Source: an optimization exercise on an open RTL-to-GDS flow (aim: small area). Production flows keep margins and buffers that such runs may drop. At most, simulation tests tie the RTL to the original design; equivalence was not proved. The series may have gaps, and a smaller design here may also do less where the tests do not look. The RTL of runs 2 and 4 was laid out without a check of its function.

<file path="design/flow/run.sh">
#!/bin/bash
# synth_recipe.tcl (not shown) runs the flow's synth.tcl, then flattens the netlist and writes it again
# the make line also repeats each setting of config.mk as NAME=value (left out here)
make -C /OpenROAD-flow-scripts/flow DESIGN_CONFIG=/design/flow/config.mk WORK_HOME=/design/flow/orfs CLKGATE_MAP_FILE= SYNTH_SCRIPT=/design/flow/synth_recipe.tcl finish
</file>
<file path="design/flow/config.mk">
export PLATFORM = sky130hd
export DESIGN_NAME = uart_stopwatch
export DESIGN_NICKNAME = uart_stopwatch
export VERILOG_FILES = /design/flow/design.v
export SDC_FILE = /design/flow/constraint.sdc
export NUM_CORES = 4
export LEC_CHECK = 0
export CAP_MARGIN = 20
export CORE_MARGIN = 2
export CORE_UTILIZATION = 40
export PLACE_DENSITY = 0.6
export SLEW_MARGIN = 20
</file>
<file path="design/flow/constraint.sdc">
create_clock -name core_clock -period 10.0 [get_ports {clk}]
set_input_delay 2.0000 -clock core_clock [delete_from_list [all_inputs] [get_ports {clk}]]
set_output_delay 2.0000 -clock core_clock [all_outputs]
set_load 0.01 [all_outputs]
</file>
<file path="design/flow/design.v">
`timescale 1ns / 1ps
module uart_stopwatch(
    input clk, rst_n,
    input rx,
    output [7:0] seg_out,
    output [7:0] sel_out,
    output tx
);
    reg rd_uart;
    wire rx_empty;
    wire [7:0] rd_data;
    reg clr; 
    reg up_reg, up_nxt; 
    reg go_reg, go_nxt; 
    reg wr_uart;
    reg [7:0] displaytime[9:0]; 
    reg [7:0] wr_data, wr_data_nxt;
    wire [4:0] in0, in1, in2, in3, in4, in5, in6, in7; 
    reg [3:0] index, index_nxt; 
    reg lock, lock_nxt;
    enhanced_stopwatch m0(
        .clk(clk),
        .rst_n(rst_n),
        .up(up_reg),
        .go(go_reg),
        .clr(clr),
        .in0(in0), 
        .in1(in1), 
        .in2(in2), 
        .in3(in3),
        .in4(in4), 
        .in5(in5),  
        .in6(in6), 
        .in7(in7) 
    );
    LED_mux m1(
        .clk(clk),
        .rst(rst_n),
        .in0(in0),
        .in1(in1),
        .in2(in2),
        .in3(in3),
        .in4(in4),
        .in5(in5),
        .in6(in6),
        .in7(in7),
        .seg_out(seg_out),
        .sel_out(sel_out)
    );
    uart #(.DBIT(8), .SB_TICK(16), .DVSR(27), .DVSR_WIDTH(9), .FIFO_W(4)) m2(
        .clk(clk),
        .rst_n(rst_n),
        .rd_uart(rd_uart),
        .wr_uart(wr_uart),
        .wr_data(wr_data),
        .rx(rx),
        .tx(tx),
        .rd_data(rd_data),
        .rx_empty(rx_empty),
        .tx_full()
    );
    always @(posedge clk, negedge rst_n) 
        begin
            if (!rst_n) 
                begin
                    index <= 0;
                    up_reg <= 1;
                    go_reg <= 0;
                    lock <= 0;
                end
            else 
                begin
                    index <= index_nxt;
                    up_reg <= up_nxt;
                    go_reg <= go_nxt;
                    lock <= lock_nxt;
                end
        end
    always @* 
        begin
            up_nxt = up_reg;
            go_nxt = go_reg;
            lock_nxt = lock;
            index_nxt = index;
            wr_uart = 0;
            wr_data = 8'h00;
            rd_uart = 0;
            clr = 0;
            if (!rx_empty) 
                begin
                    if (rd_data == 8'h43 || rd_data == 8'h63) 
                        begin  
                            clr = 1;
                            up_nxt = 1;
                        end
                    else if (rd_data == 8'h47 || rd_data == 8'h67) 
                        begin  
                            go_nxt = 1;
                        end
                    else if (rd_data == 8'h50 || rd_data == 8'h70) 
                        begin  
                            go_nxt = 0;
                        end
                    else if (rd_data == 8'h55 || rd_data == 8'h75) 
                        begin  
                            up_nxt = !up_reg;
                        end
                    else if (rd_data == 8'h52 || rd_data == 8'h72) 
                        begin  
                            lock_nxt = 1;
                            index_nxt = 0;
                        end
                    rd_uart = 1;
                end
            if (lock) 
                begin
                    wr_data = displaytime[index];
                    wr_uart = 1;
                    if (index == 9) 
                        lock_nxt = 0;  
                    else 
                        index_nxt = index + 1;
                end    
        end
    always @* 
        begin
            displaytime[0] = {4'h3, in6[3:0]};  
            displaytime[1] = {4'h3, in5[3:0]};  
            displaytime[2] = 8'h3a;             
            displaytime[3] = {4'h3, in4[3:0]};  
            displaytime[4] = {4'h3, in3[3:0]};  
            displaytime[5] = 8'h3a;             
            displaytime[6] = {4'h3, in2[3:0]};  
            displaytime[7] = {4'h3, in1[3:0]};  
            displaytime[8] = 8'h2e;             
            displaytime[9] = {4'h3, in0[3:0]};  
        end
endmodule
`timescale 1ns / 1ps
module enhanced_stopwatch(   
    input clk, rst_n,
    input up, go, clr, 
    output [4:0] in0, in1, in2, in3, in4, in5, in6, in7
);
    reg [23:0] mod_10M;  
    reg [3:0] D0, S0, S1, M0, M1, H0, H1;
    reg [23:0] mod_10M_nxt;
    reg [3:0] D0_nxt, S0_nxt, S1_nxt, M0_nxt, M1_nxt, H0_nxt, H1_nxt;
    reg mod_10M_max, D0_max, S0_max, S1_max, M0_max, M1_max, H0_max, H1_max;
    always @(posedge clk, negedge rst_n) 
        begin
            if (!rst_n) 
                begin
                    mod_10M <= 0;
                    D0 <= 0;
                    S0 <= 0;
                    S1 <= 0;
                    M0 <= 0;
                    M1 <= 0;
                    H0 <= 0;
                    H1 <= 0;
                end
            else 
                begin
                    if (clr) 
                        begin
                            mod_10M <= 0;
                            D0 <= 0;
                            S0 <= 0;
                            S1 <= 0;
                            M0 <= 0;
                            M1 <= 0;
                            H0 <= 0;
                            H1 <= 0;    
                        end
                    else if (go) 
                        begin 
                            mod_10M <= mod_10M_nxt;
                            D0 <= D0_nxt;
                            S0 <= S0_nxt;
                            S1 <= S1_nxt;
                            M0 <= M0_nxt;
                            M1 <= M1_nxt;
                            H0 <= H0_nxt;
                            H1 <= H1_nxt;
                        end
                end
        end
    always @* 
        begin
            mod_10M_nxt = mod_10M;
            D0_nxt = D0;
            S0_nxt = S0;
            S1_nxt = S1;
            M0_nxt = M0;
            M1_nxt = M1;
            H0_nxt = H0;
            H1_nxt = H1;
            mod_10M_max = 0;
            D0_max = 0;
            S0_max = 0;
            S1_max = 0;
            M0_max = 0;
            M1_max = 0;
            H0_max = 0;
            H1_max = 0;
            mod_10M_nxt = up ? mod_10M + 1 : mod_10M - 1;  
            mod_10M_max = (mod_10M_nxt == 5 || mod_10M_nxt == {24{1'b1}}) ? 1 : 0; 
            mod_10M_nxt = (mod_10M_nxt == 5) ? 0 : mod_10M_nxt; 
            mod_10M_nxt = (mod_10M_nxt == {24{1'b1}}) ? 4 : mod_10M_nxt; 
            if (mod_10M_max) 
                begin  
                    D0_nxt = up ? D0 + 1 : D0 - 1;
                    D0_max = (D0_nxt == 10 || D0_nxt == 4'b1111) ? 1 : 0;
                    D0_nxt = (D0_nxt == 10) ? 0 : D0_nxt;
                    D0_nxt = (D0_nxt == 4'b1111) ? 9 : D0_nxt;
                end
            if (D0_max && mod_10M_max) 
                begin  
                    S0_nxt = up ? S0 + 1 : S0 - 1;
                    S0_max = (S0_nxt == 10 || S0_nxt == 4'b1111) ? 1 : 0;
                    S0_nxt = (S0_nxt == 10) ? 0 : S0_nxt;
                    S0_nxt = (S0_nxt == 4'b1111) ? 9 : S0_nxt;
                end
            if (S0_max && D0_max && mod_10M_max) 
                begin  
                    S1_nxt = up ? S1 + 1 : S1 - 1;
                    S1_max = (S1_nxt == 6 || S1_nxt == 4'b1111) ? 1 : 0;
                    S1_nxt = (S1_nxt == 6) ? 0 : S1_nxt;
                    S1_nxt = (S1_nxt == 4'b1111) ? 5 : S1_nxt;
                end
            if (S1_max && S0_max && D0_max && mod_10M_max) 
                begin  
                    M0_nxt = up ? M0 + 1 : M0 - 1;
                    M0_max = (M0_nxt == 10 || M0_nxt == 4'b1111) ? 1 : 0;
                    M0_nxt = (M0_nxt == 10) ? 0 : M0_nxt;
                    M0_nxt = (M0_nxt == 4'b1111) ? 9 : M0_nxt;
                end
            if (M0_max && S1_max && S0_max && D0_max && mod_10M_max) 
                begin  
                    M1_nxt = up ? M1 + 1 : M1 - 1;
                    M1_max = (M1_nxt == 6 || M1_nxt == 4'b1111) ? 1 : 0;
                    M1_nxt = (M1_nxt == 6) ? 0 : M1_nxt;
                    M1_nxt = (M1_nxt == 4'b1111) ? 5 : M1_nxt;
                end
            if (M1_max && M0_max && S1_max && S0_max && D0_max && mod_10M_max) 
                begin  
                    H0_nxt = up ? H0 + 1 : H0 - 1;
                    H0_max = (H0_nxt == 10 || H0_nxt == 4'b1111) ? 1 : 0;
                    H0_nxt = (H0_nxt == 10) ? 0 : H0_nxt;
                    H0_nxt = (H0_nxt == 4'b1111) ? 9 : H0_nxt;
                end
            if (H0_max && M1_max && M0_max && S1_max && S0_max && D0_max && mod_10M_max) 
                begin  
                    H1_nxt = up ? H1 + 1 : H1 - 1;
                    H1_max = (H1_nxt == 3 || H1_nxt == 4'b1111) ? 1 : 0;
                    H1_nxt = (H1_nxt == 3) ? 0 : H1_nxt;
                end        
            if (H1_max == 1) 
                begin 
                    mod_10M_nxt = mod_10M;
                    D0_nxt = D0;
                    S0_nxt = S0;
                    S1_nxt = S1;
                    M0_nxt = M0;
                    M1_nxt = M1;
                    H0_nxt = H0;
                    H1_nxt = H1;
                end
        end
    assign in0 = {1'b0, D0},
           in1 = {1'b1, S0},
           in2 = {2'b0, S1},
           in3 = {1'b1, M0},
           in4 = {2'b0, M1},
           in5 = {1'b1, H0},
           in6 = {1'b0, H1},
           in7 = 0;  
endmodule
`timescale 1ns / 1ps
module LED_mux #(parameter N=20)( 
    input clk, rst,
    input [4:0] in0, in1, in2, in3, in4, in5, in6, in7, 
    output reg [7:0] seg_out,
    output reg [7:0] sel_out
);
	reg [N-1:0] r_reg;
	reg [4:0] hex_out;
	wire [N-1:0] r_nxt;
	wire [2:0] out_counter;  
	always @(posedge clk or negedge rst)
	if (!rst) 
		r_reg <= 0;
	else 
		r_reg <= r_nxt;
	assign r_nxt = (r_reg == {3'd7, {(N-3){1'b1}}}) ? {N{1'b0}} : r_reg + 1'b1; 
	assign out_counter = r_reg[N-1:N-3];
	always @(out_counter) 
	   begin
	       sel_out = 8'b1111_1111; 
	       sel_out[out_counter] = 1'b0;
	   end
	always @* 
	   begin
	       hex_out = 0;
	       case(out_counter)
	           3'b000: hex_out = in0;
	           3'b001: hex_out = in1;
	           3'b010: hex_out = in2;
	           3'b011: hex_out = in3;
	           3'b100: hex_out = in4;
	           3'b101: hex_out = in5;
	           3'b110: hex_out = in6;
	           3'b111: hex_out = in7;
	       endcase
       end
	always @* 
	   begin
	       seg_out = 0;
	       case(hex_out[3:0])
	           4'h0: seg_out[6:0] = 7'b1000_000;
	           4'h1: seg_out[6:0] = 7'b1111_001;
	           4'h2: seg_out[6:0] = 7'b0100_100;
	           4'h3: seg_out[6:0] = 7'b0110_000;
	           4'h4: seg_out[6:0] = 7'b0011_001;
	           4'h5: seg_out[6:0] = 7'b0010_010;
	           4'h6: seg_out[6:0] = 7'b0000_010;
	           4'h7: seg_out[6:0] = 7'b1111_000;
	           4'h8: seg_out[6:0] = 7'b0000_000;
	           4'h9: seg_out[6:0] = 7'b0011_000;
	       endcase
	       seg_out[7] = !hex_out[4];
	   end
endmodule
`timescale 1ns / 1ps
module uart #(parameter DBIT = 8, SB_TICK = 16, DVSR = 326, DVSR_WIDTH = 9, FIFO_W = 2)(
    input clk, rst_n,
    input rd_uart, wr_uart,
    input[7:0] wr_data,
    input rx,
    output tx,
    output[7:0] rd_data,
    output rx_empty, tx_full
);
    wire s_tick, rx_done_tick, empty;
    wire[7:0] dout, rd_data_tx;
    baud_generator #(.N(DVSR), .N_width(DVSR_WIDTH)) m0(
        .clk(clk),
        .rst_n(rst_n),
        .s_tick(s_tick)
    );
    uart_rx #(.DBIT(DBIT), .SB_TICK(SB_TICK)) m1(
        .clk(clk),
        .rst_n(rst_n),
        .rx(rx),
        .s_tick(s_tick),
        .rx_done_tick(rx_done_tick),
        .dout(dout)
    );
    fifo #(.W(FIFO_W), .B(DBIT)) m2(
        .clk(clk),
        .rst_n(rst_n),
        .wr(rx_done_tick),
        .rd(rd_uart),
        .wr_data(dout),
        .rd_data(rd_data),
        .full(),
        .empty(rx_empty)
    );
    uart_tx #(.DBIT(DBIT), .SB_TICK(SB_TICK)) m3(
        .clk(clk),
        .rst_n(rst_n),
        .s_tick(s_tick),
        .tx_start(empty),
        .din(rd_data_tx),
        .tx_done_tick(tx_done_tick),
        .tx(tx)
    );
    fifo #(.W(FIFO_W), .B(DBIT)) m4(
        .clk(clk),
        .rst_n(rst_n),
        .wr(wr_uart),
        .rd(tx_done_tick),
        .wr_data(wr_data),
        .rd_data(rd_data_tx),
        .full(tx_full),
        .empty(empty)
    );
endmodule
`timescale 1ns / 1ps
module uart_rx #(parameter DBIT=8,SB_TICK=16)(  
    input clk, rst_n,
    input rx,
    input s_tick,
    output reg rx_done_tick,
    output[7:0] dout
);
    localparam[1:0] idle = 2'b00,
					start = 2'b01,
					data = 2'b10,
					stop = 2'b11;
	reg[1:0] state_reg, state_nxt;
	reg[3:0] s_reg, s_nxt; 
	reg[2:0] n_reg, n_nxt; 
	reg[7:0] b_reg, b_nxt; 
    always @(posedge clk, negedge rst_n) 
        begin
            if(!rst_n) 
                begin
                    state_reg <= idle;
                    s_reg <= 0;
                    n_reg <= 0;
                    b_reg <= 0;
                end
            else 
                begin
                    state_reg<=state_nxt;
                    s_reg<=s_nxt;
                    n_reg<=n_nxt;
                    b_reg<=b_nxt;		
	           	end
	    end
    always @* 
        begin
            state_nxt = state_reg;
            s_nxt = s_reg;
            n_nxt = n_reg;
            b_nxt = b_reg;
            rx_done_tick = 0;
            case(state_reg)
                idle: if(rx == 0) 
                    begin 
                        s_nxt = 0;
                        state_nxt = start;
                    end						
                start: if(s_tick == 1) 
                    begin 
                        if(s_reg == 7) 
                            begin
                                s_nxt = 0;
                                n_nxt = 0;
                                state_nxt = data;
                            end
                        else 
                            s_nxt = s_reg + 1;
                    end
                data: if(s_tick == 1) 
                    begin 
                        if(s_reg == 15) 
                            begin
                                b_nxt = {rx, b_reg[7:1]};
                                s_nxt = 0;
                                if(n_reg == DBIT-1) 
                                    state_nxt = stop;
                                else n_nxt = n_reg + 1;
                            end
                        else 
                            s_nxt = s_reg + 1;
                    end
                stop: if(s_tick == 1) 
                    begin  
                        if(s_reg == SB_TICK - 1) 
                            begin
                                rx_done_tick = 1;
                                state_nxt = idle;
                            end
                        else 
                            s_nxt = s_reg + 1;
                    end	
                default: state_nxt = idle;
            endcase
        end
    assign dout = b_reg;
endmodule
`timescale 1ns / 1ps
module uart_tx #(parameter DBIT=8, SB_TICK=16)(
    input clk, rst_n,
    input s_tick, tx_start,
    input[7:0] din,
    output reg tx_done_tick,
    output tx
);
    localparam[1:0] idle = 2'd0,
                    start = 2'd1,
                    data = 2'd2,
                    stop = 2'd3;
    reg[1:0] state_reg, state_nxt;
    reg[3:0] s_reg, s_nxt; 
    reg[2:0] n_reg, n_nxt; 
    reg[7:0] din_reg, din_nxt;
    reg tx_reg, tx_nxt;
    always @(posedge clk, negedge rst_n) 
        begin
            if(!rst_n) 
                begin
                    state_reg <= idle;
                    s_reg <= 0;
                    n_reg <= 0;
                    din_reg <= 0;
                    tx_reg <= 0;
                end
            else 
                begin
                    state_reg <= state_nxt;
                    s_reg <= s_nxt;
                    n_reg <= n_nxt;
                    din_reg <= din_nxt;
                    tx_reg <= tx_nxt;
                end
        end
    always @* 
        begin
            state_nxt = state_reg;
            s_nxt = s_reg;
            n_nxt = n_reg;
            din_nxt = din_reg;
            tx_nxt = tx_reg;
            tx_done_tick = 0;
            case(state_reg)
                idle: 
                    begin 
                        tx_nxt = 1;
                        if(tx_start == 0) 
                            begin 
                                din_nxt = din;
                                s_nxt = 0;
                                state_nxt = start;
                            end
                    end
                start: 
                    begin  
                        tx_nxt = 0;
                        if(s_tick == 1) 
                            begin
                                if(s_reg == 15) 
                                    begin
                                        s_nxt = 0;
                                        n_nxt = 0;
                                        state_nxt = data;
                                    end
                                else 
                                    s_nxt = s_reg + 1;
                            end
                    end
                data: 
                    begin 
                        tx_nxt = din_reg[0];
                        if(s_tick == 1) 
                            begin
                                if(s_reg == 15) 
                                    begin
                                        din_nxt = din_reg >> 1;
                                        s_nxt = 0;
                                        if(n_reg == DBIT - 1) 
                                            state_nxt = stop;
                                        else 
                                            n_nxt = n_reg + 1;
                                    end
                                else 
                                    s_nxt = s_reg + 1;
                            end
                    end
                stop: 
                    begin 
                        tx_nxt = 1;
                        if(s_tick == 1) 
                            begin
                                if(s_reg == SB_TICK - 1) 
                                    begin
                                        tx_done_tick = 1;
                                        state_nxt = idle;
                                    end
                                else 
                                    s_nxt = s_reg + 1;
                            end
                    end
                default: 
                    state_nxt = idle;
            endcase
        end
    assign tx = tx_reg;
endmodule
`timescale 1ns / 1ps
module baud_generator #(parameter N=163, N_width=8)(
    input clk, rst_n,
    output reg s_tick
);
    reg[N_width-1:0] counter;
    always @(posedge clk, negedge rst_n) 
        begin
            if(!rst_n) 
                begin
                    counter <= 0;
                    s_tick <= 0;
                end
            else 
                begin
                    s_tick <= (counter == N - 1);
                    if(counter == N - 1) 
                        counter <= 0;
                    else 
                        counter <= counter + 1;
                end
        end
endmodule
`timescale 1ns / 1ps
module fifo #(parameter W=4, B=8)(
    input clk, rst_n,
    input wr, rd,
    input[B-1:0] wr_data,
    output[B-1:0] rd_data,
    output reg full, empty
);
    reg[W-1:0] rd_ptr, wr_ptr;
    reg[B-1:0] array_reg[2**W-1:0];
    always @(posedge clk) 
        begin
            if(wr && !full && !(wr && rd && empty)) 
                array_reg[wr_ptr] <= wr_data;
        end
    assign rd_data = array_reg[rd_ptr];
    always @(posedge clk, negedge rst_n) 
        begin
            if(!rst_n) 
                begin
                    rd_ptr <= 0;
                    wr_ptr <= 0;
                    full <= 0;
                    empty <= 1;
                end
            else 
                begin
                    case({rd, wr})
                        2'b01: 
                            if(!full) 
                                begin
                                    wr_ptr <= wr_ptr + 1;
                                    empty <= 0;
                                    full <= ((wr_ptr + 1'b1) == rd_ptr);
                                end
                        2'b10: 
                            if(!empty) 
                                begin
                                    rd_ptr <= rd_ptr + 1;
                                    full <= 0;
                                    empty <= ((rd_ptr + 1'b1) == wr_ptr);
                                end
                        2'b11: 
                            if(!empty && !full) 
                                begin
                                    rd_ptr <= rd_ptr + 1;
                                    wr_ptr <= wr_ptr + 1;
                                end
                    endcase
                end
        end
endmodule
</file>
**Run 1: where the registers sit**

(2 px per um) Other sequential cells in the stronger gray, the rest of the logic in the fainter gray.
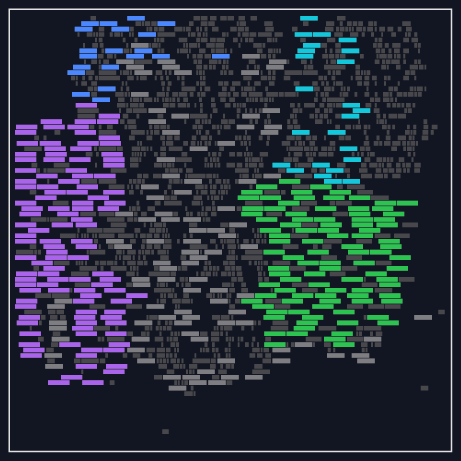
[green] m2.m4.array_reg | sequential cells: 96
[blue] m1.r_reg | sequential cells: 20 | where: top left
[cyan] m0.mod_10M | sequential cells: 24 | where: top right
[purple] m2.m2.array_reg | sequential cells: 112

**Run 1: gate families picked out**

(2 px per um)
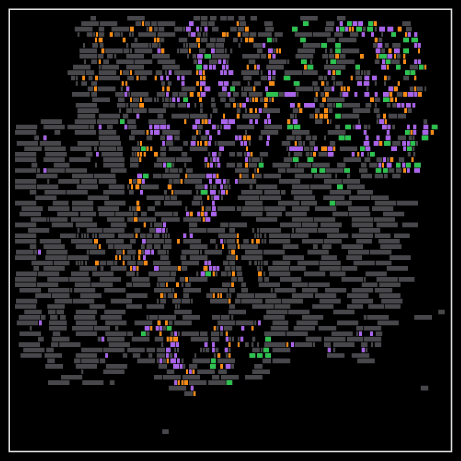
[orange] nand cells | cells: 228
[green] non-inverting ao/oa cells | cells: 79
[purple] aoi and oai cells | cells: 248
fraction of area in multi-input gates: 40.2%
leading cell type in the layout, fill and taps excluded: edfxtp_1
final cell count without fillers: 2225

==> notes.md, run 1 <==
Initial Util=40.4%; crit path time final=5480 ps; Async SR Flop Fraction=40.6%; GP Congestion=0.922; CP cell instances=inv_1 > ha_1 > nor2_1 > a21oi_1 > a21oi_1 > o22ai_1 > inv_1 > ha_1 > nor2_1 > a211oi_1 > a21oi_1 > clkdlybuf4s50_1; Ys Warns=9; initial DRC count=909; Crit-path slowest cell=clkdlybuf4s50_1; ranking of synthesized cells by area=edfxtp_1 33%, dfrtp_1 19%, ha_1 6.5%, mux4_2 6.1%, xnor2_1 2.6%; CTS HTree Levels=2; RSZ-0062 raised after global routing=false; CP Data Required Time=8000 ps; total grt overflow=0; total negative slack=0 ps; IO Pins=20; top-area cell type share of the netlist area=33.4%; Detail Placement HPWL=29.0 mm; critical path arrival=3480 ps; CTS resizes=0; maxcap violations=0; latest clock arrival within the worst-skew pair=530 ps; status=timing/DRC/antenna clean; vias=12500; Worst Setup Path Type=reg -> out; Root Driver=clkbuf_16; post-synthesis adder-cell area fraction=7.34%; number of flops mapped to enable cells by yosys=208; DRC viols=0; Fillers=4161; IO buf count=19; Final Hold Viols=0; Worst setup EP type=output pin; critical path buffer and inverter count=3; Top Family by Delay on Critical Path=buffers and inverters; Slew Limit Fails=0; Met1 Wirelength=19.3 mm; met1 GRT Util=24.6%; CP max FO=13; post-place setup slack=4850 ps; post-synthesis compound-gate area fraction=11.8%; CTS Buf Count=39; Mapped Cells=1582; Post-Synth XOR/XNOR Area=4.56%; Die W=220 um; post-DR wirelength/cell=18.6 um; max FFs per register=112; top_reg_cell synth=edfxtp_1; global-route met3 utilization=2.36%; sequential fraction of the synthesis area=52.4%; Placed Instances=2154; core box area=46400 um2
**Run 1: port wiring**

(2 px per um)
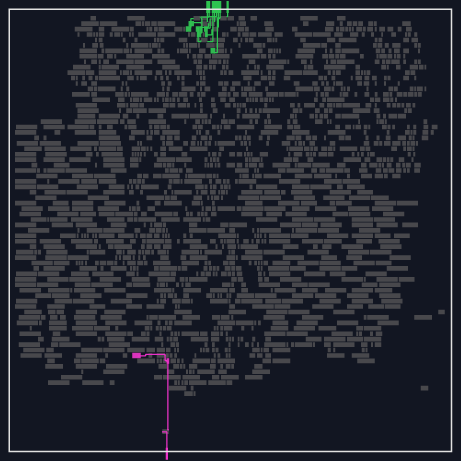
[magenta] rx | bits: 1 | direction: input | end cells: 2 | buffers: 1 | wire: 65.2 um
[green] seg_out | bits: 8 | direction: output | end cells: 8 | buffers: 8 | wire: 128 um

[run 1: final cells by class]
| cell class | instances | area [um2] | area share, % |
|---|---|---|---|
| flip-flops and latches | 350 | 9800 | 47.1 |
| multi-input cells | 1094 | 8380 | 40.2 |
| clock buffers | 50 | 1070 | 5.13 |
| well taps | 607 | 759 | 3.65 |
| repair buffers | 34 | 304 | 1.46 |
| clock inverters | 21 | 259 | 1.24 |
| inverters | 69 | 259 | 1.24 |
[run 1: path summary, 6_finish.rpt]
kind	end	slack, ps	from	depth (start not counted)
worst max-delay path	seg_out[4]	4520	m1.r_reg[18]	12
worst min-delay path	m1.r_reg[16]	470	m1.r_reg[16]	1
worst max register to register	m0.H1[0]	4750	up_reg	14
worst min register to register	m1.r_reg[16]	470	m1.r_reg[16]	1
max in group asynchronous	m0.H1[1]	7070	rst_n	2
min in group asynchronous	m2.m3.tx_reg	1480	rst_n	1
--- run 2 (changed files replaced; the others as in run 1) ---
==> design/flow/design.v <==
`timescale 1ns / 1ps
module uart_stopwatch(
    input clk, rst_n,
    input rx,
    output [7:0] seg_out,
    output [7:0] sel_out,
    output tx
);
    reg [4:0] bcnt;
    wire s_tick = bcnt[4] & bcnt[3] & bcnt[1] & bcnt[0];    
    always @(posedge clk, negedge rst_n)
        if (!rst_n)
            bcnt <= 5'd0;
        else
            bcnt <= s_tick ? 5'd1 : bcnt + 5'd1;
    reg [7:0] rc;
    reg [2:0] rb;      
    reg       rok;     
    wire r_idle  = ~rc[7] & ~rc[6] & rc[4];
    wire r_data  = rc[7];
    wire r_sample = r_data & s_tick & (rc[3:0] == 4'hf);
    wire fire = r_idle & rok;    
    always @(posedge clk, negedge rst_n)
        if (!rst_n)
            rc <= 8'b0001_0000;
        else if (r_idle) begin
            if (!rx)
                rc <= 8'b0111_1000;
        end else if (s_tick)
            rc <= rc + 8'd1;
    always @(posedge clk)
        if (r_sample && !rc[6] && !(rc[5] & rc[4]))
            rb <= {rx, rb[2:1]};
    always @(posedge clk, negedge rst_n)
        if (!rst_n)
            rok <= 1'b0;
        else if (r_idle)
            rok <= 1'b0;
        else if (r_sample)
            case (rc[6:4])
                3'd0: rok <= 1'b1;
                3'd3: rok <= rok & ~rx;
                3'd4: rok <= rok & (rx ^ (rb[0] & rb[1]));
                3'd6: rok <= rok & rx;
                3'd7: rok <= rok & ~rx;
                default: ;
            endcase
    wire cmd_c = fire & ( rb[0] &  rb[1] & ~rb[2]);
    wire cmd_g = fire & ( rb[0] &  rb[1] &  rb[2]);
    wire cmd_p = fire & (~rb[0] & ~rb[1] & ~rb[2]);
    wire cmd_u = fire & ( rb[0] & ~rb[1] &  rb[2]);
    wire cmd_r = fire & (~rb[0] &  rb[1] & ~rb[2]);
    reg up, go;
    reg [3:0] idx;                           
    wire lock = ~(idx[3] & idx[1]);
    always @(posedge clk, negedge rst_n)
        if (!rst_n) begin
            up <= 1'b1;
            go <= 1'b0;
            idx <= 4'd10;
        end else begin
            if (cmd_c) up <= 1'b1;
            else if (cmd_u) up <= ~up;
            if (cmd_g) go <= 1'b1;
            else if (cmd_p) go <= 1'b0;
            if (cmd_r) idx <= 4'd0;
            else if (lock) idx <= idx + 4'd1;
        end
    reg [2:0] pm;
    reg [3:0] d0, s0, m0, h0;
    reg [2:0] s1, m1;
    reg [1:0] h1;
    wire t_pm = up ? (pm == 3'd4) : (pm == 3'd0);
    wire t_d0 = up ? (d0 == 4'd9) : (d0 == 4'd0);
    wire t_s0 = up ? (s0 == 4'd9) : (s0 == 4'd0);
    wire t_s1 = up ? (s1 == 3'd5) : (s1 == 3'd0);
    wire t_m0 = up ? (m0 == 4'd9) : (m0 == 4'd0);
    wire t_m1 = up ? (m1 == 3'd5) : (m1 == 3'd0);
    wire t_h0 = up ? (h0 == 4'd9) : (h0 == 4'd0);
    wire t_h1 = up ? (h1 == 2'd2) : (h1 == 2'd0);
    wire c1 = t_pm;
    wire c2 = c1 & t_d0;
    wire c3 = c2 & t_s0;
    wire c4 = c3 & t_s1;
    wire c5 = c4 & t_m0;
    wire c6 = c5 & t_m1;
    wire c7 = c6 & t_h0;
    wire adv = go & ~(c7 & t_h1);
    always @(posedge clk, negedge rst_n)
        if (!rst_n) begin
            pm <= 0; d0 <= 0; s0 <= 0; s1 <= 0; m0 <= 0; m1 <= 0; h0 <= 0; h1 <= 0;
        end else if (cmd_c) begin
            pm <= 0; d0 <= 0; s0 <= 0; s1 <= 0; m0 <= 0; m1 <= 0; h0 <= 0; h1 <= 0;
        end else if (adv) begin
            pm <= t_pm ? (up ? 3'd0 : 3'd4) : (up ? pm + 3'd1 : pm - 3'd1);
            if (c1) d0 <= t_d0 ? (up ? 4'd0 : 4'd9) : (up ? d0 + 4'd1 : d0 - 4'd1);
            if (c2) s0 <= t_s0 ? (up ? 4'd0 : 4'd9) : (up ? s0 + 4'd1 : s0 - 4'd1);
            if (c3) s1 <= t_s1 ? (up ? 3'd0 : 3'd5) : (up ? s1 + 3'd1 : s1 - 3'd1);
            if (c4) m0 <= t_m0 ? (up ? 4'd0 : 4'd9) : (up ? m0 + 4'd1 : m0 - 4'd1);
            if (c5) m1 <= t_m1 ? (up ? 3'd0 : 3'd5) : (up ? m1 + 3'd1 : m1 - 3'd1);
            if (c6) h0 <= t_h0 ? (up ? 4'd0 : 4'd9) : (up ? h0 + 4'd1 : h0 - 4'd1);
            if (c7) h1 <= up ? h1 + 2'd1 : h1 - 2'd1;
        end
    reg [3:0] code;
    always @*
        case (idx)
            4'd0: code = {2'b00, h1};
            4'd1: code = h0;
            4'd3: code = {1'b0, m1};
            4'd4: code = m0;
            4'd6: code = {1'b0, s1};
            4'd7: code = s0;
            4'd8: code = 4'he;
            4'd9: code = d0;
            default: code = 4'ha;
        endcase
    reg [3:0] q [0:15];    
    reg [4:0] qp;          
    wire q_empty = qp[4];
    wire q_full  = ~qp[4] & (qp[3:0] == 4'hf);
    wire tx_done;
    wire do_wr = lock & ~q_full & ~(tx_done & q_empty);
    wire do_rd = tx_done & ~q_empty & ~(lock & q_full);
    wire [3:0] head = q[qp[3:0]];
    integer i;
    always @(posedge clk)
        if (do_wr) begin
            q[0] <= code;
            for (i = 1; i < 16; i = i + 1)
                q[i] <= q[i-1];
        end
    always @(posedge clk, negedge rst_n)
        if (!rst_n)
            qp <= 5'h1f;
        else if (do_wr & ~do_rd)
            qp <= qp + 5'd1;
        else if (do_rd & ~do_wr)
            qp <= qp - 5'd1;
    reg [7:0] tc;
    reg tx_reg;
    wire t_idle = ~tc[7] & ~tc[6] & tc[4];
    wire t_start = ~tc[7] & tc[6];
    wire t_stop = ~tc[7] & ~tc[4];
    assign tx_done = t_stop & s_tick & (tc[3:0] == 4'hf);
    always @(posedge clk, negedge rst_n)
        if (!rst_n)
            tc <= 8'b0001_0000;
        else if (t_idle) begin
            if (!q_empty)
                tc <= 8'b0111_0000;
        end else if (s_tick)
            tc <= tc + 8'd1;
    reg tbit;
    always @*
        case (tc[6:4])
            3'd4: tbit = ~(head[3] & head[2]);
            3'd5: tbit = 1'b1;
            3'd6, 3'd7: tbit = 1'b0;
            default: tbit = head[tc[5:4]];
        endcase
    always @(posedge clk, negedge rst_n)
        if (!rst_n)
            tx_reg <= 1'b0;
        else
            tx_reg <= tc[7] ? tbit : ~t_start;
    assign tx = tx_reg;
    reg [19:0] dcnt;
    always @(posedge clk, negedge rst_n)
        if (!rst_n)
            dcnt <= 20'd0;
        else
            dcnt <= dcnt + 20'd1;
    wire [2:0] pos = dcnt[19:17];
    assign sel_out = ~(8'b1 << pos);
    reg [3:0] hx;
    always @*
        case (pos)
            3'd0: hx = d0;
            3'd1: hx = s0;
            3'd2: hx = {1'b0, s1};
            3'd3: hx = m0;
            3'd4: hx = {1'b0, m1};
            3'd5: hx = h0;
            3'd6: hx = {2'b00, h1};
            default: hx = 4'd0;
        endcase
    wire A = hx[3], B = hx[2], C = hx[1], D = hx[0];
    wire sa = A | C | (B & D) | (~B & ~D);
    wire sb = ~B | (~C & ~D) | (C & D);
    wire sc = B | ~C | D;
    wire sd = (~B & ~D) | (~B & C) | (C & ~D) | (B & ~C & D);
    wire se = (~B & ~D) | (C & ~D);
    wire sf = A | (~C & ~D) | (B & ~C) | (B & ~D);
    wire sg = A | (~B & C) | (B & ~C) | (C & ~D);
    assign seg_out[6:0] = ~{sg, sf, se, sd, sc, sb, sa};
    assign seg_out[7] = ~(pos[0] & ~(pos[1] & pos[2]));
endmodule
==> notes.md, run 2 <==
status=timing/DRC/antenna clean; IO Pins=20 (unchanged); CP Data Required Time=8000 ps (about the same); Signal inverters=28 (-59%); Mapped Cells=771 (-51%); Die W=146 um (-34%); Worst Setup Path Type=reg -> out; max FFs per register=64 (-43%); reg2reg end=qp[4]; crit path time final=5100 ps (-378 ps); post-DR wirelength/cell=16.9 um (-8.9%); initial DRC count=429 (-53%); largest net degree at the start of global routing=82; vias=5962 (-52%); fraction of area in multi-input gates=41.7% (+1.4 points); Final Hold Viols=0 (unchanged); Placed Instances=1020 (-53%); core box area=19600 um2 (-58%); final cell count without fillers=1052 (-53%); latest clock arrival within the worst-skew pair=420 ps (-110 ps); CTS Buf Count=17 (-56%); CTS resizes=0 (unchanged); leading cell type in the layout, fill and taps excluded=dfrtp_1; CLK BUF=20 (-60%); Crit. path cell count=5 (-7); Async SR Flop Fraction=54.7% (+14 points); RR Startpoint=qp[3]; DRC viols=0 (unchanged); maxcap violations=0 (unchanged); GP Congestion=0.839 (-9.0%); top_reg_cell synth=dfrtp_1; total grt overflow=0 (unchanged); Detail Placement HPWL=12.0 mm (-58%); Multi-input gate area=3760 um2 (-55%); critical path arrival=3100 ps (-380 ps); critical path buffer and inverter count=1 (-2); top-area cell type share of the netlist area=25.0% (-8.4 points); Worst Hold Depth=0 (-1); RSZ-0062 raised after global routing=false; CP cell instances=mux4_2 > mux2i_1 > xor2_1 > o21ai_0 > clkdlybuf4s50_1; R2R depth=12 (-2); Leading cell kind=flip-flops and latches; Fillers=1846 (-56%); IO buf count=19 (unchanged); Ys Warns=2 (-7); Crit-path slowest cell=dfrtp_1; number of flops mapped to enable cells by yosys=67 (-68%); Initial Util=41.1% (+0.73 points); NonClk Buf Share=2.29% (+0.83 points); hold_sp=q[4][0]; CP max FO=18 (+5); Slew Limit Fails=0 (unchanged); post-place setup slack=5350 ps (+507 ps); Hold Crit Endpoint=q[5][0]; ranking of synthesized cells by area=edfxtp_1 25%, dfrtp_1 22%, xnor2_1 3.6%, dfstp_2 3.3%, nor2_1 3.1%; Top Family by Delay on Critical Path=multiplexers; final sequential cell count=148 (-58%); CTS HTree Levels=4 (+2); Tapcell Cnt=265 (-56%)
-- run 2: kinds of logic after synthesis --
family          count (synthesis)  share of synthesized area [%]
xor+xnor                       53                           5.76
simple gates                  279                           17.7
compound gates                172                           14.4
flops                         148                           50.3
mux                            26                           3.50
buf+inv                        65                           3.26
fa+ha+maj                      28                           5.10
-- run 2: per-layer routing --
layer	wire [um]	part of all wire, %
met1	8050	45
met2	8540	48
met3	790	4.4
met4	432	2.4
met5	0	0
-- run 2: worst max-delay path by stage --
stage	start	endpoint	slack, ps
after CTS	dcnt[17]	seg_out[3]	4870
after global routing	dcnt[17]	seg_out[3]	4630
final	dcnt[17]	seg_out[3]	4900
after global placement	dcnt[17]	seg_out[3]	5460
after floorplan	qp[3]	qp[4]	2040
after detailed placement	dcnt[17]	seg_out[3]	5350
**Run 2: gate families picked out**

(4 px per um)
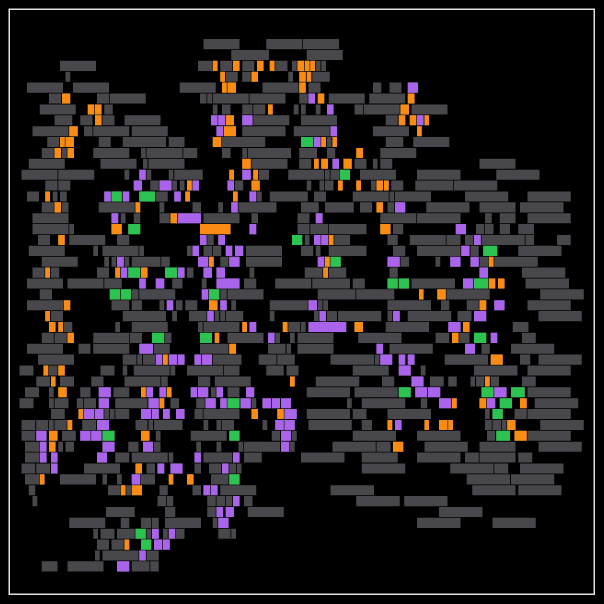
[purple] aoi and oai cells | cells: 141
[orange] nand cells | cells: 121
[green] non-inverting ao/oa cells | cells: 31

**Run 2: port wiring**

(4 px per um)
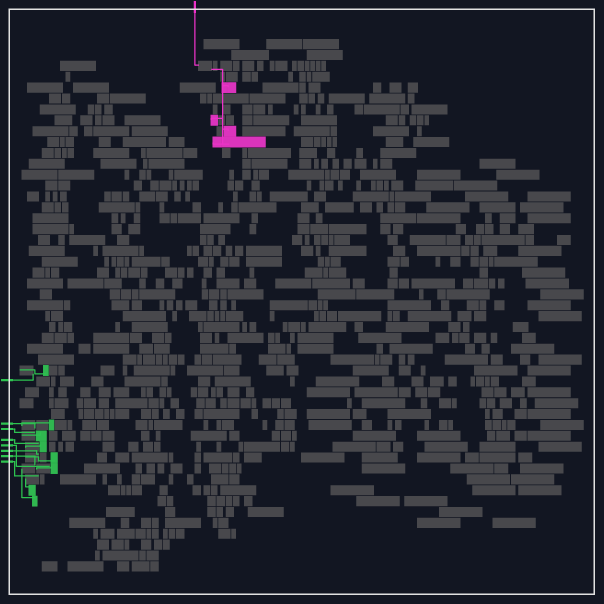
[magenta] rx | bits: 1 | direction: input | end cells: 6 | buffers: 1 | wire: 47.1 um
[green] seg_out | bits: 8 | direction: output | end cells: 8 | buffers: 8 | wire: 119 um

**Run 2: where the registers sit**

(3 px per um) Other sequential cells in the stronger gray, the rest of the logic in the fainter gray.
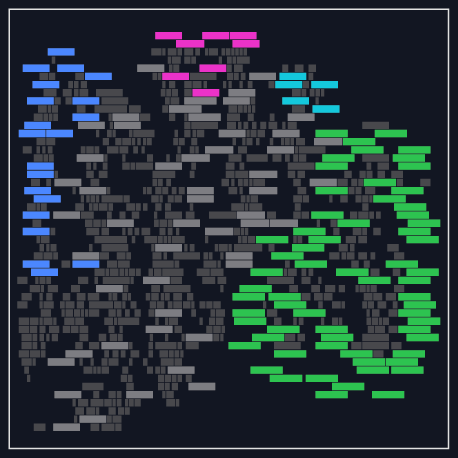
[green] q | sequential cells: 64
[cyan] bcnt | sequential cells: 5
[blue] dcnt | sequential cells: 20
[magenta] rc | sequential cells: 8 | where: top middle
sequential cell area share: 44.9%
Final Util: 46.0%
Reg area: 4050 um2

**Run 2: routing congestion map**

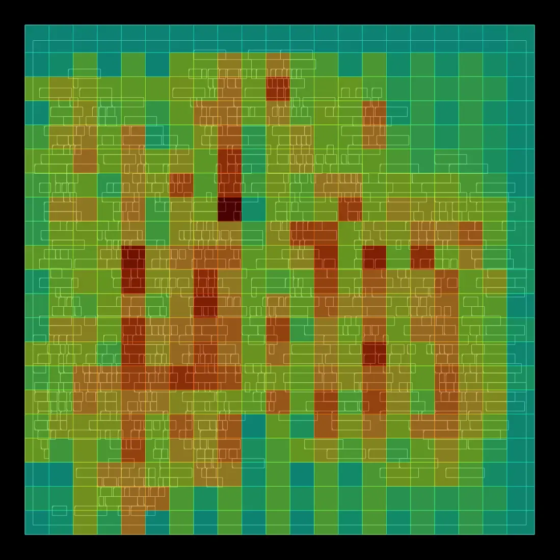
gr busiest metal: met2
global-route met3 utilization: 3.48%
met1 GRT Util: 23.1%
total track usage: 17.4%

## Run 3: what changed since run 2
--- a/design/flow/design.v
+++ b/design/flow/design.v
@@ -8,4 +8,26 @@
 );
+    wire s_tick, fire, lock, q_empty, q_full, tx_done;
+    wire [2:0] rb;
+    wire [3:0] code, head;
+    wire [3:0] d0, s0, m0, h0;
+    wire [2:0] s1, m1;
+    wire [1:0] h1;
+    wire cmd_c;
+    wire up, go;
+    sw_baud u_baud(.clk(clk), .rst_n(rst_n), .s_tick(s_tick));
+    sw_rx u_rx(.clk(clk), .rst_n(rst_n), .rx(rx), .s_tick(s_tick), .fire(fire), .rb(rb));
+    sw_ctrl u_ctrl(.clk(clk), .rst_n(rst_n), .fire(fire), .rb(rb), .cmd_c(cmd_c), .up(up), .go(go),
+                   .lock(lock), .d0(d0), .s0(s0), .s1(s1), .m0(m0), .m1(m1), .h0(h0), .h1(h1), .code(code));
+    sw_time u_time(.clk(clk), .rst_n(rst_n), .clr(cmd_c), .up(up), .go(go),
+                   .d0(d0), .s0(s0), .s1(s1), .m0(m0), .m1(m1), .h0(h0), .h1(h1));
+    sw_txq u_txq(.clk(clk), .rst_n(rst_n), .wr(lock), .code(code), .rd(tx_done),
+                 .head(head), .empty(q_empty), .full(q_full));
+    sw_tx u_tx(.clk(clk), .rst_n(rst_n), .s_tick(s_tick), .head(head), .empty(q_empty),
+               .tx_done(tx_done), .tx(tx));
+    sw_led u_led(.clk(clk), .rst_n(rst_n), .d0(d0), .s0(s0), .s1(s1), .m0(m0), .m1(m1), .h0(h0), .h1(h1),
+                 .seg_out(seg_out), .sel_out(sel_out));
+endmodule
+module sw_baud(input clk, rst_n, output s_tick);
     reg [4:0] bcnt;
-    wire s_tick = bcnt[4] & bcnt[3] & bcnt[1] & bcnt[0];    
+    assign s_tick = bcnt[4] & bcnt[3] & bcnt[1] & bcnt[0];    
     always @(posedge clk, negedge rst_n)
@@ -15,9 +37,9 @@
             bcnt <= s_tick ? 5'd1 : bcnt + 5'd1;
+endmodule
+module sw_rx(input clk, rst_n, rx, s_tick, output fire, output reg [2:0] rb);
     reg [7:0] rc;
-    reg [2:0] rb;      
     reg       rok;     
     wire r_idle  = ~rc[7] & ~rc[6] & rc[4];
-    wire r_data  = rc[7];
-    wire r_sample = r_data & s_tick & (rc[3:0] == 4'hf);
-    wire fire = r_idle & rok;    
+    wire r_sample = rc[7] & s_tick & (rc[3:0] == 4'hf);
+    assign fire = r_idle & rok;    
     always @(posedge clk, negedge rst_n)
@@ -47,3 +69,8 @@
             endcase
-    wire cmd_c = fire & ( rb[0] &  rb[1] & ~rb[2]);
+endmodule
+module sw_ctrl(input clk, rst_n, fire, input [2:0] rb,
+               output cmd_c, output reg up, go, output lock,
+               input [3:0] d0, s0, m0, h0, input [2:0] s1, m1, input [1:0] h1,
+               output reg [3:0] code);
+    assign cmd_c = fire & ( rb[0] &  rb[1] & ~rb[2]);
     wire cmd_g = fire & ( rb[0] &  rb[1] &  rb[2]);
@@ -52,5 +79,4 @@
     wire cmd_r = fire & (~rb[0] &  rb[1] & ~rb[2]);
-    reg up, go;
     reg [3:0] idx;                           
-    wire lock = ~(idx[3] & idx[1]);
+    assign lock = ~(idx[3] & idx[1]);
     always @(posedge clk, negedge rst_n)
@@ -68,6 +94,18 @@
         end
+    always @*
+        case (idx)
+            4'd0: code = {2'b00, h1};
+            4'd1: code = h0;
+            4'd3: code = {1'b0, m1};
+            4'd4: code = m0;
+            4'd6: code = {1'b0, s1};
+            4'd7: code = s0;
+            4'd8: code = 4'he;
+            4'd9: code = d0;
+            default: code = 4'ha;
+        endcase
+endmodule
+module sw_time(input clk, rst_n, clr, up, go,
+               output reg [3:0] d0, s0, m0, h0, output reg [2:0] s1, m1, output reg [1:0] h1);
     reg [2:0] pm;
-    reg [3:0] d0, s0, m0, h0;
-    reg [2:0] s1, m1;
-    reg [1:0] h1;
     wire t_pm = up ? (pm == 3'd4) : (pm == 3'd0);
@@ -91,3 +129,3 @@
             pm <= 0; d0 <= 0; s0 <= 0; s1 <= 0; m0 <= 0; m1 <= 0; h0 <= 0; h1 <= 0;
-        end else if (cmd_c) begin
+        end else if (clr) begin
             pm <= 0; d0 <= 0; s0 <= 0; s1 <= 0; m0 <= 0; m1 <= 0; h0 <= 0; h1 <= 0;
@@ -103,23 +141,11 @@
         end
-    reg [3:0] code;
-    always @*
-        case (idx)
-            4'd0: code = {2'b00, h1};
-            4'd1: code = h0;
-            4'd3: code = {1'b0, m1};
-            4'd4: code = m0;
-            4'd6: code = {1'b0, s1};
-            4'd7: code = s0;
-            4'd8: code = 4'he;
-            4'd9: code = d0;
-            default: code = 4'ha;
-        endcase
-    reg [3:0] q [0:15];    
+endmodule
+module sw_txq(input clk, rst_n, wr, rd, input [3:0] code,
+              output [3:0] head, output empty, full);
+    reg [3:0] q [0:15];
     reg [4:0] qp;          
-    wire q_empty = qp[4];
-    wire q_full  = ~qp[4] & (qp[3:0] == 4'hf);
-    wire tx_done;
-    wire do_wr = lock & ~q_full & ~(tx_done & q_empty);
-    wire do_rd = tx_done & ~q_empty & ~(lock & q_full);
-    wire [3:0] head = q[qp[3:0]];
+    assign empty = qp[4];
+    assign full  = ~qp[4] & (qp[3:0] == 4'hf);
+    wire do_wr = wr & ~full;
+    assign head = q[qp[3:0]];
     integer i;
@@ -134,8 +160,9 @@
             qp <= 5'h1f;
-        else if (do_wr & ~do_rd)
+        else if (do_wr)
             qp <= qp + 5'd1;
-        else if (do_rd & ~do_wr)
+        else if (rd)
             qp <= qp - 5'd1;
+endmodule
+module sw_tx(input clk, rst_n, s_tick, empty, input [3:0] head, output tx_done, output reg tx);
     reg [7:0] tc;
-    reg tx_reg;
     wire t_idle = ~tc[7] & ~tc[6] & tc[4];
@@ -148,3 +175,3 @@
         else if (t_idle) begin
-            if (!q_empty)
+            if (!empty)
                 tc <= 8'b0111_0000;
@@ -162,6 +189,8 @@
         if (!rst_n)
-            tx_reg <= 1'b0;
+            tx <= 1'b0;
         else
-            tx_reg <= tc[7] ? tbit : ~t_start;
-    assign tx = tx_reg;
+            tx <= tc[7] ? tbit : ~t_start;
+endmodule
+module sw_led(input clk, rst_n, input [3:0] d0, s0, m0, h0, input [2:0] s1, m1, input [1:0] h1,
+              output [7:0] seg_out, sel_out);
     reg [19:0] dcnt;
**Run 3: local utilization**

(2 px per um) 15 x 15 tiles, from white (low) to dark blue (high), 0 to 100% covered.
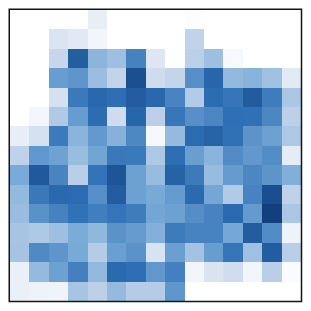
mean over tiles: 41%
emptiest ninth of the die: top left
tiles over 75% full: 12%
fullest tile: 94%
nearly empty tiles: 19%
Final Util: 45.8%
Initial Util: 40.9%
core box area: 19500 um2

**Run 3: routing congestion map**

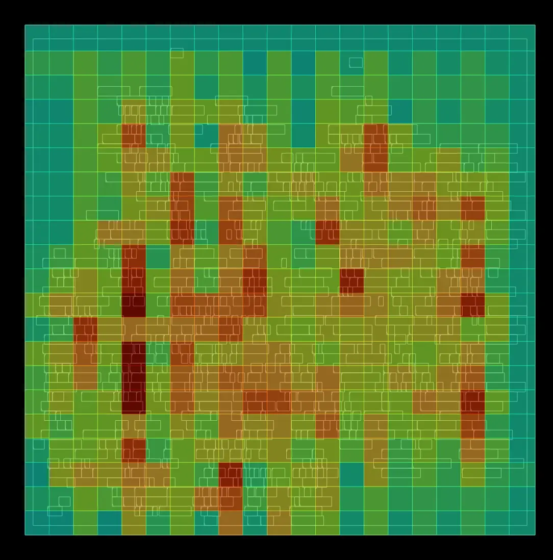
met1 GRT Util: 21.3%
global-route met3 utilization: 3.23%
GR Layer Usage met2: 28.0%

**Run 3: port wiring**

(4 px per um)
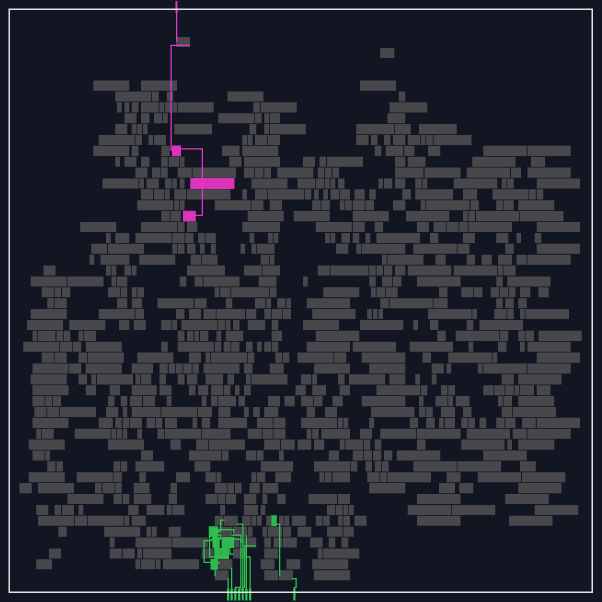
[green] seg_out | bits: 8 | direction: output | end cells: 8 | buffers: 8 | wire: 159 um
[magenta] rx | bits: 1 | direction: input | end cells: 3 | buffers: 1 | wire: 68.1 um
IO buf count: 19
IO Pins: 20

**Run 3: where the registers sit**

(3 px per um) Other sequential cells in the stronger gray, the rest of the logic in the fainter gray.
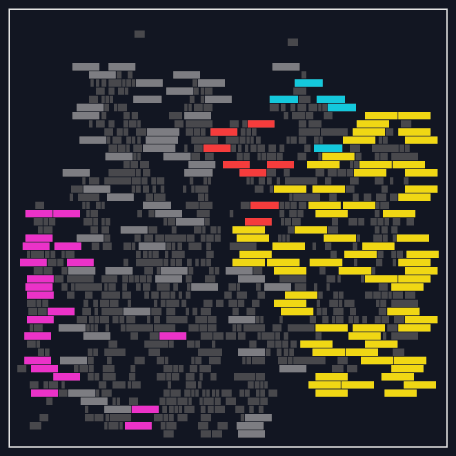
[yellow] u_txq.q | sequential cells: 64
[red] u_tx.tc | sequential cells: 8
[cyan] u_txq.qp | sequential cells: 5 | where: top right
[magenta] u_led.dcnt | sequential cells: 20
not colored: 51

==> notes.md, run 3 <==
CTS Buf Count=17 (unchanged); Async SR Flop Fraction=54.7% (unchanged); Synth area leader=edfxtp_1; post-synthesis compound-gate area fraction=13.9% (-0.49 points); status=timing/DRC/antenna clean; critical path buffer and inverter count=1 (unchanged); Placed Instances=998 (-2.2%); Top Family by Delay on Critical Path=flip-flops; latest clock arrival within the worst-skew pair=420 ps (about the same); hold_sp=u_txq.q[2][3]; setup bufs post-CTS=0; Post-Synth XOR/XNOR Area=6.24% (+0.48 points); CTS resizes=0 (unchanged); Fillers=1807 (-2.1%); total track usage=16.6% (-0.82 points); top_reg_cell synth=dfrtp_1; mux cell area share after synthesis=4.13% (+0.64 points); GP Congestion=0.838 (-0.21%); total grt overflow=0 (unchanged); CP Data Required Time=8000 ps (about the same); top-area cell type share of the netlist area=25.2% (+0.18 points); RR Startpoint=u_ctrl.up; CP max FO=19 (+1); Crit-path slowest cell=dfrtp_1; crit path time final=5230 ps (+133 ps); total negative slack=0 ps; largest net degree at the start of global routing=82 (unchanged); critical path arrival=3230 ps (+130 ps); final cell count without fillers=1030 (-2.1%); maxcap violations=0 (unchanged); Die W=145 um (-0.35%); RSZ-0062 raised after global routing=false; largest family of logic cells by synthesized area=simple AND/OR/NAND/NOR gates; Mapped Cells=753 (-2.3%); max FFs per register=64 (unchanged); Ys Warns=8 (+6); initial DRC count=352 (-18%); Detail Placement HPWL=11.2 mm (-6.7%); leading cell type in the layout, fill and taps excluded=dfrtp_1; Slew Limit Fails=0 (unchanged); post-DR wirelength/cell=16.4 um (-2.9%); number of flops mapped to enable cells by yosys=67 (unchanged); post-place setup slack=5300 ps (-55.7 ps); post-synthesis adder-cell area fraction=4.98% (-0.12 points); setup slack after layout=4770 ps; Final Hold Viols=0 (unchanged); Crit. Startpoint=u_led.dcnt[17]; CP cell instances=mux4_2 > a21oi_1 > xnor2_1 > o21ai_0 > clkdlybuf4s50_1; ranking of synthesized cells by area=edfxtp_1 25%, dfrtp_1 22%, xnor2_1 4.3%, dfstp_2 3.3%, ha_1 3.0%
## run 3: layout make-up
type / count / area (um2) / share of cell area, %
clock buffers: 17 / 425 / 4.76
multi-input cells: 536 / 3670 / 41.0
flip-flops and latches: 148 / 4050 / 45.3
inverters: 28 / 105 / 1.18
repair buffers: 21 / 206 / 2.31
clock inverters: 15 / 155 / 1.73
well taps: 265 / 332 / 3.71
## run 3: final timing paths
path                                   to  slack [ps]  cells past startpoint
min in group asynchronous  u_led.dcnt[16]        1620                      1
max reg2reg                  u_time.h1[1]        6600                      6
min                         u_txq.q[3][3]         440                      0
max in group asynchronous      u_tx.tc[0]        7820                      1
max                            seg_out[3]        4770                      5
min reg2reg                 u_txq.q[3][3]         440                      0
## run 3: layer usage
layer | vias up | part of all wire [%] | global-route usage (%)
met5 | - | 0 | 0
met4 | 0 | 1.4 | 6.27
met3 | 19 | 3.2 | 3.23
met2 | 82 | 51 | 28.0
met1 | 2882 | 45 | 21.3
li1 | 2748 | - | -
## Run 4: what changed since run 3
--- a/design/flow/design.v
+++ b/design/flow/design.v
@@ -110,10 +110,27 @@
     reg [2:0] pm;
-    wire t_pm = up ? (pm == 3'd4) : (pm == 3'd0);
-    wire t_d0 = up ? (d0 == 4'd9) : (d0 == 4'd0);
-    wire t_s0 = up ? (s0 == 4'd9) : (s0 == 4'd0);
-    wire t_s1 = up ? (s1 == 3'd5) : (s1 == 3'd0);
-    wire t_m0 = up ? (m0 == 4'd9) : (m0 == 4'd0);
-    wire t_m1 = up ? (m1 == 3'd5) : (m1 == 3'd0);
-    wire t_h0 = up ? (h0 == 4'd9) : (h0 == 4'd0);
-    wire t_h1 = up ? (h1 == 2'd2) : (h1 == 2'd0);
+    wire [2:0] tg_pm = up ? {pm[2] | (pm[1] & pm[0]), pm[0], ~pm[2]}
+                          : {~pm[1] & ~pm[0], ~pm[0] & (pm[1] | pm[2]), pm[2] | pm[1] | pm[0]};
+    wire t_pm = up ? pm[2] : ~(pm[2] | pm[1] | pm[0]);
+    function [3:0] tg10(input u, input [3:0] b);
+        tg10 = u ? {(b[2] & b[1] & b[0]) | (b[3] & b[0]), b[1] & b[0], b[0] & ~b[3], 1'b1}
+                 : {(b[3] & ~b[0]) | ~(b[3] | b[2] | b[1] | b[0]), ~b[1] & ~b[0] & (b[2] | b[3]),
+                    ~b[0] & (b[1] | b[2] | b[3]), 1'b1};
+    endfunction
+    function tm10(input u, input [3:0] b);
+        tm10 = u ? (b[3] & b[0]) : ~(b[3] | b[2] | b[1] | b[0]);
+    endfunction
+    function [2:0] tg6(input u, input [2:0] b);
+        tg6 = u ? {b[0] & (b[1] | b[2]), b[0] & ~b[2], 1'b1}
+                : {~b[1] & ~b[0], ~b[0] & (b[1] | b[2]), 1'b1};
+    endfunction
+    function tm6(input u, input [2:0] b);
+        tm6 = u ? (b[2] & b[0]) : ~(b[2] | b[1] | b[0]);
+    endfunction
+    wire t_d0 = tm10(up, d0);
+    wire t_s0 = tm10(up, s0);
+    wire t_s1 = tm6(up, s1);
+    wire t_m0 = tm10(up, m0);
+    wire t_m1 = tm6(up, m1);
+    wire t_h0 = tm10(up, h0);
+    wire t_h1 = up ? h1[1] : ~(h1[1] | h1[0]);
     wire c1 = t_pm;
@@ -129,13 +146,11 @@
             pm <= 0; d0 <= 0; s0 <= 0; s1 <= 0; m0 <= 0; m1 <= 0; h0 <= 0; h1 <= 0;
-        end else if (clr) begin
-            pm <= 0; d0 <= 0; s0 <= 0; s1 <= 0; m0 <= 0; m1 <= 0; h0 <= 0; h1 <= 0;
-        end else if (adv) begin
-            pm <= t_pm ? (up ? 3'd0 : 3'd4) : (up ? pm + 3'd1 : pm - 3'd1);
-            if (c1) d0 <= t_d0 ? (up ? 4'd0 : 4'd9) : (up ? d0 + 4'd1 : d0 - 4'd1);
-            if (c2) s0 <= t_s0 ? (up ? 4'd0 : 4'd9) : (up ? s0 + 4'd1 : s0 - 4'd1);
-            if (c3) s1 <= t_s1 ? (up ? 3'd0 : 3'd5) : (up ? s1 + 3'd1 : s1 - 3'd1);
-            if (c4) m0 <= t_m0 ? (up ? 4'd0 : 4'd9) : (up ? m0 + 4'd1 : m0 - 4'd1);
-            if (c5) m1 <= t_m1 ? (up ? 3'd0 : 3'd5) : (up ? m1 + 3'd1 : m1 - 3'd1);
-            if (c6) h0 <= t_h0 ? (up ? 4'd0 : 4'd9) : (up ? h0 + 4'd1 : h0 - 4'd1);
-            if (c7) h1 <= up ? h1 + 2'd1 : h1 - 2'd1;
+        end else begin
+            pm <= {3{~clr}} & (pm ^ ({3{adv}} & tg_pm));
+            d0 <= {4{~clr}} & (d0 ^ ({4{adv & c1}} & tg10(up, d0)));
+            s0 <= {4{~clr}} & (s0 ^ ({4{adv & c2}} & tg10(up, s0)));
+            s1 <= {3{~clr}} & (s1 ^ ({3{adv & c3}} & tg6(up, s1)));
+            m0 <= {4{~clr}} & (m0 ^ ({4{adv & c4}} & tg10(up, m0)));
+            m1 <= {3{~clr}} & (m1 ^ ({3{adv & c5}} & tg6(up, m1)));
+            h0 <= {4{~clr}} & (h0 ^ ({4{adv & c6}} & tg10(up, h0)));
+            h1 <= {2{~clr}} & (h1 ^ ({2{adv & c7}} & {~(up ^ h1[0]), 1'b1}));
         end
--- a/design/flow/config.mk
+++ b/design/flow/config.mk
@@ -10,2 +10,5 @@
 export CORE_UTILIZATION = 40
+export CTS_BUF_LIST = sky130_fd_sc_hd__clkbuf_8
+export CTS_CLUSTER_DIAMETER = 100
+export CTS_CLUSTER_SIZE = 30
 export PLACE_DENSITY = 0.6
**Run 4: port wiring**

(4 px per um)
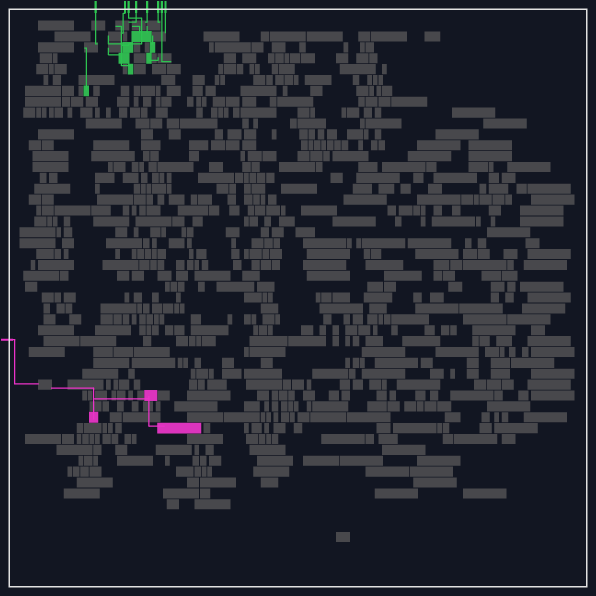
[green] seg_out | bits: 8 | direction: output | end cells: 8 | buffers: 8 | wire: 110 um
[magenta] rx | bits: 1 | direction: input | end cells: 3 | buffers: 1 | wire: 61.3 um

**Run 4: where the registers sit**

(3 px per um) Other sequential cells in the stronger gray, the rest of the logic in the fainter gray.
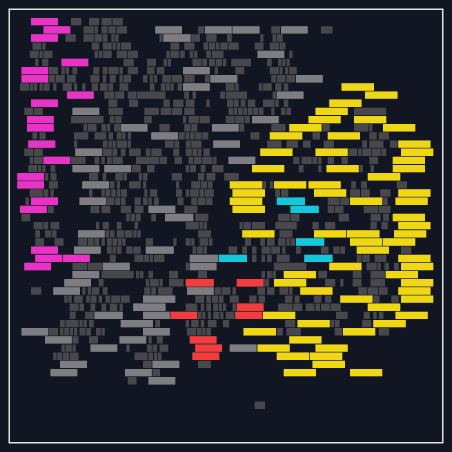
[yellow] u_txq.q | sequential cells: 64
[magenta] u_led.dcnt | sequential cells: 20
[cyan] u_txq.qp | sequential cells: 5
[red] u_tx.tc | sequential cells: 8
not colored: 51
sequential cell area share: 47.2%
Final Util: 44.4%

==> notes.md, run 4 <==
Slew Limit Fails=0 (unchanged); CP max FO=17 (-2); CP Data Required Time=8000 ps (about the same); Final Hold Viols=0 (unchanged); vias=5742; Mapped Cells=752 (-0.13%); Leading cell kind=flip-flops and latches; metal2 WL=8.34 mm (-2.4%); largest net degree at the start of global routing=82 (unchanged); IO Pins=20 (unchanged); CP cell instances=mux2i_1 > a2bb2oi_1 > nor2_1 > a211oi_1 > xnor2_1 > and3_1 > clkdlybuf4s50_1; Fillers=1828 (+1.2%); post-route cell area=8580 um2; FF+latch count, synth=148; ranking of synthesized cells by area=edfxtp_1 26%, dfrtp_1 23%, xnor2_1 3.7%, dfstp_2 3.4%, nor2_1 3.1%; Mapped Area=7840 um2; initial DRC count=527 (+50%); Ys Warns=8 (unchanged); Tapcell Cnt=265 (unchanged); Placed Instances=986 (-1.2%); Crit-path slowest cell=dfrtp_1; max FFs per register=64 (unchanged); Reg area=4050 um2 (unchanged); IO buf count=19 (unchanged); Async SR Flop Fraction=54.7% (unchanged); WL final=17.0 mm; post-place setup slack=5280 ps (-18.0 ps); clock-cell share of area=4.89% (-1.6 points); setup slack after layout=4790 ps (+22.7 ps); NonClk Buf Share=2.32% (+0.011 points); critical path arrival=3210 ps (-20 ps); Signal inverters=21 (-25%); number of flops mapped to enable cells by yosys=67 (unchanged); final cell count without fillers=1018 (-1.2%); Mapped Nets=767; CLK BUF=18 (+1); worst hold slack=443 ps; total grt overflow=0 (unchanged); Core Rows=51; final sequential cell count=148 (unchanged); Worst-path clk slew=80 ps; RSZ-0062 raised after global routing=false; Detail Placement HPWL=11.3 mm (+0.90%); maxcap violations=0 (unchanged); Clock Sinks=148; gr busiest metal=met2; setup bufs post-CTS=0 (unchanged); status=timing/DRC/antenna clean; Worst Max-Slew Pin Slew=1010 ps; Plain + repair buffers=20 (-4.8%); commonest cells after routing, fill and taps aside=71 x dfrtp_1, 67 x edfxtp_1, 65 x nor2_1; Die W=144 um (-0.97%); fraction of area in multi-input gates=40.8% (-0.24 points); Multi-input gate area=3500 um2 (-4.6%); max layer used=met4; Synth cell types=80; Top Family by Delay on Critical Path=compound AO/OA/AOI/OAI gates; top_reg_cell synth=dfrtp_1; total negative slack=0 ps (unchanged); CTS resizes=0 (unchanged); crit path time final=5210 ps (-22.7 ps); met3 WL post-DR=721 um (+34%); #MultiIn Comb=532 (-0.75%); Synth area leader=edfxtp_1; top-area cell type share of the netlist area=25.7% (+0.51 points); CTS tree=done; latest clock arrival within the worst-skew pair=450 ps (+30 ps); CTS Buf Count=17 (unchanged); Layout Skew=20.8 ps; Met1 Wirelength=7.73 mm (+1.6%); leading cell type in the layout, fill and taps excluded=dfrtp_1; critical path buffer and inverter count=1 (unchanged); GP Congestion=0.898 (+7.2%); share of layout cells above drive strength 1=10.1%
**Run 4: local utilization**

(2 px per um) 14 x 14 tiles, from white (low) to dark blue (high), 0 to 100% covered.
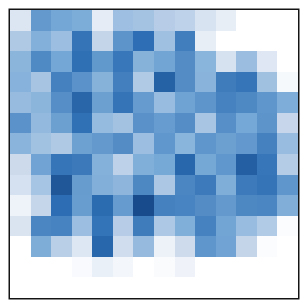
tiles over 75% full: 4.6%
nearly empty tiles: 17%
fullest tile: 89%
mean over tiles: 40%
core box area: 19300 um2
Initial Util: 40.5%

**Run 4: routing congestion map**

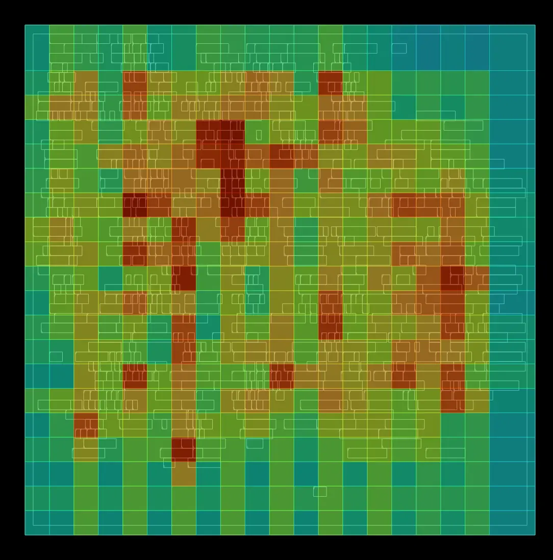
met1 GRT Util: 23.1%
GR Layer Usage met2: 27.2%
post-DR wirelength/cell: 16.7 um
global-route met3 utilization: 3.48%
total track usage: 17.1%

run 4: cell count changes after synthesis, moves of 5 or more:
cell / before / now
a21o_1: 8 / 3
a21oi_1: 42 / 35
a311oi_1: 1 / 6
buf_2: 1 / 7
fa_1: 8 / 1
ha_1: 19 / 11
inv_1: 28 / 21
nand2_1: 57 / 64
nand2b_1: 14 / 6
nand3_1: 45 / 37
nor2_1: 52 / 65
o211ai_1: 10 / 3
xnor2_1: 39 / 33
run 4: path summary, 6_finish.rpt:
check	startpoint	end	slack, ps	cells past startpoint
worst max-delay path	u_led.dcnt[19]	seg_out[0]	4790	7
worst min-delay path	u_txq.q[2][2]	u_txq.q[3][2]	440	0
worst max register to register	u_txq.qp[1]	u_txq.qp[4]	6580	9
worst min register to register	u_txq.q[2][2]	u_txq.q[3][2]	440	0
max in group asynchronous	rst_n	u_ctrl.idx[2]	7840	1
min in group asynchronous	rst_n	u_time.m0[1]	1570	1
run 4: kinds of logic after synthesis:
family,synth area share (%)
xor gates and xnor gates,5.92
and+or+nand+nor,18.2
adders and majority gates,2.01
muxes,3.15
DFF,51.7
buffers and inverters,3.67
AOI/OAI and AO/OA,15.4
## Run 5: what changed since run 4
--- a/design/flow/design.v
+++ b/design/flow/design.v
@@ -16,5 +16,6 @@
     wire up, go;
-    sw_baud u_baud(.clk(clk), .rst_n(rst_n), .s_tick(s_tick));
+    wire [4:0] bcnt;
+    sw_baud u_baud(.clk(clk), .rst_n(rst_n), .s_tick(s_tick), .bcnt(bcnt));
     sw_rx u_rx(.clk(clk), .rst_n(rst_n), .rx(rx), .s_tick(s_tick), .fire(fire), .rb(rb));
-    sw_ctrl u_ctrl(.clk(clk), .rst_n(rst_n), .fire(fire), .rb(rb), .cmd_c(cmd_c), .up(up), .go(go),
+    sw_ctrl u_ctrl(.clk(clk), .rst_n(rst_n), .fire(fire), .rb(rb), .bcnt(bcnt), .cmd_c(cmd_c), .up(up), .go(go),
                    .lock(lock), .d0(d0), .s0(s0), .s1(s1), .m0(m0), .m1(m1), .h0(h0), .h1(h1), .code(code));
@@ -29,4 +30,3 @@
 endmodule
-module sw_baud(input clk, rst_n, output s_tick);
-    reg [4:0] bcnt;
+module sw_baud(input clk, rst_n, output s_tick, output reg [4:0] bcnt);
     assign s_tick = bcnt[4] & bcnt[3] & bcnt[1] & bcnt[0];    
@@ -70,4 +70,4 @@
 endmodule
-module sw_ctrl(input clk, rst_n, fire, input [2:0] rb,
-               output cmd_c, output reg up, go, output lock,
+module sw_ctrl(input clk, rst_n, fire, input [2:0] rb, input [4:0] bcnt,
+               output cmd_c, output reg up, go, lock,
                input [3:0] d0, s0, m0, h0, input [2:0] s1, m1, input [1:0] h1,
@@ -79,4 +79,2 @@
     wire cmd_r = fire & (~rb[0] &  rb[1] & ~rb[2]);
-    reg [3:0] idx;                           
-    assign lock = ~(idx[3] & idx[1]);
     always @(posedge clk, negedge rst_n)
@@ -85,3 +83,3 @@
             go <= 1'b0;
-            idx <= 4'd10;
+            lock <= 1'b0;
         end else begin
@@ -91,15 +89,15 @@
             else if (cmd_p) go <= 1'b0;
-            if (cmd_r) idx <= 4'd0;
-            else if (lock) idx <= idx + 4'd1;
+            if (cmd_r) lock <= 1'b1;
+            else if (bcnt[3] & bcnt[1] & bcnt[0]) lock <= 1'b0;    
         end
     always @*
-        case (idx)
-            4'd0: code = {2'b00, h1};
-            4'd1: code = h0;
-            4'd3: code = {1'b0, m1};
-            4'd4: code = m0;
-            4'd6: code = {1'b0, s1};
-            4'd7: code = s0;
-            4'd8: code = 4'he;
-            4'd9: code = d0;
+        case (bcnt[3:0])
+            4'd2: code = {2'b00, h1};
+            4'd3: code = h0;
+            4'd5: code = {1'b0, m1};
+            4'd6: code = m0;
+            4'd8: code = {1'b0, s1};
+            4'd9: code = s0;
+            4'd10: code = 4'he;
+            4'd11: code = d0;
             default: code = 4'ha;
@@ -210,9 +208,14 @@
               output [7:0] seg_out, sel_out);
-    reg [19:0] dcnt;
-    always @(posedge clk, negedge rst_n)
-        if (!rst_n)
-            dcnt <= 20'd0;
-        else
-            dcnt <= dcnt + 20'd1;
-    wire [2:0] pos = dcnt[19:17];
+    reg [16:0] lf;
+    reg [2:0] pos;
+    wire lz = ~|lf[15:0];
+    always @(posedge clk, negedge rst_n)
+        if (!rst_n) begin
+            lf <= 17'd1;
+            pos <= 3'd0;
+        end else begin
+            lf <= {lf[15:0], lf[16] ^ lf[13] ^ lz};
+            if (lz & ~lf[16])
+                pos <= pos + 3'd1;
+        end
     assign sel_out = ~(8'b1 << pos);
==> design/flow/flow/run.sh (new file) <==
#!/bin/bash
# Own layout flow: the standard ORFS flow (standard.sh) with
#  * an area-oriented ABC script (flow/area.abc) for the combinational logic;
#    registers are mapped by the standard synthesis script, unchanged;
#  * a clock tree of clkbuf_8 without dummy loads;
#  * clkbuf-free minimum-size port buffers (buf_1) on every input and output.
# Each tool's output goes to a log file in this folder (ORFS also keeps its
# per-step logs under orfs/logs/).
set -euo pipefail
work=$(pwd)

# Synthesis script: synth_recipe.tcl with Yosys's abc call given our script.
{
  head -n 1 synth_recipe.tcl
  cat <<EOT
proc abc {args} {
  set i [lsearch \$args -script]
  lset args [expr {\$i + 1}] $work/flow/area.abc
  yosys abc {*}\$args
}
EOT
  tail -n +2 synth_recipe.tcl
} > own_synth.tcl
sed "s#$work/synth_recipe.tcl#$work/own_synth.tcl#" standard.sh > own_standard.sh
grep -q own_synth.tcl own_standard.sh

bash own_standard.sh \
  "CTS_ARGS=-sink_clustering_enable -repair_clock_nets -dont_use_dummy_load -sink_clustering_size 30 -sink_clustering_max_diameter 100 -buf_list sky130_fd_sc_hd__clkbuf_8" \
  "BUFFER_PORTS_ARGS=-buffer_cell sky130_fd_sc_hd__buf_1" \
  finish > flow_make.log 2>&1
test -s out/final.def
==> design/flow/flow/area.abc (new file) <==
&get -n
&st
&dc2
&dch
&nf -R 1000
&put
==> design/flow/standard.sh (new file) <==
#!/bin/bash
# synth_recipe.tcl (not shown) runs the flow's synth.tcl, then flattens the netlist and writes it again
# the make line also repeats each setting of config.mk as NAME=value (left out here)
make -C /OpenROAD-flow-scripts/flow DESIGN_CONFIG=/design/flow/config.mk WORK_HOME=/design/flow/orfs CLKGATE_MAP_FILE= SYNTH_SCRIPT=/design/flow/synth_recipe.tcl "${@:-finish}"
--- a/design/flow/config.mk
+++ b/design/flow/config.mk
@@ -10,5 +10,2 @@
 export CORE_UTILIZATION = 40
-export CTS_BUF_LIST = sky130_fd_sc_hd__clkbuf_8
-export CTS_CLUSTER_DIAMETER = 100
-export CTS_CLUSTER_SIZE = 30
 export PLACE_DENSITY = 0.6
removed: design/flow/run.sh
==> notes.md, run 5 <==
total grt overflow=0 (unchanged); FF+latch count, synth=145 (-2.0%); WL final=15.1 mm (-11%); Layout area overhead=8.90%; GR Layer Usage met2=27.8% (+0.59 points); total negative slack=0 ps (unchanged); drt pass-1 iters=8; net count reported at finish=674; CP Data Required Time=8000 ps (about the same); ranking of synthesized cells by area=edfxtp_1 30%, dfrtp_1 26%, a21oi_1 4.3%, dfstp_2 3.5%, o21ai_0 3.0%; height of the chip=133 um; gr busiest metal=met2; CTS Buf Count=17 (unchanged); setup slack after layout=5180 ps (+388 ps); top_reg_cell synth=dfrtp_1; Final period util=48.2%; GP Congestion=0.865 (-3.7%); Synth Area in Simple Gates=16.9% (-1.3 points); Detail Placement HPWL=10.2 mm (-9.9%); CP max FO=6 (-11); critical path arrival=2820 ps (-390 ps); Placed Instances=856 (-13%); Ys Warns=8 (unchanged); Core Rows=47 (-7.8%); critical path buffer and inverter count=4 (+3); Root Driver=clkbuf_8; IO buf count=19 (unchanged); top-area cell type share of the netlist area=30.0% (+4.3 points); antenna violations before repair=0; f_max=0.207 GHz; mux cell area share after synthesis=0.336% (-2.8 points); Final Hold Viols=0 (unchanged); number of flops mapped to enable cells by yosys=67 (unchanged); leading cell type in the layout, fill and taps excluded=dfrtp_1; final cell count without fillers=873 (-14%); RSZ-0062 raised after global routing=false; Worst Max-Slew Pin Slew=991 ps (-21.8 ps); DRC viols=0; diode count=0; largest net degree at the start of global routing=79 (-3.7%); core box area=16500 um2 (-15%); vias in the first global route=4944; CTS resizes=0 (unchanged); Initial Util=40.7% (+0.17 points); Final ANT Viol Nets=0; commonest cells after routing, fill and taps aside=69 x dfrtp_1, 67 x edfxtp_1, 57 x a21oi_1; post-synthesis adder-cell area fraction=3.10% (+1.1 points); Synth cell types=47 (-41%); Post-Synth XOR/XNOR Area=1.70% (-4.2 points); most frequent cell after synthesis=dfrtp_1; largest family of logic cells by synthesized area=compound AO/OA/AOI/OAI gates; Worst-path clk slew=80 ps (about the same); post-route cell area=7300 um2 (-15%); Layout Skew=21.5 ps (+0.720 ps); Critical Path Source Type=flop; min-delay worst type=reg -> reg; Crit-path slowest cell=dfrtp_1; post-synthesis compound-gate area fraction=17.1% (+1.7 points); setup bufs post-CTS=0 (unchanged); Async SR Flop Fraction=53.8% (-0.94 points); maxcap violations=0 (unchanged); vias=5085 (-11%); CTS tree=done; Die W=133 um (-7.3%); die area=17800 um2; share of layout cells above drive strength 1=4.59% (-5.5 points); Top Family by Delay on Critical Path=simple AND/OR/NAND/NOR gates; CP cell instances=clkinv_1 > ha_1 > nor2b_1 > clkinv_1 > o22ai_1 > a221oi_1 > nand3_1 > clkinv_1 > o21ai_0 > nand2_1 > nor2_1 > buf_1; initial DRC count=616 (+17%); worst hold slack=372 ps (-71.0 ps); Finish-stage setup viols=0; global-route met3 utilization=4.38% (+0.90 points); crit path time final=4820 ps (-388 ps); Synth area leader=edfxtp_1; max incr delay on CP=400 ps; post-place setup slack=5350 ps (+75.8 ps); Clock Sinks=145 (-2.0%); Slew Limit Fails=0 (unchanged); Mapped Nets=635 (-17%); max FFs per register=64 (unchanged); IO Pins=20 (unchanged); latest clock arrival within the worst-skew pair=450 ps (about the same); clock buffer depth=2; status=timing/DRC/antenna clean; Mapped Cells=616 (-18%); Worst setup EP type=output pin; Mapped Area=6700 um2 (-14%)
==> run 5: path summary, 6_finish.rpt <==
path / endpoint / slack [ps] / cells past startpoint / startpoint
max in group asynchronous: u_tx.tc[6] / 7650 / 1 / rst_n
worst max register to register: u_time.s1[1] / 5300 / 14 / u_ctrl.up
worst min register to register: u_led.lf[2] / 370 / 0 / u_led.lf[1]
worst min-delay path: u_led.lf[2] / 370 / 0 / u_led.lf[1]
worst max-delay path: seg_out[6] / 5180 / 12 / u_led.pos[1]
min in group asynchronous: u_time.m0[1] / 1690 / 1 / rst_n
==> run 5: final cells by class <==
| type | count | area [um2] |
|---|---|---|
| clock buffers | 17 | 234 |
| fillers | 1570 | 9170 |
| inverters | 28 | 105 |
| multi-input cells | 443 | 2630 |
| flip-flops and latches | 145 | 3980 |
| well taps | 220 | 275 |
| repair buffers | 20 | 82.6 |
==> run 5: metal layers <==
| metal | wire length (um) | share of wire (%) | up-vias |
|---|---|---|---|
| met3 | 742 | 4.9 | 34 |
| met1 | 6710 | 44 | 2488 |
| met5 | 0 | 0 | - |
| li1 | - | - | 2415 |
| met4 | 471 | 3.1 | 0 |
| met2 | 7230 | 48 | 148 |
**Run 5: where the registers sit**

(4 px per um) Other sequential cells in the stronger gray, the rest of the logic in the fainter gray.
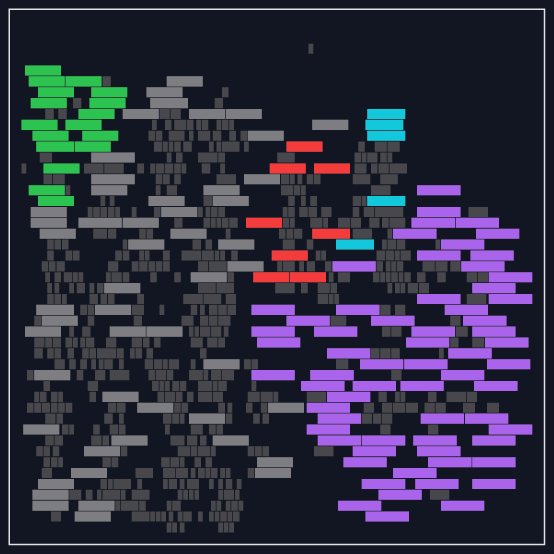
[red] u_tx.tc | sequential cells: 8 | where: middle
[green] u_led.lf | sequential cells: 17 | where: top left
[purple] u_txq.q | sequential cells: 64
[cyan] u_txq.qp | sequential cells: 5
not colored: 51
sequential cell area share: 54.5%
Final Util: 44.3%
Reg area: 3980 um2

**Run 5: local utilization**

(3 px per um) 13 x 13 tiles, from white (low) to dark blue (high), 0 to 100% covered.
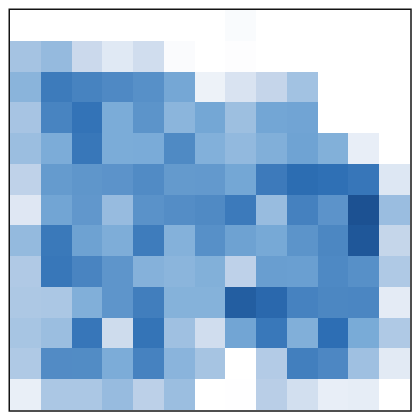
tiles over 75% full: 3.6%
emptiest ninth of the die: top right
nearly empty tiles: 18%
mean over tiles: 39%
fullest tile: 87%

**Run 5: gate families picked out**

(4 px per um)
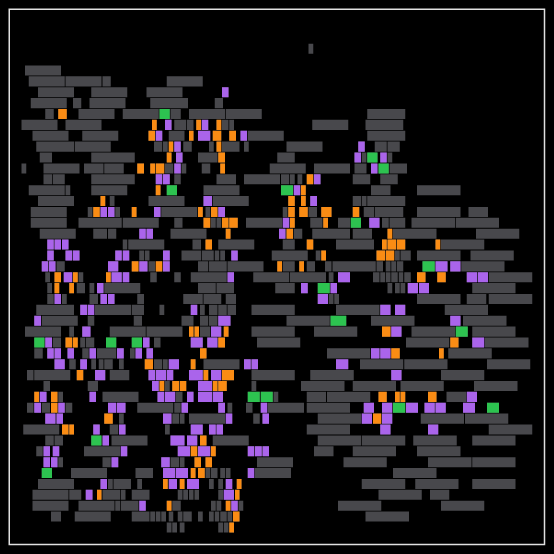
[green] non-inverting ao/oa cells | cells: 19
[orange] nand cells | cells: 106
[purple] aoi and oai cells | cells: 162

**Run 5: routing congestion map**

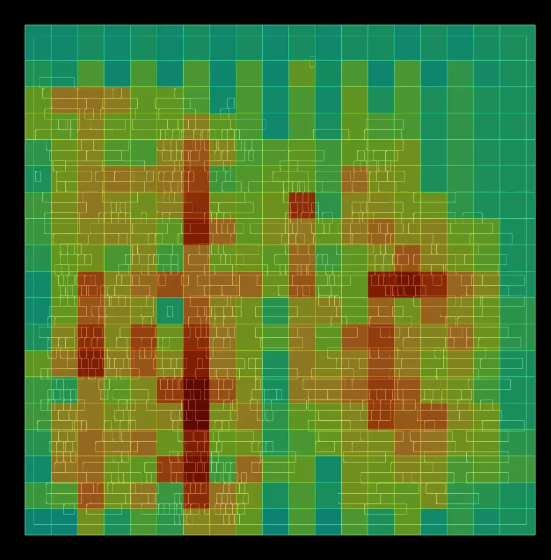
total track usage: 17.7%
post-DR wirelength/cell: 17.4 um
met1 GRT Util: 23.0%

**Run 5: port wiring**

(4 px per um)
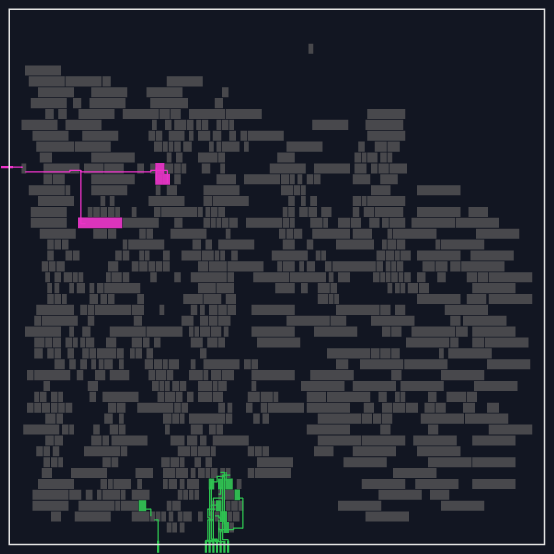

## Run 6: what changed since run 5
--- a/design/flow/design.v
+++ b/design/flow/design.v
@@ -46,8 +46,10 @@
         if (!rst_n)
-            rc <= 8'b0001_0000;
+            rc[7:4] <= 4'b0001;
         else if (r_idle) begin
             if (!rx)
-                rc <= 8'b0111_1000;
+                rc[7:4] <= 4'b0111;
         end else if (s_tick)
-            rc <= rc + 8'd1;
+            rc[7:4] <= rc[7:4] + {3'd0, rc[3:0] == 4'hf};
+    always @(posedge clk)
+        rc[3:0] <= r_idle ? 4'b1000 : rc[3:0] + {3'd0, s_tick};
     always @(posedge clk)
@@ -186,8 +188,10 @@
         if (!rst_n)
-            tc <= 8'b0001_0000;
+            tc[7:4] <= 4'b0001;
         else if (t_idle) begin
             if (!empty)
-                tc <= 8'b0111_0000;
+                tc[7:4] <= 4'b0111;
         end else if (s_tick)
-            tc <= tc + 8'd1;
+            tc[7:4] <= tc[7:4] + {3'd0, tc[3:0] == 4'hf};
+    always @(posedge clk)
+        tc[3:0] <= t_idle ? 4'b0000 : tc[3:0] + {3'd0, s_tick};
     reg tbit;
--- a/design/flow/flow/run.sh
+++ b/design/flow/flow/run.sh
@@ -5,3 +5,3 @@
 #  * a clock tree of clkbuf_8 without dummy loads;
-#  * clkbuf-free minimum-size port buffers (buf_1) on every input and output.
+#  * minimum-size port buffers (buf_1) on every input and output.
 # Each tool's output goes to a log file in this folder (ORFS also keeps its
**Run 6: port wiring**

(4 px per um)
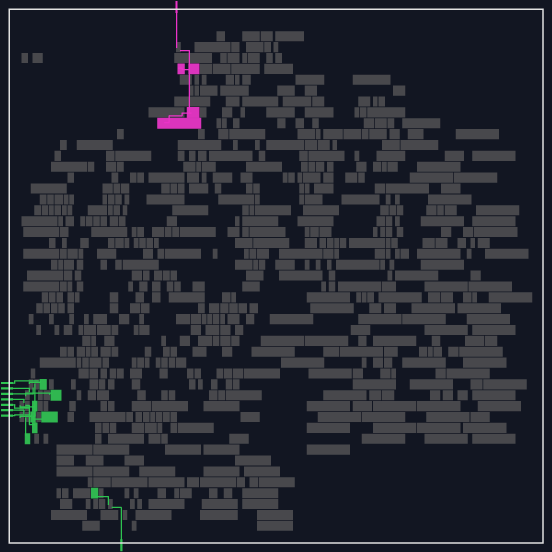
[magenta] rx | bits: 1 | direction: input | end cells: 4 | buffers: 1 | wire: 39.3 um
[green] seg_out | bits: 8 | direction: output | end cells: 8 | buffers: 8 | wire: 94.0 um

**Run 6: where the registers sit**

(4 px per um) Other sequential cells in the stronger gray, the rest of the logic in the fainter gray.
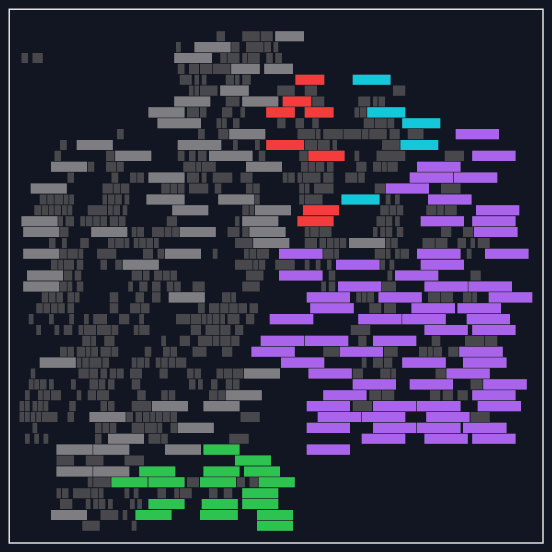
[purple] u_txq.q | sequential cells: 64
[cyan] u_txq.qp | sequential cells: 5
[green] u_led.lf | sequential cells: 17 | where: bottom middle
[red] u_tx.tc | sequential cells: 8 | where: top middle
not colored: 51

==> notes.md, run 6 <==
Avg Inst Size Synth=11.1 um2; top_reg_cell synth=edfxtp_1; height of the chip=133 um (-0.31%); Layout area overhead=9.04%; total grt overflow=0 (unchanged); number of flops mapped to enable cells by yosys=67 (unchanged); reg2reg end=u_time.s1[1]; f_max=0.211 GHz (+2.0%); Hold Crit Endpoint=u_led.lf[8]; clock buffer depth=2 (unchanged); total track usage=17.7% (+0.065 points); share of layout cells above drive strength 1=4.87% (+0.27 points); net count reported at finish=664 (-1.5%); top-area cell type share of the netlist area=30.2% (+0.19 points); largest net degree at the start of global routing=71 (-10%); setup slack after layout=5270 ps (+93.9 ps); Ys Warns=8 (unchanged); FF+latch count, synth=145 (unchanged); initial DRC count=646 (+4.9%); Slew Limit Fails=0 (unchanged); Vias/cell=5.82; gr busiest metal=met2; IO buf count=19 (unchanged); Met1 Wirelength=6.47 mm (-3.5%); Worst setup EP type=output pin; Crit. Startpoint=u_led.pos[0]; Async SR Flop Fraction=48.3% (-5.5 points); commonest cells after routing, fill and taps aside=67 x edfxtp_1, 61 x dfrtp_1, 49 x a21oi_1; diode count=0 (unchanged); Layout Skew=20.6 ps (-0.868 ps); total negative slack=0 ps (unchanged); DRC viols=0 (unchanged); core box area=16400 um2 (-0.36%); die area=17700 um2 (-0.61%); R2R Setup Slk=5310 ps (about the same); Final Util=44.3% (-0.070 points); Synth cell types=49 (+4.3%); WL final=14.8 mm (-2.3%); Core Rows=47 (unchanged); CP Data Required Time=8000 ps (about the same); Placed Instances=840 (-1.9%); RSZ-0062 raised after global routing=false; Die W=133 um (-0.31%); most frequent cell after synthesis=edfxtp_1; Clock Sinks=145 (unchanged); vias in the first global route=4901 (-0.87%); Worst Hold Depth=0 (unchanged); metal2 WL=7.18 mm (-0.58%); worst hold slack=371 ps (-1.17 ps); Mapped Nets=624 (-1.7%); CP max FO=6 (unchanged); maxcap violations=0 (unchanged); Detail Placement HPWL=10.1 mm (-1.4%); vias=4987 (-1.9%); status=timing/DRC/antenna clean; max FFs per register=64 (unchanged); Critical Path Source Type=flop; RR Startpoint=u_ctrl.up; hold_sp=u_led.lf[7]; GP Congestion=0.893 (+3.3%); Worst-path clk slew=70 ps (about the same); Initial Util=40.6% (-0.11 points); leading cell type in the layout, fill and taps excluded=edfxtp_1; crit path time final=4730 ps (-93.9 ps); min-delay worst type=reg -> reg; post-DR wirelength/cell=17.3 um (-0.45%); Final period util=47.3% (-0.94 points); post-place setup slack=5410 ps (+52.7 ps); R2R depth=14 (unchanged); CTS Buf Count=17 (unchanged); Mapped Area=6660 um2 (-0.63%); met3 WL post-DR=878 um (+18%); Setup crit end=seg_out[6]; max layer used=met4; antenna violations before repair=0 (unchanged); CTS resizes=0 (unchanged); post-route cell area=7260 um2 (-0.51%); Finish-stage setup viols=0 (unchanged); latest clock arrival within the worst-skew pair=450 ps (about the same); Synth area leader=edfxtp_1; IO Pins=20 (unchanged); met1 GRT Util=22.5% (-0.49 points); Root Driver=clkbuf_8; critical path arrival=2730 ps (-90 ps); GR Layer Usage met2=29.2% (+1.4 points); drt pass-1 iters=6 (-2); setup bufs post-CTS=0 (unchanged); Final Hold Viols=0 (unchanged); global-route met3 utilization=4.71% (+0.34 points); Mapped Cells=599 (-2.8%); ranking of synthesized cells by area=edfxtp_1 30%, dfrtp_1 23%, ha_1 3.9%, a21oi_1 3.7%, dfstp_2 3.6%; Final ANT Viol Nets=0 (unchanged); CTS tree=done
**Run 6: gate families picked out**

(4 px per um)
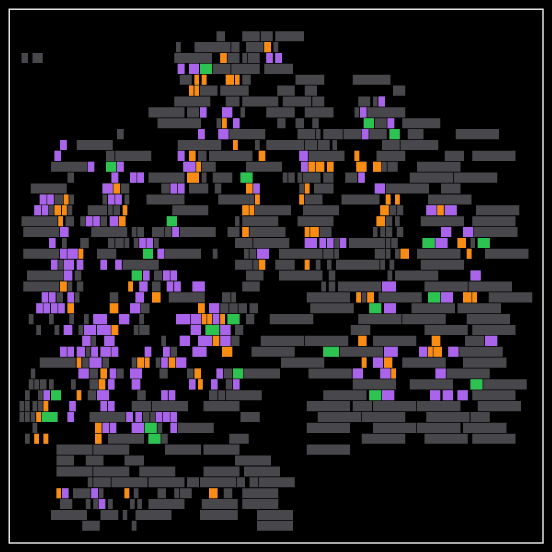
[green] non-inverting ao/oa cells | cells: 22
[orange] nand cells | cells: 88
[purple] aoi and oai cells | cells: 152
fraction of area in multi-input gates: 36.1%
final cell count without fillers: 857

**Run 6: local utilization**

(3 px per um) 13 x 13 tiles, from white (low) to dark blue (high), 0 to 100% covered.
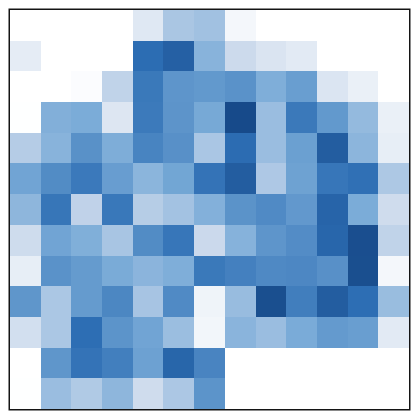
fullest tile: 90%
nearly empty tiles: 20%
tiles over 75% full: 8.3%

-- run 6: cell types whose count changed after synthesis, sizes merged, moves of 4 or more --
cell   before  now
nand2      51   42
a21oi      57   49
dfrtp      69   61
dfxtp       0    8
a22oi      24   17
ha         15   21
nand3      33   27
xnor2       6   10
-- run 6: worst max-delay path: stages (launching register included) --
cell and delay (ps):
dfrtp_1 410, clkinv_1 100, ha_1 240, nor2b_1 340
clkinv_1 150, o22ai_1 170, a221oi_1 70, o211ai_1 250
nand2_1 100, nand2_1 110, nand2_1 80, nor2_1 120
buf_1 150
-- run 6: cell families (layout without fill, tap and decap cells) --
kind of cell / after synthesis / in the layout / share of synthesized area [%]
and+or+nand+nor: 212 / 212 / 15.7
buffers and inverters: 28 / 66 / 1.58
DFF: 145 / 145 / 59.1
muxes: 2 / 2 / 0.319
xor gates and xnor gates: 16 / 16 / 2.10
AOI/OAI and AO/OA: 174 / 174 / 17.0
adders and majority gates: 22 / 22 / 4.25
-- run 6: area by class of cell --
cell class | count | area, um2
tap | 220 | 275
multi-input combinational | 426 | 2630
clock buffer | 17 | 234
sequential | 145 | 3940
inverter | 28 | 105
timing repair buffer | 21 | 87.6
fill | 1489 | 9150

==> static timing again, ports no longer ideal <==
Ports are ideal in the flow. The routed layouts listed here were re-timed in OpenROAD.
Step 1 (the two cells are an assumption about what drives the block):
set clk [get_ports {clk}]
set_driving_cell -lib_cell sky130_fd_sc_hd__clkbuf_16 $clk
set_driving_cell -lib_cell sky130_fd_sc_hd__buf_2 [delete_from_list [all_inputs] $clk]
Step 2 adds t to the input delays and takes it off the output delays; t is the mean of the earliest and latest rising clock arrival at the registers after step 1. Input paths then give back, and output paths get back, about the clock's delay inside the block.
Slacks: ideal / step 1 / step 2; pairs: ideal / step 1.
| run | t, ns | setup slack, ns | hold slack, ns |
|---|---|---|---|
| run 1 | 0.575 | 4.520 / 4.470 / 4.746 | 0.470 / 0.470 / 0.470 |
| run 2 | 0.458 | 4.898 / 4.857 / 5.315 | 0.445 / 0.445 / 0.445 |
| run 3 | 0.468 | 4.766 / 4.719 / 5.187 | 0.444 / 0.444 / 0.444 |
| run 4 | 0.475 | 4.788 / 4.748 / 5.223 | 0.443 / 0.443 / 0.443 |
| run 5 | 0.482 | 5.177 / 5.139 / 5.297 | 0.372 / 0.372 / 0.372 |
| run 6 | 0.479 | 5.271 / 5.231 / 5.311 | 0.371 / 0.371 / 0.371 |
After both steps every run listed still meets setup and hold.
